Context: an optimization exercise on an open-source flow, tuned for small area. The choices shown serve that exercise and are no tape-out recipe. The RTL was checked by simulation tests, not by an equivalence proof against the original design. Not every run is shown, and edits may drop behaviour that the tests do not exercise.

## flow/flow/run.sh

```bash
#!/bin/bash
# Standard layout, with two changes: ports are buffered with the smallest
# buffer, and the clock tree uses larger sink clusters and no dummy loads.
set -euo pipefail
export BUFFER_PORTS_ARGS="-buffer_cell sky130_fd_sc_hd__buf_1"
export CTS_ARGS="-sink_clustering_enable -repair_clock_nets -dont_use_dummy_load -sink_clustering_size 24 -sink_clustering_max_diameter 120"
bash standard.sh > standard.log 2>&1
```

## flow/standard.sh

```bash
#!/bin/bash
# synth_recipe.tcl (not shown) runs the flow's synth.tcl, then flattens the netlist and writes it again
# the make line also repeats each setting of config.mk as NAME=value (left out here)
make -C /OpenROAD-flow-scripts/flow DESIGN_CONFIG=/design/flow/config.mk WORK_HOME=/design/flow/orfs CLKGATE_MAP_FILE= SYNTH_SCRIPT=/design/flow/synth_recipe.tcl "${@:-finish}"
```

## flow/config.mk

```make
export PLATFORM = sky130hd
export DESIGN_NAME = FFT_8pt
export DESIGN_NICKNAME = FFT_8pt
export VERILOG_FILES = /design/flow/design.v
export SDC_FILE = /design/flow/constraint.sdc
export NUM_CORES = 4
export LEC_CHECK = 0
export CAP_MARGIN = 20
export CORE_MARGIN = 2
export CORE_UTILIZATION = 65
export SLEW_MARGIN = 20
export SYNTH_HIERARCHICAL = 1
```

## flow/constraint.sdc

```tcl
create_clock -name core_clock -period 16.0 [get_ports {clk}]
set_input_delay 3.2000 -clock core_clock [delete_from_list [all_inputs] [get_ports {clk}]]
set_output_delay 3.2000 -clock core_clock [all_outputs]
set_load 0.01 [all_outputs]
```

## flow/design.v

```verilog
`timescale 1ns / 1ps
module FFT_8pt(
    input clk, reset,
    input [11:0] real_in, imag_in,
    input [2:0] addr_real, addr_imag,
    input wr_en_real, wr_en_imag,
    output [23:0] fft_real_out, fft_imag_out
);
    reg [95:0] real_mem, imag_mem;
    reg [2:0] read_addr_real, read_addr_imag;
    integer a;
    always @(posedge clk) begin
        for (a = 0; a < 8; a = a + 1) begin
            if (wr_en_real && addr_real == a) real_mem[a*12 +: 12] <= {~real_in[11], real_in[10:0]};
            if (wr_en_imag && addr_imag == a) imag_mem[a*12 +: 12] <= {~imag_in[11], imag_in[10:0]};
        end
        if (!wr_en_real) read_addr_real <= addr_real;
        if (!wr_en_imag) read_addr_imag <= addr_imag;
    end
    wire [11:0] mr = real_mem[read_addr_real*12 +: 12];
    wire [11:0] mi = imag_mem[read_addr_imag*12 +: 12];
    reg [2:0] k;
    reg run;
    always @(posedge clk or posedge reset) begin
        if (reset) begin
            k <= 3'd0;
            run <= 1'b0;
        end else begin
            k <= k + 3'd1;
            if (k == 3'd7) run <= 1'b1;
        end
    end
    wire sw = k[0] & k[1];
    wire ng = k[2] & ~k[0];
    wire [11:0] cr = sw ? mi : (mr ^ {12{ng}});
    wire [11:0] ci = (sw ? mr : mi) ^ {12{sw | ng}};
    reg [11:0] rr [0:7];
    reg [11:0] ri [0:7];
    wire [11:0] er = run ? rr[0] : cr;
    wire [11:0] ei = run ? ri[0] : ci;
    integer q;
    always @(posedge clk) begin
        for (q = 0; q < 7; q = q + 1) begin
            rr[q] <= rr[q+1];
            ri[q] <= ri[q+1];
        end
        rr[7] <= er;
        ri[7] <= ei;
    end
    wire [2:0] j = k + 3'd1;
    wire [11:0] sr0 = rr[1];
    wire [11:0] sr1 = rr[2];
    wire [11:0] sr2 = rr[3];
    wire [11:0] sr3 = rr[4];
    wire [11:0] sr4 = rr[5];
    wire [11:0] sr5 = rr[6];
    wire [11:0] sr6 = rr[7];
    wire [11:0] sr7 = er;
    wire [11:0] si0 = ri[1];
    wire [11:0] si1 = ri[2];
    wire [11:0] si2 = ri[3];
    wire [11:0] si3 = ri[4];
    wire [11:0] si4 = ri[5];
    wire [11:0] si5 = ri[6];
    wire [11:0] si6 = ri[7];
    wire [11:0] si7 = ei;
    wire odd = j[0];
    wire sn = ~j[0] & (j[1] ^ j[2]);
    wire t1 = j[0] & ~j[1];
    wire t3 = j[0] & j[1];
    wire snt1 = (~j[0] & (j[1] ^ j[2])) | (j[0] & ~j[1]);
    wire snt3 = (~j[0] & (j[1] ^ j[2])) | (j[0] & j[1]);
    wire [7:0] tab_cb0r = 8'b11111010;
    wire cb0r = tab_cb0r[j];
    wire [7:0] tab_cb0i = 8'b11111010;
    wire cb0i = tab_cb0i[j];
    wire [7:0] tab_cb1r = 8'b10101010;
    wire cb1r = tab_cb1r[j];
    wire [7:0] tab_cb1i = 8'b11101110;
    wire cb1i = tab_cb1i[j];
    wire [7:0] tab_cb2r = 8'b10111110;
    wire cb2r = tab_cb2r[j];
    wire [7:0] tab_cb2i = 8'b10111110;
    wire cb2i = tab_cb2i[j];
    wire [7:0] tab_cb3r = 8'b10101010;
    wire cb3r = tab_cb3r[j];
    wire [7:0] tab_cb3i = 8'b10111011;
    wire cb3i = tab_cb3i[j];
    wire [7:0] tab_cc0r = 8'b01010100;
    wire cc0r = tab_cc0r[j];
    wire [7:0] tab_cc0i = 8'b01010100;
    wire cc0i = tab_cc0i[j];
    wire [7:0] tab_cc1r = 8'b11101110;
    wire cc1r = tab_cc1r[j];
    wire [7:0] tab_cc1i = 8'b01000100;
    wire cc1i = tab_cc1i[j];
    wire [3:0] kc;
    wire [7:0] tab_kc0 = 8'b00000100;
    assign kc[0] = tab_kc0[j];
    wire [7:0] tab_kc1 = 8'b10101010;
    assign kc[1] = tab_kc1[j];
    wire [7:0] tab_kc2 = 8'b01010101;
    assign kc[2] = tab_kc2[j];
    wire [7:0] tab_kc3 = 8'b00100110;
    assign kc[3] = tab_kc3[j];
    wire [23:0] yr, yi;
    wire w0, w1, w2, w3, w4, w5, w6, w7, w8, w9, w10, w11, w12, w13, w14, w15, w16, w17, w18, w19, w20, w21, w22, w23, w24, w25, w26, w27, w28, w29, w30, w31, w32, w33, w34, w35, w36, w37, w38, w39, w40, w41, w42, w43, w44, w45, w46, w47, w48, w49, w50, w51, w52, w53, w54, w55, w56, w57, w58, w59, w60, w61, w62, w63, w64, w65, w66, w67, w68, w69, w70, w71, w72, w73, w74, w75, w76, w77, w78, w79, w80, w81, w82, w83, w84, w85, w86, w87, w88, w89, w90, w91, w92, w93, w94, w95, w96, w97, w98, w99, w100, w101, w102, w103, w104, w105, w106, w107, w108, w109, w110, w111, w112, w113, w114, w115, w116, w117, w118, w119, w120, w121, w122, w123, w124, w125, w126, w127, w128, w129, w130, w131, w132, w133, w134, w135, w136, w137, w138, w139, w140, w141, w142, w143, w144, w145, w146, w147, w148, w149, w150, w151, w152, w153, w154, w155, w156, w157, w158, w159, w160, w161, w162, w163, w164, w165, w166, w167, w168, w169, w170, w171, w172, w173, w174, w175, w176, w177, w178, w179, w180, w181, w182, w183, w184, w185, w186, w187, w188, w189, w190, w191, w192, w193, w194, w195, w196, w197, w198, w199, w200, w201, w202, w203, w204, w205, w206, w207, w208, w209, w210, w211, w212, w213, w214, w215, w216, w217, w218, w219, w220, w221, w222, w223, w224, w225, w226, w227, w228, w229, w230, w231, w232, w233, w234, w235, w236, w237, w238, w239, w240, w241, w242, w243, w244, w245, w246, w247, w248, w249, w250, w251, w252, w253, w254, w255, w256, w257, w258, w259, w260, w261, w262, w263, w264, w265, w266, w267, w268, w269, w270, w271, w272, w273, w274, w275, w276, w277, w278, w279, w280, w281, w282, w283, w284, w285, w286, w287, w288, w289, w290, w291, w292, w293, w294, w295, w296, w297, w298, w299, w300, w301, w302, w303, w304, w305, w306, w307, w308, w309, w310, w311, w312, w313, w314, w315, w316, w317, w318, w319, w320, w321, w322, w323, w324, w325, w326, w327, w328, w329, w330, w331, w332, w333, w334, w335, w336, w337, w338, w339, w340, w341, w342, w343, w344, w345, w346, w347, w348, w349, w350, w351, w352, w353, w354, w355, w356, w357, w358, w359, w360, w361, w362, w363, w364, w365, w366, w367, w368, w369, w370, w371, w372, w373, w374, w375, w376, w377, w378, w379, w380, w381, w382, w383, w384, w385, w386, w387, w388, w389, w390, w391, w392, w393, w394, w395, w396, w397, w398, w399, w400, w401, w402, w403, w404, w405, w406, w407, w408, w409, w410, w411, w412, w413, w414, w415, w416, w417, w418, w419, w420, w421, w422, w423, w424, w425, w426, w427, w428, w429, w430, w431, w432, w433, w434, w435, w436, w437, w438, w439, w440, w441, w442, w443, w444, w445, w446, w447, w448, w449, w450, w451, w452, w453, w454, w455, w456, w457, w458, w459, w460, w461, w462, w463, w464, w465, w466, w467, w468, w469, w470, w471, w472, w473, w474, w475, w476, w477, w478, w479, w480, w481, w482, w483, w484, w485, w486, w487, w488, w489, w490, w491, w492, w493, w494, w495, w496, w497, w498, w499, w500, w501, w502, w503, w504, w505, w506, w507, w508, w509, w510, w511, w512, w513, w514, w515, w516, w517, w518, w519, w520, w521, w522, w523, w524, w525, w526, w527, w528, w529, w530, w531, w532, w533, w534, w535, w536, w537, w538, w539, w540, w541, w542, w543, w544, w545, w546, w547, w548, w549, w550, w551, w552, w553, w554, w555, w556, w557, w558, w559, w560, w561, w562, w563, w564, w565, w566, w567, w568, w569, w570, w571, w572, w573, w574, w575, w576, w577, w578, w579, w580, w581, w582, w583, w584, w585, w586, w587, w588, w589, w590, w591, w592, w593, w594, w595, w596, w597, w598, w599, w600, w601, w602, w603, w604, w605, w606, w607, w608, w609, w610, w611, w612, w613, w614, w615, w616, w617, w618, w619, w620, w621, w622, w623, w624, w625, w626, w627, w628, w629, w630, w631, w632, w633, w634, w635, w636, w637, w638, w639, w640, w641, w642, w643, w644, w645, w646, w647, w648, w649, w650, w651, w652, w653, w654, w655, w656, w657, w658, w659, w660, w661, w662, w663, w664, w665, w666, w667, w668, w669, w670, w671, w672, w673, w674, w675, w676, w677, w678, w679, w680, w681, w682, w683, w684, w685, w686, w687, w688, w689, w690, w691, w692, w693, w694, w695, w696, w697, w698, w699, w700, w701, w702, w703, w704, w705, w706, w707, w708, w709, w710, w711, w712, w713, w714, w715, w716, w717, w718, w719, w720, w721, w722, w723, w724, w725, w726, w727, w728, w729, w730, w731, w732, w733, w734, w735, w736, w737, w738, w739, w740, w741, w742, w743, w744, w745, w746, w747, w748, w749, w750, w751, w752, w753, w754, w755, w756, w757, w758, w759, w760, w761, w762, w763, w764, w765, w766, w767, w768, w769, w770, w771, w772, w773, w774, w775, w776, w777, w778, w779, w780, w781, w782, w783, w784, w785, w786, w787, w788, w789, w790, w791, w792, w793, w794, w795, w796, w797, w798, w799, w800, w801, w802, w803, w804, w805, w806, w807, w808, w809, w810, w811, w812, w813, w814, w815, w816, w817, w818, w819, w820, w821, w822, w823, w824, w825, w826, w827, w828, w829, w830, w831, w832, w833, w834, w835, w836, w837, w838, w839, w840, w841, w842, w843, w844, w845, w846, w847, w848, w849, w850, w851, w852, w853, w854, w855, w856, w857, w858, w859, w860, w861, w862, w863, w864, w865, w866, w867, w868, w869, w870, w871, w872, w873, w874, w875, w876, w877, w878, w879, w880, w881, w882, w883, w884, w885, w886, w887, w888, w889, w890;
    assign w0 = ~sr4[0];
    assign w1 = ~sr4[1];
    assign w2 = ~sr4[2];
    assign w3 = ~sr4[3];
    assign w4 = ~sr4[4];
    assign w5 = ~sr4[5];
    assign w6 = ~sr4[6];
    assign w7 = ~sr4[7];
    assign w8 = ~sr4[8];
    assign w9 = ~sr4[9];
    assign w10 = ~sr4[10];
    assign w11 = ~sr4[11];
    fft_fa uw12 (.a(sr0[0]), .b(w0), .c(cb0r), .s(w12), .co(w13));
    fft_fa uw14 (.a(sr0[1]), .b(w1), .c(w13), .s(w14), .co(w15));
    fft_fa uw16 (.a(sr0[2]), .b(w2), .c(w15), .s(w16), .co(w17));
    fft_fa uw18 (.a(sr0[3]), .b(w3), .c(w17), .s(w18), .co(w19));
    fft_fa uw20 (.a(sr0[4]), .b(w4), .c(w19), .s(w20), .co(w21));
    fft_fa uw22 (.a(sr0[5]), .b(w5), .c(w21), .s(w22), .co(w23));
    fft_fa uw24 (.a(sr0[6]), .b(w6), .c(w23), .s(w24), .co(w25));
    fft_fa uw26 (.a(sr0[7]), .b(w7), .c(w25), .s(w26), .co(w27));
    fft_fa uw28 (.a(sr0[8]), .b(w8), .c(w27), .s(w28), .co(w29));
    fft_fa uw30 (.a(sr0[9]), .b(w9), .c(w29), .s(w30), .co(w31));
    fft_fa uw32 (.a(sr0[10]), .b(w10), .c(w31), .s(w32), .co(w33));
    fft_fa uw34 (.a(sr0[11]), .b(w11), .c(w33), .s(w34), .co(w35));
    fft_fa uw36 (.a(sr1[0]), .b(sr5[0]), .c(cb1r), .s(w36), .co(w37));
    fft_fa uw38 (.a(sr1[1]), .b(sr5[1]), .c(w37), .s(w38), .co(w39));
    fft_fa uw40 (.a(sr1[2]), .b(sr5[2]), .c(w39), .s(w40), .co(w41));
    fft_fa uw42 (.a(sr1[3]), .b(sr5[3]), .c(w41), .s(w42), .co(w43));
    fft_fa uw44 (.a(sr1[4]), .b(sr5[4]), .c(w43), .s(w44), .co(w45));
    fft_fa uw46 (.a(sr1[5]), .b(sr5[5]), .c(w45), .s(w46), .co(w47));
    fft_fa uw48 (.a(sr1[6]), .b(sr5[6]), .c(w47), .s(w48), .co(w49));
    fft_fa uw50 (.a(sr1[7]), .b(sr5[7]), .c(w49), .s(w50), .co(w51));
    fft_fa uw52 (.a(sr1[8]), .b(sr5[8]), .c(w51), .s(w52), .co(w53));
    fft_fa uw54 (.a(sr1[9]), .b(sr5[9]), .c(w53), .s(w54), .co(w55));
    fft_fa uw56 (.a(sr1[10]), .b(sr5[10]), .c(w55), .s(w56), .co(w57));
    fft_fa uw58 (.a(sr1[11]), .b(sr5[11]), .c(w57), .s(w58), .co(w59));
    assign w60 = ~sr6[0];
    assign w61 = ~sr6[1];
    assign w62 = ~sr6[2];
    assign w63 = ~sr6[3];
    assign w64 = ~sr6[4];
    assign w65 = ~sr6[5];
    assign w66 = ~sr6[6];
    assign w67 = ~sr6[7];
    assign w68 = ~sr6[8];
    assign w69 = ~sr6[9];
    assign w70 = ~sr6[10];
    assign w71 = ~sr6[11];
    fft_fa uw72 (.a(sr2[0]), .b(w60), .c(cb2r), .s(w72), .co(w73));
    fft_fa uw74 (.a(sr2[1]), .b(w61), .c(w73), .s(w74), .co(w75));
    fft_fa uw76 (.a(sr2[2]), .b(w62), .c(w75), .s(w76), .co(w77));
    fft_fa uw78 (.a(sr2[3]), .b(w63), .c(w77), .s(w78), .co(w79));
    fft_fa uw80 (.a(sr2[4]), .b(w64), .c(w79), .s(w80), .co(w81));
    fft_fa uw82 (.a(sr2[5]), .b(w65), .c(w81), .s(w82), .co(w83));
    fft_fa uw84 (.a(sr2[6]), .b(w66), .c(w83), .s(w84), .co(w85));
    fft_fa uw86 (.a(sr2[7]), .b(w67), .c(w85), .s(w86), .co(w87));
    fft_fa uw88 (.a(sr2[8]), .b(w68), .c(w87), .s(w88), .co(w89));
    fft_fa uw90 (.a(sr2[9]), .b(w69), .c(w89), .s(w90), .co(w91));
    fft_fa uw92 (.a(sr2[10]), .b(w70), .c(w91), .s(w92), .co(w93));
    fft_fa uw94 (.a(sr2[11]), .b(w71), .c(w93), .s(w94), .co(w95));
    fft_fa uw96 (.a(sr3[0]), .b(sr7[0]), .c(cb3r), .s(w96), .co(w97));
    fft_fa uw98 (.a(sr3[1]), .b(sr7[1]), .c(w97), .s(w98), .co(w99));
    fft_fa uw100 (.a(sr3[2]), .b(sr7[2]), .c(w99), .s(w100), .co(w101));
    fft_fa uw102 (.a(sr3[3]), .b(sr7[3]), .c(w101), .s(w102), .co(w103));
    fft_fa uw104 (.a(sr3[4]), .b(sr7[4]), .c(w103), .s(w104), .co(w105));
    fft_fa uw106 (.a(sr3[5]), .b(sr7[5]), .c(w105), .s(w106), .co(w107));
    fft_fa uw108 (.a(sr3[6]), .b(sr7[6]), .c(w107), .s(w108), .co(w109));
    fft_fa uw110 (.a(sr3[7]), .b(sr7[7]), .c(w109), .s(w110), .co(w111));
    fft_fa uw112 (.a(sr3[8]), .b(sr7[8]), .c(w111), .s(w112), .co(w113));
    fft_fa uw114 (.a(sr3[9]), .b(sr7[9]), .c(w113), .s(w114), .co(w115));
    fft_fa uw116 (.a(sr3[10]), .b(sr7[10]), .c(w115), .s(w116), .co(w117));
    fft_fa uw118 (.a(sr3[11]), .b(sr7[11]), .c(w117), .s(w118), .co(w119));
    assign w120 = ~si4[0];
    assign w121 = ~si4[1];
    assign w122 = ~si4[2];
    assign w123 = ~si4[3];
    assign w124 = ~si4[4];
    assign w125 = ~si4[5];
    assign w126 = ~si4[6];
    assign w127 = ~si4[7];
    assign w128 = ~si4[8];
    assign w129 = ~si4[9];
    assign w130 = ~si4[10];
    assign w131 = ~si4[11];
    fft_fa uw132 (.a(si0[0]), .b(w120), .c(cb0i), .s(w132), .co(w133));
    fft_fa uw134 (.a(si0[1]), .b(w121), .c(w133), .s(w134), .co(w135));
    fft_fa uw136 (.a(si0[2]), .b(w122), .c(w135), .s(w136), .co(w137));
    fft_fa uw138 (.a(si0[3]), .b(w123), .c(w137), .s(w138), .co(w139));
    fft_fa uw140 (.a(si0[4]), .b(w124), .c(w139), .s(w140), .co(w141));
    fft_fa uw142 (.a(si0[5]), .b(w125), .c(w141), .s(w142), .co(w143));
    fft_fa uw144 (.a(si0[6]), .b(w126), .c(w143), .s(w144), .co(w145));
    fft_fa uw146 (.a(si0[7]), .b(w127), .c(w145), .s(w146), .co(w147));
    fft_fa uw148 (.a(si0[8]), .b(w128), .c(w147), .s(w148), .co(w149));
    fft_fa uw150 (.a(si0[9]), .b(w129), .c(w149), .s(w150), .co(w151));
    fft_fa uw152 (.a(si0[10]), .b(w130), .c(w151), .s(w152), .co(w153));
    fft_fa uw154 (.a(si0[11]), .b(w131), .c(w153), .s(w154), .co(w155));
    fft_fa uw156 (.a(si1[0]), .b(si5[0]), .c(cb1i), .s(w156), .co(w157));
    fft_fa uw158 (.a(si1[1]), .b(si5[1]), .c(w157), .s(w158), .co(w159));
    fft_fa uw160 (.a(si1[2]), .b(si5[2]), .c(w159), .s(w160), .co(w161));
    fft_fa uw162 (.a(si1[3]), .b(si5[3]), .c(w161), .s(w162), .co(w163));
    fft_fa uw164 (.a(si1[4]), .b(si5[4]), .c(w163), .s(w164), .co(w165));
    fft_fa uw166 (.a(si1[5]), .b(si5[5]), .c(w165), .s(w166), .co(w167));
    fft_fa uw168 (.a(si1[6]), .b(si5[6]), .c(w167), .s(w168), .co(w169));
    fft_fa uw170 (.a(si1[7]), .b(si5[7]), .c(w169), .s(w170), .co(w171));
    fft_fa uw172 (.a(si1[8]), .b(si5[8]), .c(w171), .s(w172), .co(w173));
    fft_fa uw174 (.a(si1[9]), .b(si5[9]), .c(w173), .s(w174), .co(w175));
    fft_fa uw176 (.a(si1[10]), .b(si5[10]), .c(w175), .s(w176), .co(w177));
    fft_fa uw178 (.a(si1[11]), .b(si5[11]), .c(w177), .s(w178), .co(w179));
    assign w180 = ~si6[0];
    assign w181 = ~si6[1];
    assign w182 = ~si6[2];
    assign w183 = ~si6[3];
    assign w184 = ~si6[4];
    assign w185 = ~si6[5];
    assign w186 = ~si6[6];
    assign w187 = ~si6[7];
    assign w188 = ~si6[8];
    assign w189 = ~si6[9];
    assign w190 = ~si6[10];
    assign w191 = ~si6[11];
    fft_fa uw192 (.a(si2[0]), .b(w180), .c(cb2i), .s(w192), .co(w193));
    fft_fa uw194 (.a(si2[1]), .b(w181), .c(w193), .s(w194), .co(w195));
    fft_fa uw196 (.a(si2[2]), .b(w182), .c(w195), .s(w196), .co(w197));
    fft_fa uw198 (.a(si2[3]), .b(w183), .c(w197), .s(w198), .co(w199));
    fft_fa uw200 (.a(si2[4]), .b(w184), .c(w199), .s(w200), .co(w201));
    fft_fa uw202 (.a(si2[5]), .b(w185), .c(w201), .s(w202), .co(w203));
    fft_fa uw204 (.a(si2[6]), .b(w186), .c(w203), .s(w204), .co(w205));
    fft_fa uw206 (.a(si2[7]), .b(w187), .c(w205), .s(w206), .co(w207));
    fft_fa uw208 (.a(si2[8]), .b(w188), .c(w207), .s(w208), .co(w209));
    fft_fa uw210 (.a(si2[9]), .b(w189), .c(w209), .s(w210), .co(w211));
    fft_fa uw212 (.a(si2[10]), .b(w190), .c(w211), .s(w212), .co(w213));
    fft_fa uw214 (.a(si2[11]), .b(w191), .c(w213), .s(w214), .co(w215));
    fft_fa uw216 (.a(si3[0]), .b(si7[0]), .c(cb3i), .s(w216), .co(w217));
    fft_fa uw218 (.a(si3[1]), .b(si7[1]), .c(w217), .s(w218), .co(w219));
    fft_fa uw220 (.a(si3[2]), .b(si7[2]), .c(w219), .s(w220), .co(w221));
    fft_fa uw222 (.a(si3[3]), .b(si7[3]), .c(w221), .s(w222), .co(w223));
    fft_fa uw224 (.a(si3[4]), .b(si7[4]), .c(w223), .s(w224), .co(w225));
    fft_fa uw226 (.a(si3[5]), .b(si7[5]), .c(w225), .s(w226), .co(w227));
    fft_fa uw228 (.a(si3[6]), .b(si7[6]), .c(w227), .s(w228), .co(w229));
    fft_fa uw230 (.a(si3[7]), .b(si7[7]), .c(w229), .s(w230), .co(w231));
    fft_fa uw232 (.a(si3[8]), .b(si7[8]), .c(w231), .s(w232), .co(w233));
    fft_fa uw234 (.a(si3[9]), .b(si7[9]), .c(w233), .s(w234), .co(w235));
    fft_fa uw236 (.a(si3[10]), .b(si7[10]), .c(w235), .s(w236), .co(w237));
    fft_fa uw238 (.a(si3[11]), .b(si7[11]), .c(w237), .s(w238), .co(w239));
    fft_fa uw240 (.a(w12), .b(w72), .c(cc0r), .s(w240), .co(w241));
    fft_fa uw242 (.a(w14), .b(w74), .c(w241), .s(w242), .co(w243));
    fft_fa uw244 (.a(w16), .b(w76), .c(w243), .s(w244), .co(w245));
    fft_fa uw246 (.a(w18), .b(w78), .c(w245), .s(w246), .co(w247));
    fft_fa uw248 (.a(w20), .b(w80), .c(w247), .s(w248), .co(w249));
    fft_fa uw250 (.a(w22), .b(w82), .c(w249), .s(w250), .co(w251));
    fft_fa uw252 (.a(w24), .b(w84), .c(w251), .s(w252), .co(w253));
    fft_fa uw254 (.a(w26), .b(w86), .c(w253), .s(w254), .co(w255));
    fft_fa uw256 (.a(w28), .b(w88), .c(w255), .s(w256), .co(w257));
    fft_fa uw258 (.a(w30), .b(w90), .c(w257), .s(w258), .co(w259));
    fft_fa uw260 (.a(w32), .b(w92), .c(w259), .s(w260), .co(w261));
    fft_fa uw262 (.a(w34), .b(w94), .c(w261), .s(w262), .co(w263));
    fft_fa uw264 (.a(w35), .b(w95), .c(w263), .s(w264), .co(w265));
    fft_fa uw266 (.a(w132), .b(w192), .c(cc0i), .s(w266), .co(w267));
    fft_fa uw268 (.a(w134), .b(w194), .c(w267), .s(w268), .co(w269));
    fft_fa uw270 (.a(w136), .b(w196), .c(w269), .s(w270), .co(w271));
    fft_fa uw272 (.a(w138), .b(w198), .c(w271), .s(w272), .co(w273));
    fft_fa uw274 (.a(w140), .b(w200), .c(w273), .s(w274), .co(w275));
    fft_fa uw276 (.a(w142), .b(w202), .c(w275), .s(w276), .co(w277));
    fft_fa uw278 (.a(w144), .b(w204), .c(w277), .s(w278), .co(w279));
    fft_fa uw280 (.a(w146), .b(w206), .c(w279), .s(w280), .co(w281));
    fft_fa uw282 (.a(w148), .b(w208), .c(w281), .s(w282), .co(w283));
    fft_fa uw284 (.a(w150), .b(w210), .c(w283), .s(w284), .co(w285));
    fft_fa uw286 (.a(w152), .b(w212), .c(w285), .s(w286), .co(w287));
    fft_fa uw288 (.a(w154), .b(w214), .c(w287), .s(w288), .co(w289));
    fft_fa uw290 (.a(w155), .b(w215), .c(w289), .s(w290), .co(w291));
    assign w292 = ~w216;
    assign w293 = ~w218;
    assign w294 = ~w220;
    assign w295 = ~w222;
    assign w296 = ~w224;
    assign w297 = ~w226;
    assign w298 = ~w228;
    assign w299 = ~w230;
    assign w300 = ~w232;
    assign w301 = ~w234;
    assign w302 = ~w236;
    assign w303 = ~w238;
    assign w304 = ~w239;
    fft_fa uw305 (.a(w36), .b(w292), .c(cc1r), .s(w305), .co(w306));
    fft_fa uw307 (.a(w38), .b(w293), .c(w306), .s(w307), .co(w308));
    fft_fa uw309 (.a(w40), .b(w294), .c(w308), .s(w309), .co(w310));
    fft_fa uw311 (.a(w42), .b(w295), .c(w310), .s(w311), .co(w312));
    fft_fa uw313 (.a(w44), .b(w296), .c(w312), .s(w313), .co(w314));
    fft_fa uw315 (.a(w46), .b(w297), .c(w314), .s(w315), .co(w316));
    fft_fa uw317 (.a(w48), .b(w298), .c(w316), .s(w317), .co(w318));
    fft_fa uw319 (.a(w50), .b(w299), .c(w318), .s(w319), .co(w320));
    fft_fa uw321 (.a(w52), .b(w300), .c(w320), .s(w321), .co(w322));
    fft_fa uw323 (.a(w54), .b(w301), .c(w322), .s(w323), .co(w324));
    fft_fa uw325 (.a(w56), .b(w302), .c(w324), .s(w325), .co(w326));
    fft_fa uw327 (.a(w58), .b(w303), .c(w326), .s(w327), .co(w328));
    fft_fa uw329 (.a(w59), .b(w304), .c(w328), .s(w329), .co(w330));
    fft_fa uw331 (.a(w156), .b(w96), .c(cc1i), .s(w331), .co(w332));
    fft_fa uw333 (.a(w158), .b(w98), .c(w332), .s(w333), .co(w334));
    fft_fa uw335 (.a(w160), .b(w100), .c(w334), .s(w335), .co(w336));
    fft_fa uw337 (.a(w162), .b(w102), .c(w336), .s(w337), .co(w338));
    fft_fa uw339 (.a(w164), .b(w104), .c(w338), .s(w339), .co(w340));
    fft_fa uw341 (.a(w166), .b(w106), .c(w340), .s(w341), .co(w342));
    fft_fa uw343 (.a(w168), .b(w108), .c(w342), .s(w343), .co(w344));
    fft_fa uw345 (.a(w170), .b(w110), .c(w344), .s(w345), .co(w346));
    fft_fa uw347 (.a(w172), .b(w112), .c(w346), .s(w347), .co(w348));
    fft_fa uw349 (.a(w174), .b(w114), .c(w348), .s(w349), .co(w350));
    fft_fa uw351 (.a(w176), .b(w116), .c(w350), .s(w351), .co(w352));
    fft_fa uw353 (.a(w178), .b(w118), .c(w352), .s(w353), .co(w354));
    fft_fa uw355 (.a(w179), .b(w119), .c(w354), .s(w355), .co(w356));
    assign w357 = t1 ? w331 : w305;
    assign w358 = w357 ^ sn;
    assign w359 = t1 ? w333 : w307;
    assign w360 = w359 ^ sn;
    assign w361 = t1 ? w335 : w309;
    assign w362 = w361 ^ sn;
    assign w363 = t1 ? w337 : w311;
    assign w364 = w363 ^ sn;
    assign w365 = t1 ? w339 : w313;
    assign w366 = w365 ^ sn;
    assign w367 = t1 ? w341 : w315;
    assign w368 = w367 ^ sn;
    assign w369 = t1 ? w343 : w317;
    assign w370 = w369 ^ sn;
    assign w371 = t1 ? w345 : w319;
    assign w372 = w371 ^ sn;
    assign w373 = t1 ? w347 : w321;
    assign w374 = w373 ^ sn;
    assign w375 = t1 ? w349 : w323;
    assign w376 = w375 ^ sn;
    assign w377 = t1 ? w351 : w325;
    assign w378 = w377 ^ sn;
    assign w379 = t1 ? w353 : w327;
    assign w380 = w379 ^ sn;
    assign w381 = t1 ? w355 : w329;
    assign w382 = w381 ^ sn;
    assign w383 = t1 ? w356 : w330;
    assign w384 = w383 ^ sn;
    assign w385 = t1 ? w305 : w331;
    assign w386 = w385 ^ snt1;
    assign w387 = t1 ? w307 : w333;
    assign w388 = w387 ^ snt1;
    assign w389 = t1 ? w309 : w335;
    assign w390 = w389 ^ snt1;
    assign w391 = t1 ? w311 : w337;
    assign w392 = w391 ^ snt1;
    assign w393 = t1 ? w313 : w339;
    assign w394 = w393 ^ snt1;
    assign w395 = t1 ? w315 : w341;
    assign w396 = w395 ^ snt1;
    assign w397 = t1 ? w317 : w343;
    assign w398 = w397 ^ snt1;
    assign w399 = t1 ? w319 : w345;
    assign w400 = w399 ^ snt1;
    assign w401 = t1 ? w321 : w347;
    assign w402 = w401 ^ snt1;
    assign w403 = t1 ? w323 : w349;
    assign w404 = w403 ^ snt1;
    assign w405 = t1 ? w325 : w351;
    assign w406 = w405 ^ snt1;
    assign w407 = t1 ? w327 : w353;
    assign w408 = w407 ^ snt1;
    assign w409 = t1 ? w329 : w355;
    assign w410 = w409 ^ snt1;
    assign w411 = t1 ? w330 : w356;
    assign w412 = w411 ^ snt1;
    assign w413 = w240 ^ sn;
    assign w414 = w242 ^ sn;
    assign w415 = w244 ^ sn;
    assign w416 = w246 ^ sn;
    assign w417 = w248 ^ sn;
    assign w418 = w250 ^ sn;
    assign w419 = w252 ^ sn;
    assign w420 = w254 ^ sn;
    assign w421 = w256 ^ sn;
    assign w422 = w258 ^ sn;
    assign w423 = w260 ^ sn;
    assign w424 = w262 ^ sn;
    assign w425 = w264 ^ sn;
    assign w426 = w265 ^ sn;
    assign w427 = w266 & odd;
    assign w428 = w427 ^ t3;
    assign w429 = w268 & odd;
    assign w430 = w429 ^ t3;
    assign w431 = w270 & odd;
    assign w432 = w431 ^ t3;
    assign w433 = w272 & odd;
    assign w434 = w433 ^ t3;
    assign w435 = w274 & odd;
    assign w436 = w435 ^ t3;
    assign w437 = w276 & odd;
    assign w438 = w437 ^ t3;
    assign w439 = w278 & odd;
    assign w440 = w439 ^ t3;
    assign w441 = w280 & odd;
    assign w442 = w441 ^ t3;
    assign w443 = w282 & odd;
    assign w444 = w443 ^ t3;
    assign w445 = w284 & odd;
    assign w446 = w445 ^ t3;
    assign w447 = w286 & odd;
    assign w448 = w447 ^ t3;
    assign w449 = w288 & odd;
    assign w450 = w449 ^ t3;
    assign w451 = w290 & odd;
    assign w452 = w451 ^ t3;
    assign w453 = w291 & odd;
    assign w454 = w453 ^ t3;
    fft_fa uw455 (.a(w413), .b(w428), .c(snt3), .s(w455), .co(w456));
    fft_fa uw457 (.a(w414), .b(w430), .c(w456), .s(w457), .co(w458));
    fft_fa uw459 (.a(w415), .b(w432), .c(w458), .s(w459), .co(w460));
    fft_fa uw461 (.a(w416), .b(w434), .c(w460), .s(w461), .co(w462));
    fft_fa uw463 (.a(w417), .b(w436), .c(w462), .s(w463), .co(w464));
    fft_fa uw465 (.a(w418), .b(w438), .c(w464), .s(w465), .co(w466));
    fft_fa uw467 (.a(w419), .b(w440), .c(w466), .s(w467), .co(w468));
    fft_fa uw469 (.a(w420), .b(w442), .c(w468), .s(w469), .co(w470));
    fft_fa uw471 (.a(w421), .b(w444), .c(w470), .s(w471), .co(w472));
    fft_fa uw473 (.a(w422), .b(w446), .c(w472), .s(w473), .co(w474));
    fft_fa uw475 (.a(w423), .b(w448), .c(w474), .s(w475), .co(w476));
    fft_fa uw477 (.a(w424), .b(w450), .c(w476), .s(w477), .co(w478));
    fft_fa uw479 (.a(w425), .b(w452), .c(w478), .s(w479), .co(w480));
    fft_fa uw481 (.a(w426), .b(w454), .c(w480), .s(w481), .co(w482));
    assign w483 = w266 ^ sn;
    assign w484 = w268 ^ sn;
    assign w485 = w270 ^ sn;
    assign w486 = w272 ^ sn;
    assign w487 = w274 ^ sn;
    assign w488 = w276 ^ sn;
    assign w489 = w278 ^ sn;
    assign w490 = w280 ^ sn;
    assign w491 = w282 ^ sn;
    assign w492 = w284 ^ sn;
    assign w493 = w286 ^ sn;
    assign w494 = w288 ^ sn;
    assign w495 = w290 ^ sn;
    assign w496 = w291 ^ sn;
    assign w497 = w240 & odd;
    assign w498 = w497 ^ t1;
    assign w499 = w242 & odd;
    assign w500 = w499 ^ t1;
    assign w501 = w244 & odd;
    assign w502 = w501 ^ t1;
    assign w503 = w246 & odd;
    assign w504 = w503 ^ t1;
    assign w505 = w248 & odd;
    assign w506 = w505 ^ t1;
    assign w507 = w250 & odd;
    assign w508 = w507 ^ t1;
    assign w509 = w252 & odd;
    assign w510 = w509 ^ t1;
    assign w511 = w254 & odd;
    assign w512 = w511 ^ t1;
    assign w513 = w256 & odd;
    assign w514 = w513 ^ t1;
    assign w515 = w258 & odd;
    assign w516 = w515 ^ t1;
    assign w517 = w260 & odd;
    assign w518 = w517 ^ t1;
    assign w519 = w262 & odd;
    assign w520 = w519 ^ t1;
    assign w521 = w264 & odd;
    assign w522 = w521 ^ t1;
    assign w523 = w265 & odd;
    assign w524 = w523 ^ t1;
    fft_fa uw525 (.a(w483), .b(w498), .c(snt1), .s(w525), .co(w526));
    fft_fa uw527 (.a(w484), .b(w500), .c(w526), .s(w527), .co(w528));
    fft_fa uw529 (.a(w485), .b(w502), .c(w528), .s(w529), .co(w530));
    fft_fa uw531 (.a(w486), .b(w504), .c(w530), .s(w531), .co(w532));
    fft_fa uw533 (.a(w487), .b(w506), .c(w532), .s(w533), .co(w534));
    fft_fa uw535 (.a(w488), .b(w508), .c(w534), .s(w535), .co(w536));
    fft_fa uw537 (.a(w489), .b(w510), .c(w536), .s(w537), .co(w538));
    fft_fa uw539 (.a(w490), .b(w512), .c(w538), .s(w539), .co(w540));
    fft_fa uw541 (.a(w491), .b(w514), .c(w540), .s(w541), .co(w542));
    fft_fa uw543 (.a(w492), .b(w516), .c(w542), .s(w543), .co(w544));
    fft_fa uw545 (.a(w493), .b(w518), .c(w544), .s(w545), .co(w546));
    fft_fa uw547 (.a(w494), .b(w520), .c(w546), .s(w547), .co(w548));
    fft_fa uw549 (.a(w495), .b(w522), .c(w548), .s(w549), .co(w550));
    fft_fa uw551 (.a(w496), .b(w524), .c(w550), .s(w551), .co(w552));
    assign w553 = w455 & odd;
    assign w554 = w457 & odd;
    assign w555 = w459 & odd;
    assign w556 = w461 & odd;
    assign w557 = w463 & odd;
    assign w558 = w465 & odd;
    assign w559 = w467 & odd;
    assign w560 = w469 & odd;
    assign w561 = w471 & odd;
    assign w562 = w473 & odd;
    assign w563 = w475 & odd;
    assign w564 = w477 & odd;
    assign w565 = w479 & odd;
    assign w566 = w481 & odd;
    assign w567 = w482 & odd;
    fft_ha uw568 (.a(w555), .b(w553), .s(w568), .co(w569));
    fft_fa uw570 (.a(w556), .b(w554), .c(w569), .s(w570), .co(w571));
    fft_fa uw572 (.a(w557), .b(w555), .c(w571), .s(w572), .co(w573));
    fft_fa uw574 (.a(w558), .b(w556), .c(w573), .s(w574), .co(w575));
    fft_fa uw576 (.a(w559), .b(w557), .c(w575), .s(w576), .co(w577));
    fft_fa uw578 (.a(w560), .b(w558), .c(w577), .s(w578), .co(w579));
    fft_fa uw580 (.a(w561), .b(w559), .c(w579), .s(w580), .co(w581));
    fft_fa uw582 (.a(w562), .b(w560), .c(w581), .s(w582), .co(w583));
    fft_fa uw584 (.a(w563), .b(w561), .c(w583), .s(w584), .co(w585));
    fft_fa uw586 (.a(w564), .b(w562), .c(w585), .s(w586), .co(w587));
    fft_fa uw588 (.a(w565), .b(w563), .c(w587), .s(w588), .co(w589));
    fft_fa uw590 (.a(w566), .b(w564), .c(w589), .s(w590), .co(w591));
    fft_fa uw592 (.a(w567), .b(w565), .c(w591), .s(w592), .co(w593));
    fft_ha uw594 (.a(w566), .b(w593), .s(w594), .co(w595));
    fft_ha uw596 (.a(w567), .b(w595), .s(w596), .co(w597));
    assign w598 = ~w553;
    assign w599 = ~w554;
    assign w600 = ~w568;
    assign w601 = ~w570;
    assign w602 = ~w572;
    assign w603 = ~w574;
    assign w604 = ~w576;
    assign w605 = ~w578;
    assign w606 = ~w580;
    assign w607 = ~w582;
    assign w608 = ~w584;
    assign w609 = ~w586;
    assign w610 = ~w588;
    assign w611 = ~w590;
    assign w612 = ~w592;
    assign w613 = ~w594;
    assign w614 = ~w596;
    assign w615 = ~w597;
    assign w616 = ~(w572 ^ w598);
    assign w617 = w572 | w598;
    fft_fa uw618 (.a(w574), .b(w599), .c(w617), .s(w618), .co(w619));
    fft_fa uw620 (.a(w576), .b(w600), .c(w619), .s(w620), .co(w621));
    fft_fa uw622 (.a(w578), .b(w601), .c(w621), .s(w622), .co(w623));
    fft_fa uw624 (.a(w358), .b(w455), .c(w580), .s(w624), .co(w625));
    fft_fa uw626 (.a(w602), .b(kc[0]), .c(w623), .s(w626), .co(w627));
    fft_fa uw628 (.a(w360), .b(w457), .c(w582), .s(w628), .co(w629));
    fft_fa uw630 (.a(w603), .b(w625), .c(w627), .s(w630), .co(w631));
    fft_fa uw632 (.a(w362), .b(w459), .c(w584), .s(w632), .co(w633));
    fft_fa uw634 (.a(w604), .b(w629), .c(w631), .s(w634), .co(w635));
    fft_fa uw636 (.a(w364), .b(w461), .c(w586), .s(w636), .co(w637));
    fft_fa uw638 (.a(w605), .b(w633), .c(w635), .s(w638), .co(w639));
    fft_fa uw640 (.a(w366), .b(w463), .c(w588), .s(w640), .co(w641));
    fft_fa uw642 (.a(w606), .b(w637), .c(w639), .s(w642), .co(w643));
    fft_fa uw644 (.a(w368), .b(w465), .c(w590), .s(w644), .co(w645));
    fft_fa uw646 (.a(w607), .b(w641), .c(w643), .s(w646), .co(w647));
    fft_fa uw648 (.a(w370), .b(w467), .c(w592), .s(w648), .co(w649));
    fft_fa uw650 (.a(w608), .b(kc[1]), .c(w645), .s(w650), .co(w651));
    fft_fa uw652 (.a(w647), .b(w648), .c(w650), .s(w652), .co(w653));
    fft_fa uw654 (.a(w372), .b(w469), .c(w594), .s(w654), .co(w655));
    fft_fa uw656 (.a(w609), .b(kc[1]), .c(w649), .s(w656), .co(w657));
    fft_fa uw658 (.a(w651), .b(w653), .c(w654), .s(w658), .co(w659));
    fft_fa uw660 (.a(w374), .b(w471), .c(w596), .s(w660), .co(w661));
    fft_fa uw662 (.a(w610), .b(w655), .c(w657), .s(w662), .co(w663));
    fft_fa uw664 (.a(w659), .b(w660), .c(w662), .s(w664), .co(w665));
    fft_fa uw666 (.a(w376), .b(w473), .c(w597), .s(w666), .co(w667));
    fft_fa uw668 (.a(w611), .b(kc[1]), .c(w661), .s(w668), .co(w669));
    fft_fa uw670 (.a(w663), .b(w665), .c(w666), .s(w670), .co(w671));
    fft_fa uw672 (.a(w378), .b(w475), .c(w612), .s(w672), .co(w673));
    fft_fa uw674 (.a(w667), .b(w669), .c(w671), .s(w674), .co(w675));
    fft_fa uw676 (.a(w380), .b(w477), .c(w613), .s(w676), .co(w677));
    fft_fa uw678 (.a(w673), .b(w675), .c(w676), .s(w678), .co(w679));
    fft_fa uw680 (.a(w382), .b(w479), .c(w614), .s(w680), .co(w681));
    fft_fa uw682 (.a(kc[1]), .b(w677), .c(w679), .s(w682), .co(w683));
    fft_fa uw684 (.a(w384), .b(w481), .c(w615), .s(w684), .co(w685));
    fft_fa uw686 (.a(kc[1]), .b(w681), .c(w683), .s(w686), .co(w687));
    fft_fa uw688 (.a(w482), .b(kc[1]), .c(w685), .s(w688), .co(w689));
    fft_ha uw690 (.a(w624), .b(w626), .s(w690), .co(w691));
    fft_fa uw692 (.a(w628), .b(w630), .c(w691), .s(w692), .co(w693));
    fft_fa uw694 (.a(w632), .b(w634), .c(w693), .s(w694), .co(w695));
    fft_fa uw696 (.a(w636), .b(w638), .c(w695), .s(w696), .co(w697));
    fft_fa uw698 (.a(w640), .b(w642), .c(w697), .s(w698), .co(w699));
    fft_fa uw700 (.a(w644), .b(w646), .c(w699), .s(w700), .co(w701));
    fft_ha uw702 (.a(w652), .b(w701), .s(w702), .co(w703));
    fft_fa uw704 (.a(w656), .b(w658), .c(w703), .s(w704), .co(w705));
    fft_ha uw706 (.a(w664), .b(w705), .s(w706), .co(w707));
    fft_fa uw708 (.a(w668), .b(w670), .c(w707), .s(w708), .co(w709));
    fft_fa uw710 (.a(w672), .b(w674), .c(w709), .s(w710), .co(w711));
    fft_ha uw712 (.a(w678), .b(w711), .s(w712), .co(w713));
    fft_fa uw714 (.a(w680), .b(w682), .c(w713), .s(w714), .co(w715));
    fft_fa uw716 (.a(w684), .b(w686), .c(w715), .s(w716), .co(w717));
    fft_fa uw718 (.a(w687), .b(w688), .c(w717), .s(w718), .co(w719));
    fft_fa uw720 (.a(kc[2]), .b(w689), .c(w719), .s(w720), .co(w721));
    assign w722 = w525 & odd;
    assign w723 = w527 & odd;
    assign w724 = w529 & odd;
    assign w725 = w531 & odd;
    assign w726 = w533 & odd;
    assign w727 = w535 & odd;
    assign w728 = w537 & odd;
    assign w729 = w539 & odd;
    assign w730 = w541 & odd;
    assign w731 = w543 & odd;
    assign w732 = w545 & odd;
    assign w733 = w547 & odd;
    assign w734 = w549 & odd;
    assign w735 = w551 & odd;
    assign w736 = w552 & odd;
    fft_ha uw737 (.a(w724), .b(w722), .s(w737), .co(w738));
    fft_fa uw739 (.a(w725), .b(w723), .c(w738), .s(w739), .co(w740));
    fft_fa uw741 (.a(w726), .b(w724), .c(w740), .s(w741), .co(w742));
    fft_fa uw743 (.a(w727), .b(w725), .c(w742), .s(w743), .co(w744));
    fft_fa uw745 (.a(w728), .b(w726), .c(w744), .s(w745), .co(w746));
    fft_fa uw747 (.a(w729), .b(w727), .c(w746), .s(w747), .co(w748));
    fft_fa uw749 (.a(w730), .b(w728), .c(w748), .s(w749), .co(w750));
    fft_fa uw751 (.a(w731), .b(w729), .c(w750), .s(w751), .co(w752));
    fft_fa uw753 (.a(w732), .b(w730), .c(w752), .s(w753), .co(w754));
    fft_fa uw755 (.a(w733), .b(w731), .c(w754), .s(w755), .co(w756));
    fft_fa uw757 (.a(w734), .b(w732), .c(w756), .s(w757), .co(w758));
    fft_fa uw759 (.a(w735), .b(w733), .c(w758), .s(w759), .co(w760));
    fft_fa uw761 (.a(w736), .b(w734), .c(w760), .s(w761), .co(w762));
    fft_ha uw763 (.a(w735), .b(w762), .s(w763), .co(w764));
    fft_ha uw765 (.a(w736), .b(w764), .s(w765), .co(w766));
    assign w767 = ~w722;
    assign w768 = ~w723;
    assign w769 = ~w737;
    assign w770 = ~w739;
    assign w771 = ~w741;
    assign w772 = ~w743;
    assign w773 = ~w745;
    assign w774 = ~w747;
    assign w775 = ~w749;
    assign w776 = ~w751;
    assign w777 = ~w753;
    assign w778 = ~w755;
    assign w779 = ~w757;
    assign w780 = ~w759;
    assign w781 = ~w761;
    assign w782 = ~w763;
    assign w783 = ~w765;
    assign w784 = ~w766;
    assign w785 = ~(w741 ^ w767);
    assign w786 = w741 | w767;
    fft_fa uw787 (.a(w743), .b(w768), .c(w786), .s(w787), .co(w788));
    fft_fa uw789 (.a(w745), .b(w769), .c(w788), .s(w789), .co(w790));
    fft_fa uw791 (.a(w747), .b(w770), .c(w790), .s(w791), .co(w792));
    fft_fa uw793 (.a(w386), .b(w525), .c(w749), .s(w793), .co(w794));
    fft_fa uw795 (.a(w771), .b(kc[3]), .c(w792), .s(w795), .co(w796));
    fft_fa uw797 (.a(w388), .b(w527), .c(w751), .s(w797), .co(w798));
    fft_fa uw799 (.a(w772), .b(w794), .c(w796), .s(w799), .co(w800));
    fft_fa uw801 (.a(w390), .b(w529), .c(w753), .s(w801), .co(w802));
    fft_fa uw803 (.a(w773), .b(w798), .c(w800), .s(w803), .co(w804));
    fft_fa uw805 (.a(w392), .b(w531), .c(w755), .s(w805), .co(w806));
    fft_fa uw807 (.a(w774), .b(w802), .c(w804), .s(w807), .co(w808));
    fft_fa uw809 (.a(w394), .b(w533), .c(w757), .s(w809), .co(w810));
    fft_fa uw811 (.a(w775), .b(w806), .c(w808), .s(w811), .co(w812));
    fft_fa uw813 (.a(w396), .b(w535), .c(w759), .s(w813), .co(w814));
    fft_fa uw815 (.a(w776), .b(w810), .c(w812), .s(w815), .co(w816));
    fft_fa uw817 (.a(w398), .b(w537), .c(w761), .s(w817), .co(w818));
    fft_fa uw819 (.a(w777), .b(kc[1]), .c(w814), .s(w819), .co(w820));
    fft_fa uw821 (.a(w816), .b(w817), .c(w819), .s(w821), .co(w822));
    fft_fa uw823 (.a(w400), .b(w539), .c(w763), .s(w823), .co(w824));
    fft_fa uw825 (.a(w778), .b(kc[1]), .c(w818), .s(w825), .co(w826));
    fft_fa uw827 (.a(w820), .b(w822), .c(w823), .s(w827), .co(w828));
    fft_fa uw829 (.a(w402), .b(w541), .c(w765), .s(w829), .co(w830));
    fft_fa uw831 (.a(w779), .b(w824), .c(w826), .s(w831), .co(w832));
    fft_fa uw833 (.a(w828), .b(w829), .c(w831), .s(w833), .co(w834));
    fft_fa uw835 (.a(w404), .b(w543), .c(w766), .s(w835), .co(w836));
    fft_fa uw837 (.a(w780), .b(kc[1]), .c(w830), .s(w837), .co(w838));
    fft_fa uw839 (.a(w832), .b(w834), .c(w835), .s(w839), .co(w840));
    fft_fa uw841 (.a(w406), .b(w545), .c(w781), .s(w841), .co(w842));
    fft_fa uw843 (.a(w836), .b(w838), .c(w840), .s(w843), .co(w844));
    fft_fa uw845 (.a(w408), .b(w547), .c(w782), .s(w845), .co(w846));
    fft_fa uw847 (.a(w842), .b(w844), .c(w845), .s(w847), .co(w848));
    fft_fa uw849 (.a(w410), .b(w549), .c(w783), .s(w849), .co(w850));
    fft_fa uw851 (.a(kc[1]), .b(w846), .c(w848), .s(w851), .co(w852));
    fft_fa uw853 (.a(w412), .b(w551), .c(w784), .s(w853), .co(w854));
    fft_fa uw855 (.a(kc[1]), .b(w850), .c(w852), .s(w855), .co(w856));
    fft_fa uw857 (.a(w552), .b(kc[1]), .c(w854), .s(w857), .co(w858));
    fft_ha uw859 (.a(w793), .b(w795), .s(w859), .co(w860));
    fft_fa uw861 (.a(w797), .b(w799), .c(w860), .s(w861), .co(w862));
    fft_fa uw863 (.a(w801), .b(w803), .c(w862), .s(w863), .co(w864));
    fft_fa uw865 (.a(w805), .b(w807), .c(w864), .s(w865), .co(w866));
    fft_fa uw867 (.a(w809), .b(w811), .c(w866), .s(w867), .co(w868));
    fft_fa uw869 (.a(w813), .b(w815), .c(w868), .s(w869), .co(w870));
    fft_ha uw871 (.a(w821), .b(w870), .s(w871), .co(w872));
    fft_fa uw873 (.a(w825), .b(w827), .c(w872), .s(w873), .co(w874));
    fft_ha uw875 (.a(w833), .b(w874), .s(w875), .co(w876));
    fft_fa uw877 (.a(w837), .b(w839), .c(w876), .s(w877), .co(w878));
    fft_fa uw879 (.a(w841), .b(w843), .c(w878), .s(w879), .co(w880));
    fft_ha uw881 (.a(w847), .b(w880), .s(w881), .co(w882));
    fft_fa uw883 (.a(w849), .b(w851), .c(w882), .s(w883), .co(w884));
    fft_fa uw885 (.a(w853), .b(w855), .c(w884), .s(w885), .co(w886));
    fft_fa uw887 (.a(w856), .b(w857), .c(w886), .s(w887), .co(w888));
    fft_fa uw889 (.a(kc[2]), .b(w858), .c(w888), .s(w889), .co(w890));
    assign yr[0] = w553;
    assign yr[1] = w554;
    assign yr[2] = w568;
    assign yr[3] = w570;
    assign yr[4] = w616;
    assign yr[5] = w618;
    assign yr[6] = w620;
    assign yr[7] = w622;
    assign yr[8] = w690;
    assign yr[9] = w692;
    assign yr[10] = w694;
    assign yr[11] = w696;
    assign yr[12] = w698;
    assign yr[13] = w700;
    assign yr[14] = w702;
    assign yr[15] = w704;
    assign yr[16] = w706;
    assign yr[17] = w708;
    assign yr[18] = w710;
    assign yr[19] = w712;
    assign yr[20] = w714;
    assign yr[21] = w716;
    assign yr[22] = w718;
    assign yr[23] = w720;
    assign yi[0] = w722;
    assign yi[1] = w723;
    assign yi[2] = w737;
    assign yi[3] = w739;
    assign yi[4] = w785;
    assign yi[5] = w787;
    assign yi[6] = w789;
    assign yi[7] = w791;
    assign yi[8] = w859;
    assign yi[9] = w861;
    assign yi[10] = w863;
    assign yi[11] = w865;
    assign yi[12] = w867;
    assign yi[13] = w869;
    assign yi[14] = w871;
    assign yi[15] = w873;
    assign yi[16] = w875;
    assign yi[17] = w877;
    assign yi[18] = w879;
    assign yi[19] = w881;
    assign yi[20] = w883;
    assign yi[21] = w885;
    assign yi[22] = w887;
    assign yi[23] = w889;
    reg [23:0] out_r, out_i;
    always @(posedge clk) begin
        out_r <= yr;
        out_i <= yi;
    end
    assign fft_real_out = out_r;
    assign fft_imag_out = out_i;
endmodule
module fft_fa(input a, b, c, output s, co);
    assign s = a ^ b ^ c;
    assign co = (a & b) | (a & c) | (b & c);
endmodule
module fft_ha(input a, b, output s, co);
    assign s = a ^ b;
    assign co = a & b;
endmodule
```

==> results.py, run 1 <==
metrics = {
    "layout": {
        "final_net_count": 1729,
        "sequential_cell_area_sq_mm": 0.01085,
        "layout_commonest_cell": "sky130_fd_sc_hd__fa_1",
        "layout.cells.most_common_list": "296 x sky130_fd_sc_hd__fa_1, 240 x sky130_fd_sc_hd__dfxtp_1, 198 x sky130_fd_sc_hd__edfxtp_1",
        "fill_cells": 2192,
        "multi_input_comb_area_sq_mm": 0.01007,
        "post_layout_nonfiller_instances": 1816,
        "final_core_utilization": 0.7038,
        "drive_gt1_frac": 0.1019,
        "final_area_sq_mm": 0.02296,
        "syn2layout_area_growth_pct": 6.513,
        "diodes": 0,
    },
    "clock_network": {
        "max-clock-path-buffers": 3,
        "cts_sink_cnt": 442,
        "post-cts-setup-buffer-count": 0,
        "clk_pin_slew_worst_paths_ns": 0.09,
        "numCtsBuffers": 22,
        "tritoncts_clock_tree": "yes",
        "cts_hold_buffers": 0,
        "post_cts_resized": 0,
    },
    "logic_synthesis": {
        "synth_largest_type_area_fraction": 0.2758,
        "dominant_combinational_cell_family_by_area_after_synthesis": "adder cells",
        "synth_common_cells": "296 x sky130_fd_sc_hd__fa_1, 240 x sky130_fd_sc_hd__dfxtp_1, 198 x sky130_fd_sc_hd__edfxtp_1",
        "syn_area_per_cell_sq_um": 16.79,
        "synth_edf_count": 198,
        "synthAdderAreaFrac": 0.2883,
        "synth_compound_gate_area_share": 0.008359,
        "netlist_top_cells_area": "sky130_fd_sc_hd__edfxtp_1 28%, sky130_fd_sc_hd__fa_1 27%, sky130_fd_sc_hd__dfxtp_1 22%",
        "yosys.area.top_type": "sky130_fd_sc_hd__edfxtp_1",
        "synth_seq_area_share": 0.5034,
        "synth-async-reset-ratio": 0.009050,
        "synth-warning-count": 9,
        "synthesis.area_sq_mm": 0.02155,
        "yosysUniqueCellTypes": 28,
    },
    "timing": {
        "tns_ns": 0,
        "fin_hold_ws_ns": 0.3248,
        "final.setup.worst_slack_ns": 0.8208,
        "timing_worst_slew_pin_value_ns": 0.9793,
        "max_slew_margin": 0.3471,
        "final_min_period_over_clock_period": 0.9487,
        "final_max_slew_viol_count": 0,
        "setup_repair_after_global_routing_missed_its_margin": "false",
        "max_clock_freq_ghz": 0.06588,
        "finalSetupViolCount": 0,
        "min_period_ns": 15.18,
    },
    "placed_design": {
        "placement.io_buffers": 81,
        "post-place-cells": 1794,
        "dpl-instance-area_sq_mm": 0.02241,
        "dpl_worst_slack_ns": 0.9131,
        "routabilityCongestion": 0.8262,
    },
    "routing": {
        "drt-total-wl_um": 38350,
        "antenna_violating_nets_post_route": 0,
        "post_drt_via_cell_ratio": 5.369,
        "vias": 9750,
        "drcViolationCount": 0,
        "first_pass_iters": 5,
    },
    "floorplan": {
        "dieArea_sq_mm": 0.03463,
        "die_h_um": 186.1,
        "initial_core_util": 0.6608,
        "boundaryPins": 82,
        "core.rowCount": 66,
    },
    "critical_path": {
        "crit_path_start": "k[0]",
        "rr_startpoint": "k[0]",
        "timing.critical_path.arrival_ns": 15.56,
        "slowest_stage": "sky130_fd_sc_hd__fa_1",
        "worstSetupPathDepth": 36,
        "path_max_fanout": 6,
        "cpLargestDelayFamily": "adder cells",
        "critPathKind": "flop to flop",
        "startpoint_type": "flop",
        "type_of_element_capturing_the_critical_path": "flop",
        "regToRegEndpoint": "out_r[23]",
        "critical_path.endpoint": "out_r[23]",
        "critical_path.max_stage_delay_ns": 0.56,
        "crit_top_cell": "sky130_fd_sc_hd__fa_1",
        "path_buf_inv": 0,
        "worst-endpoint-required_ns": 16.38,
    },
    "worst_hold_path": {
        "hold_class": "flop to flop",
        "worstHoldPathCells": 0,
        "hold_path.startpoint": "rr[5][6]",
        "hold-path-endpoint": "rr[4][6]",
    },
    "global_route": {
        "grtUsageTotal": 0.2390,
        "globalRoute.totalOverflow": 0,
        "first_global_vias": 10931,
        "grt_first_pass_wirelength_um": 60610,
        "grt_max_degree": 43,
    },
    "flow_run": {
        "drv_cap": 0,
    },
    "status": {
        "status": "no timing/DRC/antenna violations",
    },
}
[run 1: routing by layer]
| metal | routed length, um | global-route usage | vias up | part of all wire |
|---|---|---|---|---|
| li1 | - | - | 4415 | - |
| met1 | 16350 | 0.3270 | 5121 | 0.43 |
| met2 | 19810 | 0.4177 | 170 | 0.52 |
| met3 | 1156 | 0.02602 | 44 | 0.030 |
| met4 | 1020 | 0.05858 | 0 | 0.027 |
| met5 | 0 | 0 | - | 0 |
[run 1: cell type report]
class	instances	share of cell area
clock buffers	22	0.02398
flip-flops and latches	442	0.4726
multi-input cells	691	0.4388
inverters	109	0.01782
well taps	442	0.02409
repair buffers	110	0.02273
Figure 1. The clock tree on the layout (run 1).
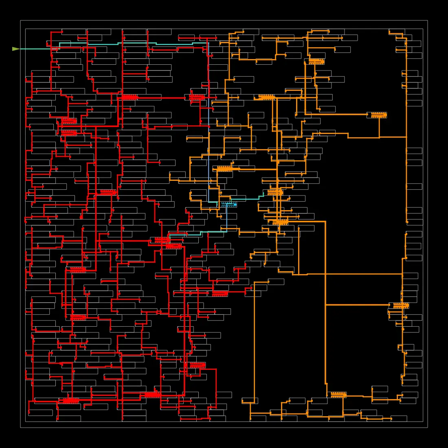
deepest level of the CTS H-tree: 1
root buf cell: sky130_fd_sc_hd__clkbuf_16
FF+latch count: 442

Figure 2. Clock network drawn from the DEF (run 1).
The bar under the picture is 50 um long.
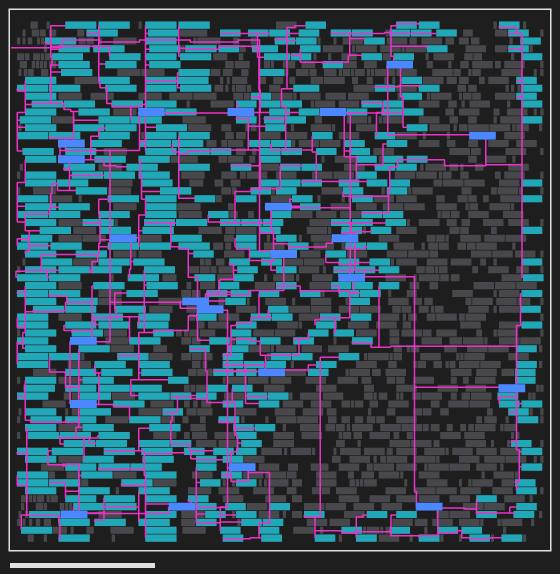
[clock-net drivers] blue | count: 22
[clock wires] magenta | length: 4230 um
[flip-flops] cyan | count: 442
flops lie: spread over the die
routed clock nets: 23

Figure 3. Zoomed window (run 1).
Window x 125 to 155, y 125 to 155 um. Cells in grey, sequential cells in the stronger grey; small squares are vias.
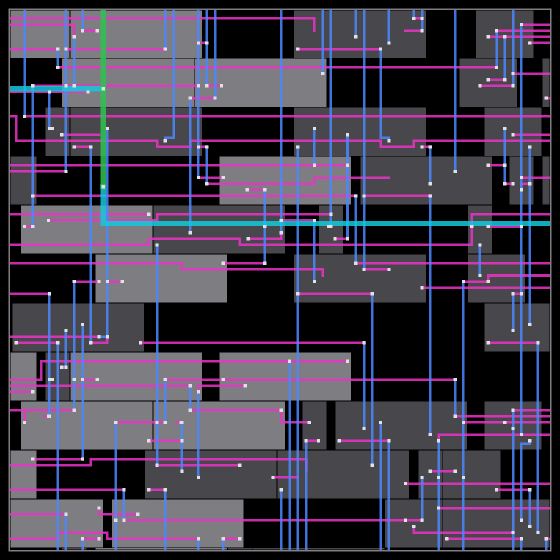
[M2] blue
[M4] green
[M3] cyan
[M1] magenta
sequential cells in the window: 12
most frequent: dfxtp_1 (12), fa_1 (11), xnor2_1 (7)
cells with their middle in the window: 37
netlist names of flops here include: ri (12)

Figure 4. Register map, names as in the netlist (run 1).
The bar under the picture is 50 um long.
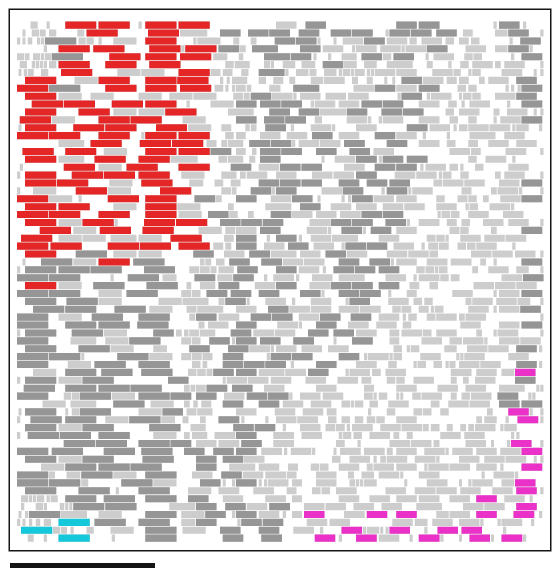
[out_i] magenta | placed flops: 24 | where: lower right
[real_mem] red | placed flops: 96
[read_addr_imag] cyan | placed flops: 3
not coloured: 319

==> run 2, diff against run 1 <==
==> flow/flow/run.sh (replaced) <==
#!/bin/bash
# Standard layout, with three changes: ports are buffered with the smallest
# buffer, the clock tree uses larger sink clusters and no dummy loads, and
# after global routing cells on paths with slack are downsized.
set -euo pipefail
export BUFFER_PORTS_ARGS="-buffer_cell sky130_fd_sc_hd__buf_1"
export CTS_ARGS="-sink_clustering_enable -repair_clock_nets -dont_use_dummy_load -sink_clustering_size 24 -sink_clustering_max_diameter 120"
export RECOVER_POWER=100
bash standard.sh > standard.log 2>&1
Figure 5. Clock network drawn from the DEF (run 2).
The bar under the picture is 50 um long.
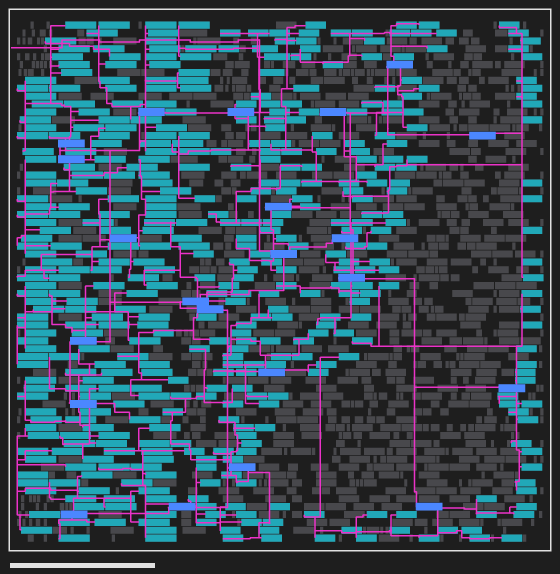
[clock-net drivers] blue | count: 22
[clock wires] magenta | length: 4250 um
[flip-flops] cyan | count: 442
routed clock nets: 23

Figure 6. Zoomed window (run 2).
Window x 125 to 155, y 125 to 155 um. Cells in grey, sequential cells in the stronger grey; small squares are vias.
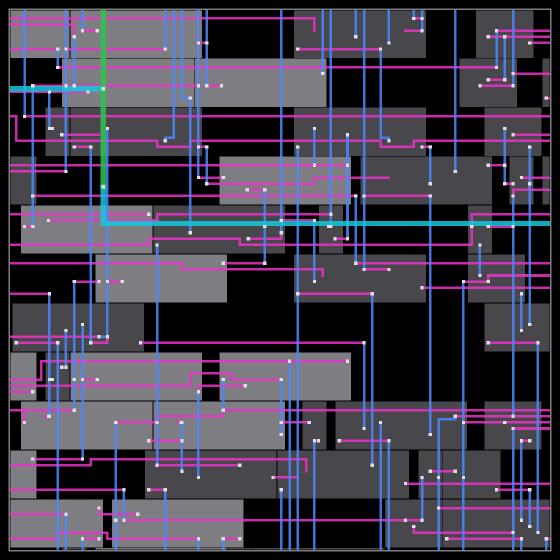
[M2] blue
[M3] cyan
[M4] green
[M1] magenta
sequential cells in the window: 12
cells with their middle in the window: 37
netlist names of flops here include: ri (12)
most frequent: dfxtp_1 (12), fa_1 (11), xnor2_1 (7)

==> run 2 against run 1 <==
Effect of this change: the layout now fails its checks (capacitance limit, slew limit); final cell count stayed put; clock skew decreased by 0.0011 ns; critical path depth did not move; worst hold slack better by 0.0056 ns; utilization decreased by 0.56 points; largest cell class unchanged.
==> results.py, run 2 <==
metrics = {
    "timing": {
        "min_period_ns": 15.16,
        "final_min_period_over_clock_period": 0.9477,
        "tns_ns": 0,
        "final_max_slew_viol_count": 25,
        "hold_viol_final": 0,
        "max_slew_margin": -0.3594,
        "max_clock_freq_ghz": 0.06595,
        "timing_worst_slew_pin_value_ns": 2.039,
        "final.setup.worst_slack_ns": 0.8369,
        "final.setup_skew_ns": 0.06125,
        "setup_repair_after_global_routing_missed_its_margin": "false",
        "finalSetupViolCount": 0,
    },
    "critical_path": {
        "timing.critical_path.arrival_ns": 15.55,
        "critical_path.max_stage_delay_ns": 0.56,
        "startpoint_type": "flop",
        "type_of_element_capturing_the_critical_path": "flop",
        "path_buf_inv": 0,
        "worst-endpoint-required_ns": 16.39,
        "slowest_stage": "sky130_fd_sc_hd__fa_1",
        "crit_top_cell": "sky130_fd_sc_hd__fa_1",
        "path_max_fanout": 6,
        "critPathKind": "flop to flop",
        "cpLargestDelayFamily": "adder cells",
    },
    "logic_synthesis": {
        "synthAdderAreaFrac": 0.2883,
        "synth-async-reset-ratio": 0.009050,
        "yosys.area.top_type": "sky130_fd_sc_hd__edfxtp_1",
        "synth_edf_count": 198,
        "ys_ff_latch": 442,
        "syn-instance-count": 1284,
        "synth_largest_type_area_fraction": 0.2758,
        "synth.mux.area_fraction": 0.09880,
        "yosysUniqueCellTypes": 28,
        "netlist_top_cells_area": "sky130_fd_sc_hd__edfxtp_1 28%, sky130_fd_sc_hd__fa_1 27%, sky130_fd_sc_hd__dfxtp_1 22%",
        "synth_compound_gate_area_share": 0.008359,
        "synth_seq_area_share": 0.5034,
        "synthMostInstantiatedCell": "sky130_fd_sc_hd__fa_1",
        "synth_common_cells": "296 x sky130_fd_sc_hd__fa_1, 240 x sky130_fd_sc_hd__dfxtp_1, 198 x sky130_fd_sc_hd__edfxtp_1",
        "syn_area_per_cell_sq_um": 16.79,
        "dominant_combinational_cell_family_by_area_after_synthesis": "adder cells",
        "synthesis.area_sq_mm": 0.02155,
        "synth_simple_gate_area_share": 0.03210,
        "ys_dominant_reg_cell": "sky130_fd_sc_hd__dfxtp_1",
        "yosys.area_share.xor_xnor": 0.03941,
        "synth-warning-count": 9,
    },
    "layout": {
        "nNonClkBuffers": 110,
        "seqAreaFraction": 0.4764,
        "syn2layout_area_growth_pct": 5.666,
        "clock_area_frac": 0.02417,
        "final_area_sq_mm": 0.02278,
        "layout.comb_gates.multi_input": 691,
        "layout.cells.most_common_list": "296 x sky130_fd_sc_hd__fa_1, 240 x sky130_fd_sc_hd__dfxtp_1, 198 x sky130_fd_sc_hd__edfxtp_1",
        "final_net_count": 1729,
        "layout_commonest_cell": "sky130_fd_sc_hd__fa_1",
        "final_core_utilization": 0.6982,
        "diodes": 0,
        "inverters_excl_clock": 109,
        "multi_input_area_share": 0.4371,
        "sequential_cell_area_sq_mm": 0.01085,
        "post_layout_nonfiller_instances": 1816,
        "buf_share": 0.02011,
        "drive_gt1_frac": 0.07860,
        "multi_input_comb_area_sq_mm": 0.009955,
        "flops_and_latches": 442,
        "clock_buffer_count": 22,
        "fill_cells": 2232,
        "layout.cells.largest_class": "sequential cells",
    },
    "floorplan": {
        "die_width_um": 186.1,
        "core-area_sq_mm": 0.03262,
        "boundaryPins": 82,
        "n_tap_cell": 442,
        "dieArea_sq_mm": 0.03463,
        "initial_core_util": 0.6608,
        "core.rowCount": 66,
        "die_h_um": 186.1,
    },
    "global_route": {
        "grt_first_pass_wirelength_um": 60610,
        "met1_capacity_usage_during_global_routing": 0.3270,
        "grt_util_met2": 0.4177,
        "grt_use_met3": 0.02602,
        "busiest_layer_in_global_routing": "met2",
        "globalRoute.totalOverflow": 0,
        "grt_max_degree": 43,
        "grtUsageTotal": 0.2390,
        "grt_antenna_before_repair": 0,
        "first_global_vias": 10931,
    },
    "worst_hold_path": {
        "hold_class": "flop to flop",
    },
    "routing": {
        "post_drt_via_cell_ratio": 5.350,
        "first_pass_iters": 4,
        "drcViolationCount": 0,
        "route.layer.met1.wl_um": 16530,
        "routed_length_on_met3_um": 1221,
        "drt-total-wl_um": 38520,
        "first_iter_violations": 473,
        "total_met2_wirelength_after_detailed_routing_um": 19740,
        "top_signal_layer_used": "met4",
        "antenna_violating_nets_post_route": 0,
        "route.detailed.wl_per_inst_um": 21.21,
        "vias": 9716,
    },
    "clock_network": {
        "root_buffer": "sky130_fd_sc_hd__clkbuf_16",
        "htree_num_levels": 1,
        "post_cts_resized": 0,
        "cts_hold_buffers": 0,
        "max-clock-path-buffers": 3,
        "clk-insertion-delay-late_ns": 0.56,
        "post-cts-setup-buffer-count": 0,
        "tritoncts_clock_tree": "yes",
        "clk_pin_slew_worst_paths_ns": 0.09,
    },
    "status": {
        "status": "failed layout checks",
        "violations": "capacitance limit, slew limit",
    },
    "placed_design": {
        "placement.io_buffers": 81,
        "post-dp-hpwl_um": 30050,
        "post-place-cells": 1794,
        "routabilityCongestion": 0.8262,
        "dpl_worst_slack_ns": 0.9131,
        "dpl-instance-area_sq_mm": 0.02241,
    },
    "flow_run": {
        "drv_cap": 1,
    },
}
Figure 7. The clock tree on the layout (run 2).
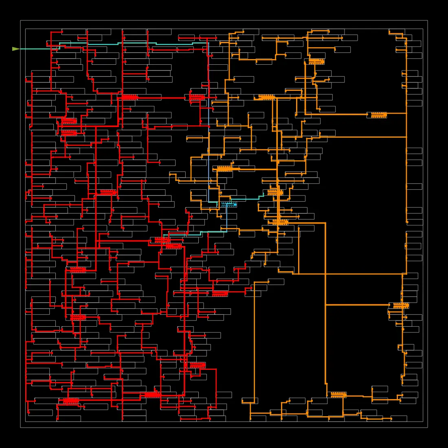
CTS sink cnt: 442
clock buffers created by TritonCTS: 22

## run 2: cell types whose count changed in the layout (fill, tap and decap cells not counted), moves of 2 or more
| cell | change |
|---|---|
| sky130_fd_sc_hd__clkbuf_1 | +42 |
| sky130_fd_sc_hd__buf_1 | -25 |
| sky130_fd_sc_hd__buf_4 | -17 |
| sky130_fd_sc_hd__mux2i_1 | +12 |
| sky130_fd_sc_hd__mux2i_4 | -7 |
| sky130_fd_sc_hd__mux2i_2 | -5 |
| sky130_fd_sc_hd__a221oi_1 | +2 |
| sky130_fd_sc_hd__a221oi_2 | -2 |
## run 2: path summary, 6_finish.rpt
kind	to	slack, ns	from	cells after the start
min	rr[4][6]	0.33	rr[5][6]	0
max reg2reg	out_r[23]	0.84	k[0]	36
max in group asynchronous	k[2]	13.30	reset	2
min in group asynchronous	run	2.49	reset	2
min reg2reg	rr[4][6]	0.33	rr[5][6]	0
max	out_r[23]	0.84	k[0]	36
## run 2: per-stage QoR
step	hold slack, ns
floorplan	0.3308
global placement	0.3351
detailed placement	0.3349
CTS	0.3138
global route	0.3270
finish	0.3304
==> run 3, diff against run 2 <==
==> flow/flow/run.sh (replaced) <==
#!/bin/bash
# Standard layout, with two changes: ports are buffered with the smallest
# buffer, and the clock tree uses smaller buffers and no dummy loads.
set -euo pipefail
export BUFFER_PORTS_ARGS="-buffer_cell sky130_fd_sc_hd__buf_1"
export CTS_ARGS="-sink_clustering_enable -repair_clock_nets -dont_use_dummy_load -sink_clustering_size 16 -sink_clustering_max_diameter 80 -buf_list sky130_fd_sc_hd__clkbuf_8 -root_buf sky130_fd_sc_hd__clkbuf_16"
bash standard.sh > standard.log 2>&1
Figure 8. Clock network drawn from the DEF (run 3).
The bar under the picture is 50 um long.
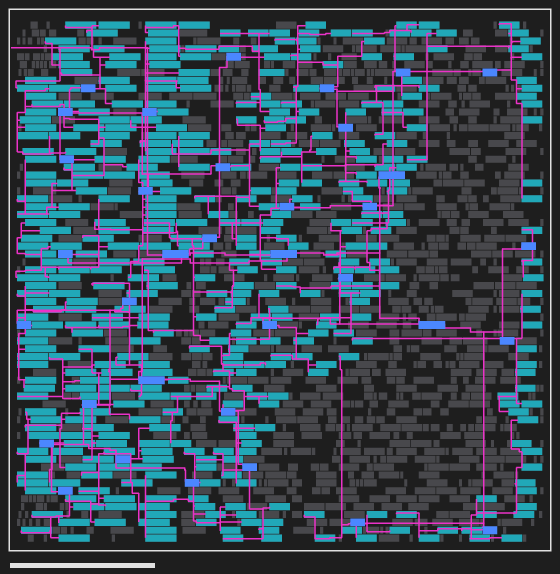
[clock wires] magenta | length: 4680 um
[clock-net drivers] blue | count: 35
[flip-flops] cyan | count: 442
flops lie: spread over the die

Figure 9. The clock tree on the layout (run 3).
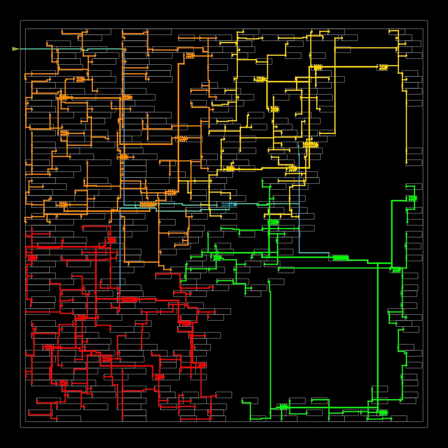
deepest level of the CTS H-tree: 2
clock buffers created by TritonCTS: 35

==> run 3 against run 2 <==
Effect of this change: now clean on timing, DRC and antenna; first-iteration DRC count decreased by 7.8%; critical path depth unchanged; worst setup slack improved by 0.074 ns; critical path type unchanged; critical endpoint unchanged.
==> results.py, run 3 <==
metrics = {
    "logic_synthesis": {
        "synth_compound_gate_area_share": 0.008359,
        "yosysUniqueCellTypes": 28,
        "synth_simple_gate_area_share": 0.03210,
        "synth_seq_area_share": 0.5034,
        "netlist_top_cells_area": "sky130_fd_sc_hd__edfxtp_1 28%, sky130_fd_sc_hd__fa_1 27%, sky130_fd_sc_hd__dfxtp_1 22%",
        "synth_largest_type_area_fraction": 0.2758,
        "synth_common_cells": "296 x sky130_fd_sc_hd__fa_1, 240 x sky130_fd_sc_hd__dfxtp_1, 198 x sky130_fd_sc_hd__edfxtp_1",
        "yosys.area.top_type": "sky130_fd_sc_hd__edfxtp_1",
        "synth-async-reset-ratio": 0.009050,
        "synthMostInstantiatedCell": "sky130_fd_sc_hd__fa_1",
        "ys_ff_latch": 442,
        "synthesis.area_sq_mm": 0.02155,
        "syn-instance-count": 1284,
        "ys_dominant_reg_cell": "sky130_fd_sc_hd__dfxtp_1",
        "synth_edf_count": 198,
        "syn_area_per_cell_sq_um": 16.79,
        "synth-warning-count": 9,
        "yosys.area_share.xor_xnor": 0.03941,
        "synth.mux.area_fraction": 0.09880,
        "synthAdderAreaFrac": 0.2883,
        "dominant_combinational_cell_family_by_area_after_synthesis": "adder cells",
    },
    "global_route": {
        "first_global_vias": 10984,
        "grtUsageTotal": 0.2395,
        "grt_util_met2": 0.4039,
        "met1_capacity_usage_during_global_routing": 0.3226,
        "grt_use_met3": 0.03717,
        "grt_first_pass_wirelength_um": 60440,
        "grt_antenna_before_repair": 0,
        "grt_max_degree": 43,
        "busiest_layer_in_global_routing": "met2",
        "globalRoute.totalOverflow": 0,
    },
    "timing": {
        "max_slew_margin": 0.3467,
        "timing_worst_slew_pin_value_ns": 0.9800,
        "finalSetupViolCount": 0,
        "final.setup_skew_ns": 0.07057,
        "hold_viol_final": 0,
        "final_min_period_over_clock_period": 0.9431,
        "max_clock_freq_ghz": 0.06627,
        "final_max_slew_viol_count": 0,
        "setup_repair_after_global_routing_missed_its_margin": "false",
        "min_period_ns": 15.09,
        "tns_ns": 0,
    },
    "floorplan": {
        "die_h_um": 186.1,
        "initial_core_util": 0.6608,
        "dieArea_sq_mm": 0.03463,
        "die_width_um": 186.1,
        "core-area_sq_mm": 0.03262,
        "boundaryPins": 82,
        "core.rowCount": 66,
    },
    "clock_network": {
        "clk-insertion-delay-late_ns": 0.52,
        "clk_pin_slew_worst_paths_ns": 0.10,
        "cts_hold_buffers": 0,
        "post_cts_resized": 0,
        "tritoncts_clock_tree": "yes",
        "cts_sink_cnt": 442,
        "root_buffer": "sky130_fd_sc_hd__clkbuf_16",
        "post-cts-setup-buffer-count": 0,
        "max-clock-path-buffers": 3,
    },
    "routing": {
        "top_signal_layer_used": "met4",
        "post_drt_via_cell_ratio": 5.320,
        "vias": 9730,
        "route.layer.met1.wl_um": 16170,
        "drt-total-wl_um": 38310,
        "routed_length_on_met3_um": 1483,
        "first_iter_violations": 436,
        "antenna_violating_nets_post_route": 0,
        "first_pass_iters": 4,
        "route.detailed.wl_per_inst_um": 20.94,
        "drcViolationCount": 0,
        "total_met2_wirelength_after_detailed_routing_um": 19320,
    },
    "layout": {
        "syn2layout_area_growth_pct": 6.455,
        "final_core_utilization": 0.7035,
        "drive_gt1_frac": 0.1103,
        "layout.cells.most_common_list": "296 x sky130_fd_sc_hd__fa_1, 240 x sky130_fd_sc_hd__dfxtp_1, 198 x sky130_fd_sc_hd__edfxtp_1",
        "final_net_count": 1742,
        "diodes": 0,
        "layout_commonest_cell": "sky130_fd_sc_hd__fa_1",
        "fill_cells": 2189,
    },
    "critical_path": {
        "path_max_fanout": 6,
        "startpoint_type": "flop",
        "slowest_stage": "sky130_fd_sc_hd__fa_1",
        "reg2regPathDepth": 36,
        "critPathKind": "flop to flop",
        "crit_top_cell": "sky130_fd_sc_hd__fa_1",
        "critical_path.max_stage_delay_ns": 0.56,
        "worstSetupPathDepth": 36,
        "worst-endpoint-required_ns": 16.38,
        "path_buf_inv": 0,
        "timing.critical_path.arrival_ns": 15.47,
        "type_of_element_capturing_the_critical_path": "flop",
        "cpLargestDelayFamily": "adder cells",
    },
    "flow_run": {
        "drv_cap": 0,
    },
    "status": {
        "status": "no timing/DRC/antenna violations",
    },
    "placed_design": {
        "routabilityCongestion": 0.8262,
        "placement.io_buffers": 81,
        "post-dp-hpwl_um": 30050,
    },
    "worst_hold_path": {
        "worstHoldPathCells": 0,
        "hold_class": "flop to flop",
    },
}
Figure 10. Zoomed window (run 3).
Window x 125 to 155, y 125 to 155 um. Cells in grey, sequential cells in the stronger grey; small squares are vias.
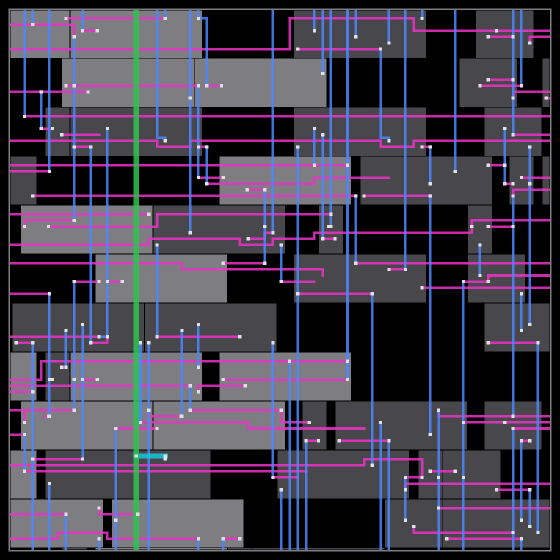
[M2] blue
[M4] green
[M3] cyan
[M1] magenta
cells with their middle in the window: 38
most frequent: dfxtp_1 (12), fa_1 (11), xnor2_1 (7)
netlist names of flops here include: ri (12)
sequential cells in the window: 12

[run 3: worst paths after layout]
kind                                from   endpoint  slack (ns)
worst min-delay path            rr[5][4]   rr[4][4]        0.33
worst max-delay path                k[0]  out_r[23]        0.91
max in group asynchronous          reset       k[2]       13.28
worst max register to register      k[0]  out_r[23]        0.91
min in group asynchronous          reset        run        2.53
worst min register to register  rr[5][4]   rr[4][4]        0.33
[run 3: final cells by class]
class                      count  area (sq um)  share of cell area
inverter                     109         409.1             0.01783
timing repair buffer         110         521.8             0.02274
sequential                   442         10850              0.4729
multi-input combinational    691         10070              0.4390
tap                          442         553.0             0.02410
clock buffer                  35         538.0             0.02345
[run 3: through the flow]
step | hold slack (ns) | instances | cell area [sq um] | setup slack, ns
after detailed placement | 0.3349 | 1794 | 22410 | 0.9131
after global placement | 0.3351 | 1794 | 22410 | 1.081
final | 0.3290 | 1829 | 22950 | 0.9105
after global routing | 0.3519 | 1829 | 22950 | 0.3945
after CTS | 0.3343 | 1829 | 22950 | 0.8756
after floorplan | 0.3308 | 1284 | 21550 | 1.291
==> run 4, diff against run 3 <==
==> flow/flow/run.sh (replaced) <==
#!/bin/bash
# Standard layout, with these changes: ports are buffered with the smallest
# buffer; the clock tree uses clkbuf_8 leaves and no dummy loads; buffers
# that synthesis added are removed and its upsized cells set back to drive 1
# after floorplanning (repair_design and repair_timing resize as needed).
set -euo pipefail
export BUFFER_PORTS_ARGS="-buffer_cell sky130_fd_sc_hd__buf_1"
export CTS_ARGS="-sink_clustering_enable -repair_clock_nets -dont_use_dummy_load -sink_clustering_size 16 -sink_clustering_max_diameter 80 -buf_list sky130_fd_sc_hd__clkbuf_8 -root_buf sky130_fd_sc_hd__clkbuf_16"
export REMOVE_ABC_BUFFERS=1
export POST_FLOORPLAN_TCL="$PWD/flow/downsize.tcl"
bash standard.sh > standard.log 2>&1
==> flow/flow/downsize.tcl (new file) <==
# Replace every combinational cell that synthesis sized up with the drive-1
# version of the same cell; placement's repair_design and repair_timing size
# back up what the layout needs.
set db [ord::get_db]
set block [ord::get_db_block]
set n 0
foreach inst [$block getInsts] {
  set name [[$inst getMaster] getName]
  if {[regexp {^(sky130_fd_sc_hd__[a-z0-9]+)_([0-9]+)$} $name -> base drv]} {
    if {$drv > 1 && ![string match "*__df*" $base] && ![string match "*__edf*" $base] \
        && ![string match "*clk*" $base] && ![string match "*conb*" $base]} {
      set new [$db findMaster ${base}_1]
      if {$new != "NULL" && $new != ""} {
        $inst swapMaster $new
        incr n
      }
    }
  }
}
puts "downsize.tcl: $n instances set to drive 1"
Figure 11. Clock network drawn from the DEF (run 4).
The bar under the picture is 50 um long.
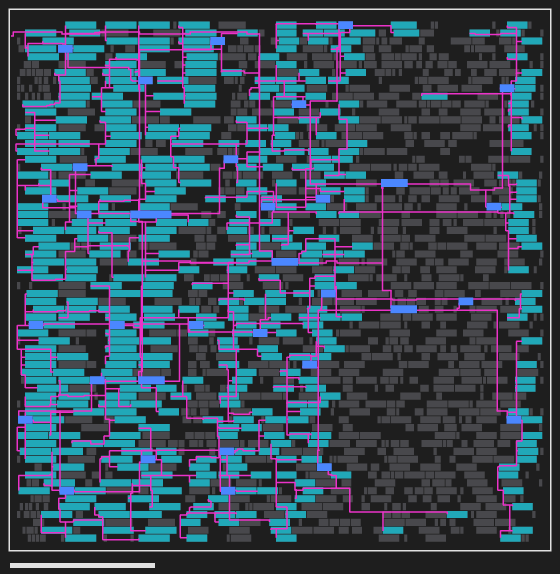
[clock wires] magenta | length: 4420 um
[flip-flops] cyan | count: 442
[clock-net drivers] blue | count: 34
routed clock nets: 35
flops lie: spread over the die
later-pin clock latency in the skew report: 0.53 ns
Layout Skew: 0.07521 ns

Figure 12. Met2 routing (run 4).
The bar under the picture is 50 um long. Cells faint in the background.
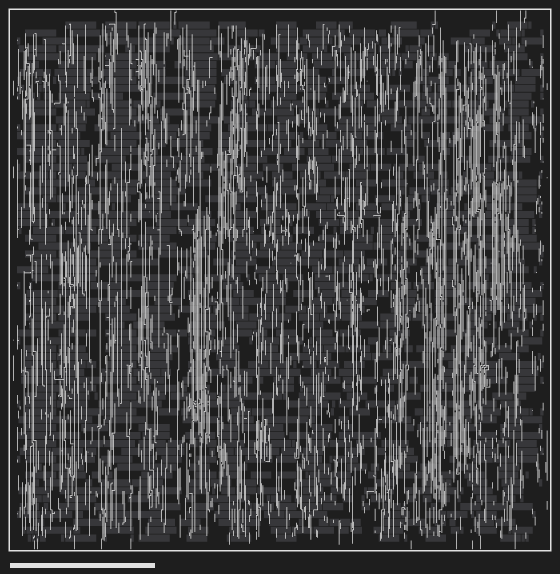
share of all routed wire: 50%
longest straight run: 75.1 um
wire length on this layer: 19300 um
main direction: vertical
nets with wire on the layer: 1517

==> run 4 against run 3 <==
Effect of this change: via count grew 0.72%; critical path depth is the same; sequential cell count is the same; synthesized cell count is the same; global-route usage grew 0.18 points; design area shrank 0.70%; wire length grew 1.1%; area after synthesis is the same; critical path type unchanged; largest cell class unchanged.
==> results.py, run 4 <==
metrics = {
    "global_route": {
        "grt_first_pass_wirelength_um": 60580,
        "grt_antenna_before_repair": 0,
        "busiest_layer_in_global_routing": "met2",
        "grt_use_met3": 0.03502,
        "grt_util_met2": 0.4030,
        "grtUsageTotal": 0.2413,
        "grt_max_degree": 47,
        "globalRoute.totalOverflow": 0,
    },
    "routing": {
        "vias": 9800,
        "drcViolationCount": 0,
        "post_drt_via_cell_ratio": 5.361,
        "antenna_violating_nets_post_route": 0,
        "route.layer.met1.wl_um": 17280,
        "routed_length_on_met3_um": 1290,
        "total_met2_wirelength_after_detailed_routing_um": 19270,
        "first_iter_violations": 431,
        "top_signal_layer_used": "met4",
        "route.detailed.wl_per_inst_um": 21.19,
        "drt-total-wl_um": 38730,
        "first_pass_iters": 4,
    },
    "clock_network": {
        "max-clock-path-buffers": 3,
        "cts_sink_cnt": 442,
        "post_cts_resized": 0,
        "clk_pin_slew_worst_paths_ns": 0.10,
        "tritoncts_clock_tree": "yes",
        "cts_hold_buffers": 0,
        "root_buffer": "sky130_fd_sc_hd__clkbuf_16",
        "htree_num_levels": 2,
        "post-cts-setup-buffer-count": 0,
    },
    "logic_synthesis": {
        "synth_edf_count": 198,
        "yosysUniqueCellTypes": 28,
        "synthesis.area_sq_mm": 0.02155,
        "ys_ff_latch": 442,
        "synthMostInstantiatedCell": "sky130_fd_sc_hd__fa_1",
        "synth_common_cells": "296 x sky130_fd_sc_hd__fa_1, 240 x sky130_fd_sc_hd__dfxtp_1, 198 x sky130_fd_sc_hd__edfxtp_1",
        "syn-instance-count": 1284,
        "synth-async-reset-ratio": 0.009050,
        "synth_seq_area_share": 0.5034,
        "netlist_top_cells_area": "sky130_fd_sc_hd__edfxtp_1 28%, sky130_fd_sc_hd__fa_1 27%, sky130_fd_sc_hd__dfxtp_1 22%",
        "yosys.area.top_type": "sky130_fd_sc_hd__edfxtp_1",
    },
    "layout": {
        "final_core_utilization": 0.6985,
        "diodes": 0,
        "final_net_count": 1741,
        "layout.cells.most_common_list": "296 x sky130_fd_sc_hd__fa_1, 240 x sky130_fd_sc_hd__dfxtp_1, 198 x sky130_fd_sc_hd__edfxtp_1",
        "final_area_sq_mm": 0.02279,
        "fill_cells": 2229,
        "syn2layout_area_growth_pct": 5.712,
        "drive_gt1_frac": 0.04834,
        "layout_commonest_cell": "sky130_fd_sc_hd__fa_1",
    },
    "status": {
        "status": "no timing/DRC/antenna violations",
    },
    "critical_path": {
        "critical_path.max_stage_delay_ns": 0.60,
        "path_buf_inv": 0,
        "crit_top_cell": "sky130_fd_sc_hd__fa_1",
        "worst-endpoint-required_ns": 16.37,
        "startpoint_type": "flop",
        "timing.critical_path.arrival_ns": 15.81,
        "slowest_stage": "sky130_fd_sc_hd__fa_1",
        "cpLargestDelayFamily": "adder cells",
        "critPathKind": "flop to flop",
        "type_of_element_capturing_the_critical_path": "flop",
        "path_max_fanout": 7,
    },
    "timing": {
        "max_clock_freq_ghz": 0.06478,
        "min_period_ns": 15.44,
        "setup_repair_after_global_routing_missed_its_margin": "false",
        "fin_hold_ws_ns": 0.3446,
        "tns_ns": 0,
        "final_max_slew_viol_count": 0,
        "finalSetupViolCount": 0,
        "max_slew_margin": 0.3742,
        "final.setup.worst_slack_ns": 0.5624,
        "timing_worst_slew_pin_value_ns": 0.9387,
        "final_min_period_over_clock_period": 0.9648,
    },
    "placed_design": {
        "post-dp-hpwl_um": 30050,
        "dpl-instance-area_sq_mm": 0.02226,
        "placement.io_buffers": 81,
        "routabilityCongestion": 0.7852,
        "dpl_worst_slack_ns": 0.5268,
    },
    "floorplan": {
        "boundaryPins": 82,
        "die_width_um": 186.1,
        "core.rowCount": 66,
        "die_h_um": 186.1,
        "initial_core_util": 0.6608,
    },
    "worst_hold_path": {
        "hold_class": "flop to flop",
    },
    "flow_run": {
        "drv_cap": 0,
    },
}
Figure 13. The clock tree on the layout (run 4).
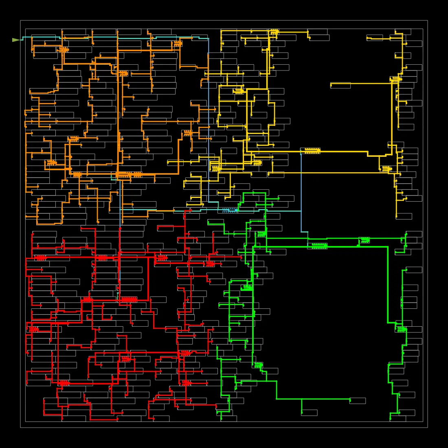
clock buffers created by TritonCTS: 34

-- run 4: cell families (layout without fill, tap and decap cells) --
logic type                 after synthesis  in the layout  synth area share
AOI/OAI and AO/OA                       12             12          0.008359
xor gates and xnor gates                97             97           0.03942
adders and majority gates              319            319            0.2883
buffers and inverters                  151            253           0.02966
DFF                                    442            442            0.5034
muxes                                  128            128           0.09880
and+or+nand+nor                        135            135           0.03210
-- run 4: cell type report --
cell class,instances,area [sq um],area share
timing repair buffer,110,521.8,0.02290
sequential,442,10850,0.4762
clock buffer,34,524.3,0.02301
multi-input combinational,691,9927,0.4357
tap,442,553.0,0.02427
inverter,109,409.1,0.01796
-- run 4: worst paths after layout --
check,from,to,slack (ns),cells past startpoint
max in group asynchronous,reset,k[1],13.27,2
max,k[1],out_r[23],0.56,36
min reg2reg,ri[5][5],ri[4][5],0.34,0
min,ri[5][5],ri[4][5],0.34,0
max reg2reg,k[1],out_r[23],0.56,36
min in group asynchronous,reset,run,2.55,2
-- run 4: Yosys stat by module, one instance, submodules excluded --
module / flip-flops and latches / cells inside / cell area [sq um] / copies in the design
fft_ha: 0 / 1 / 12.51 / 14
FFT_8pt: 442 / 974 / 15450 / 1
fft_fa: 0 / 1 / 20.02 / 296

## afterwards: timing with drivers on the ports
No port has a modelled driver above. Below, the same layouts with a new extraction and two added sets of constraints.
Step 1 assumes that a clkbuf_16 drives the clock port and a buf_2 every other input.
Step 2, shift: input delay + t, output delay - t, t = (earliest + latest rising clock arrival at the registers) / 2. This alone moves slack from input paths to output paths.
Slacks: ideal ports / drivers / drivers and shift; pairs: ideal ports / drivers.
run	t, ns	setup WS [ns]	worst setup path after step 2	clock arrival spread, ns	worst slew at a driven data input, ns
run 1	0.580	0.821 / 0.821 / 0.821	register to register	0.064 / 0.064	0.05
run 2	0.578	0.837 / 0.837 / 0.837	register to register	0.062 / 0.062	0.05
run 3	0.536	0.911 / 0.911 / 0.911	register to register	0.071 / 0.071	0.05
run 4	0.545	0.562 / 0.562 / 0.562	register to register	0.075 / 0.075	0.05
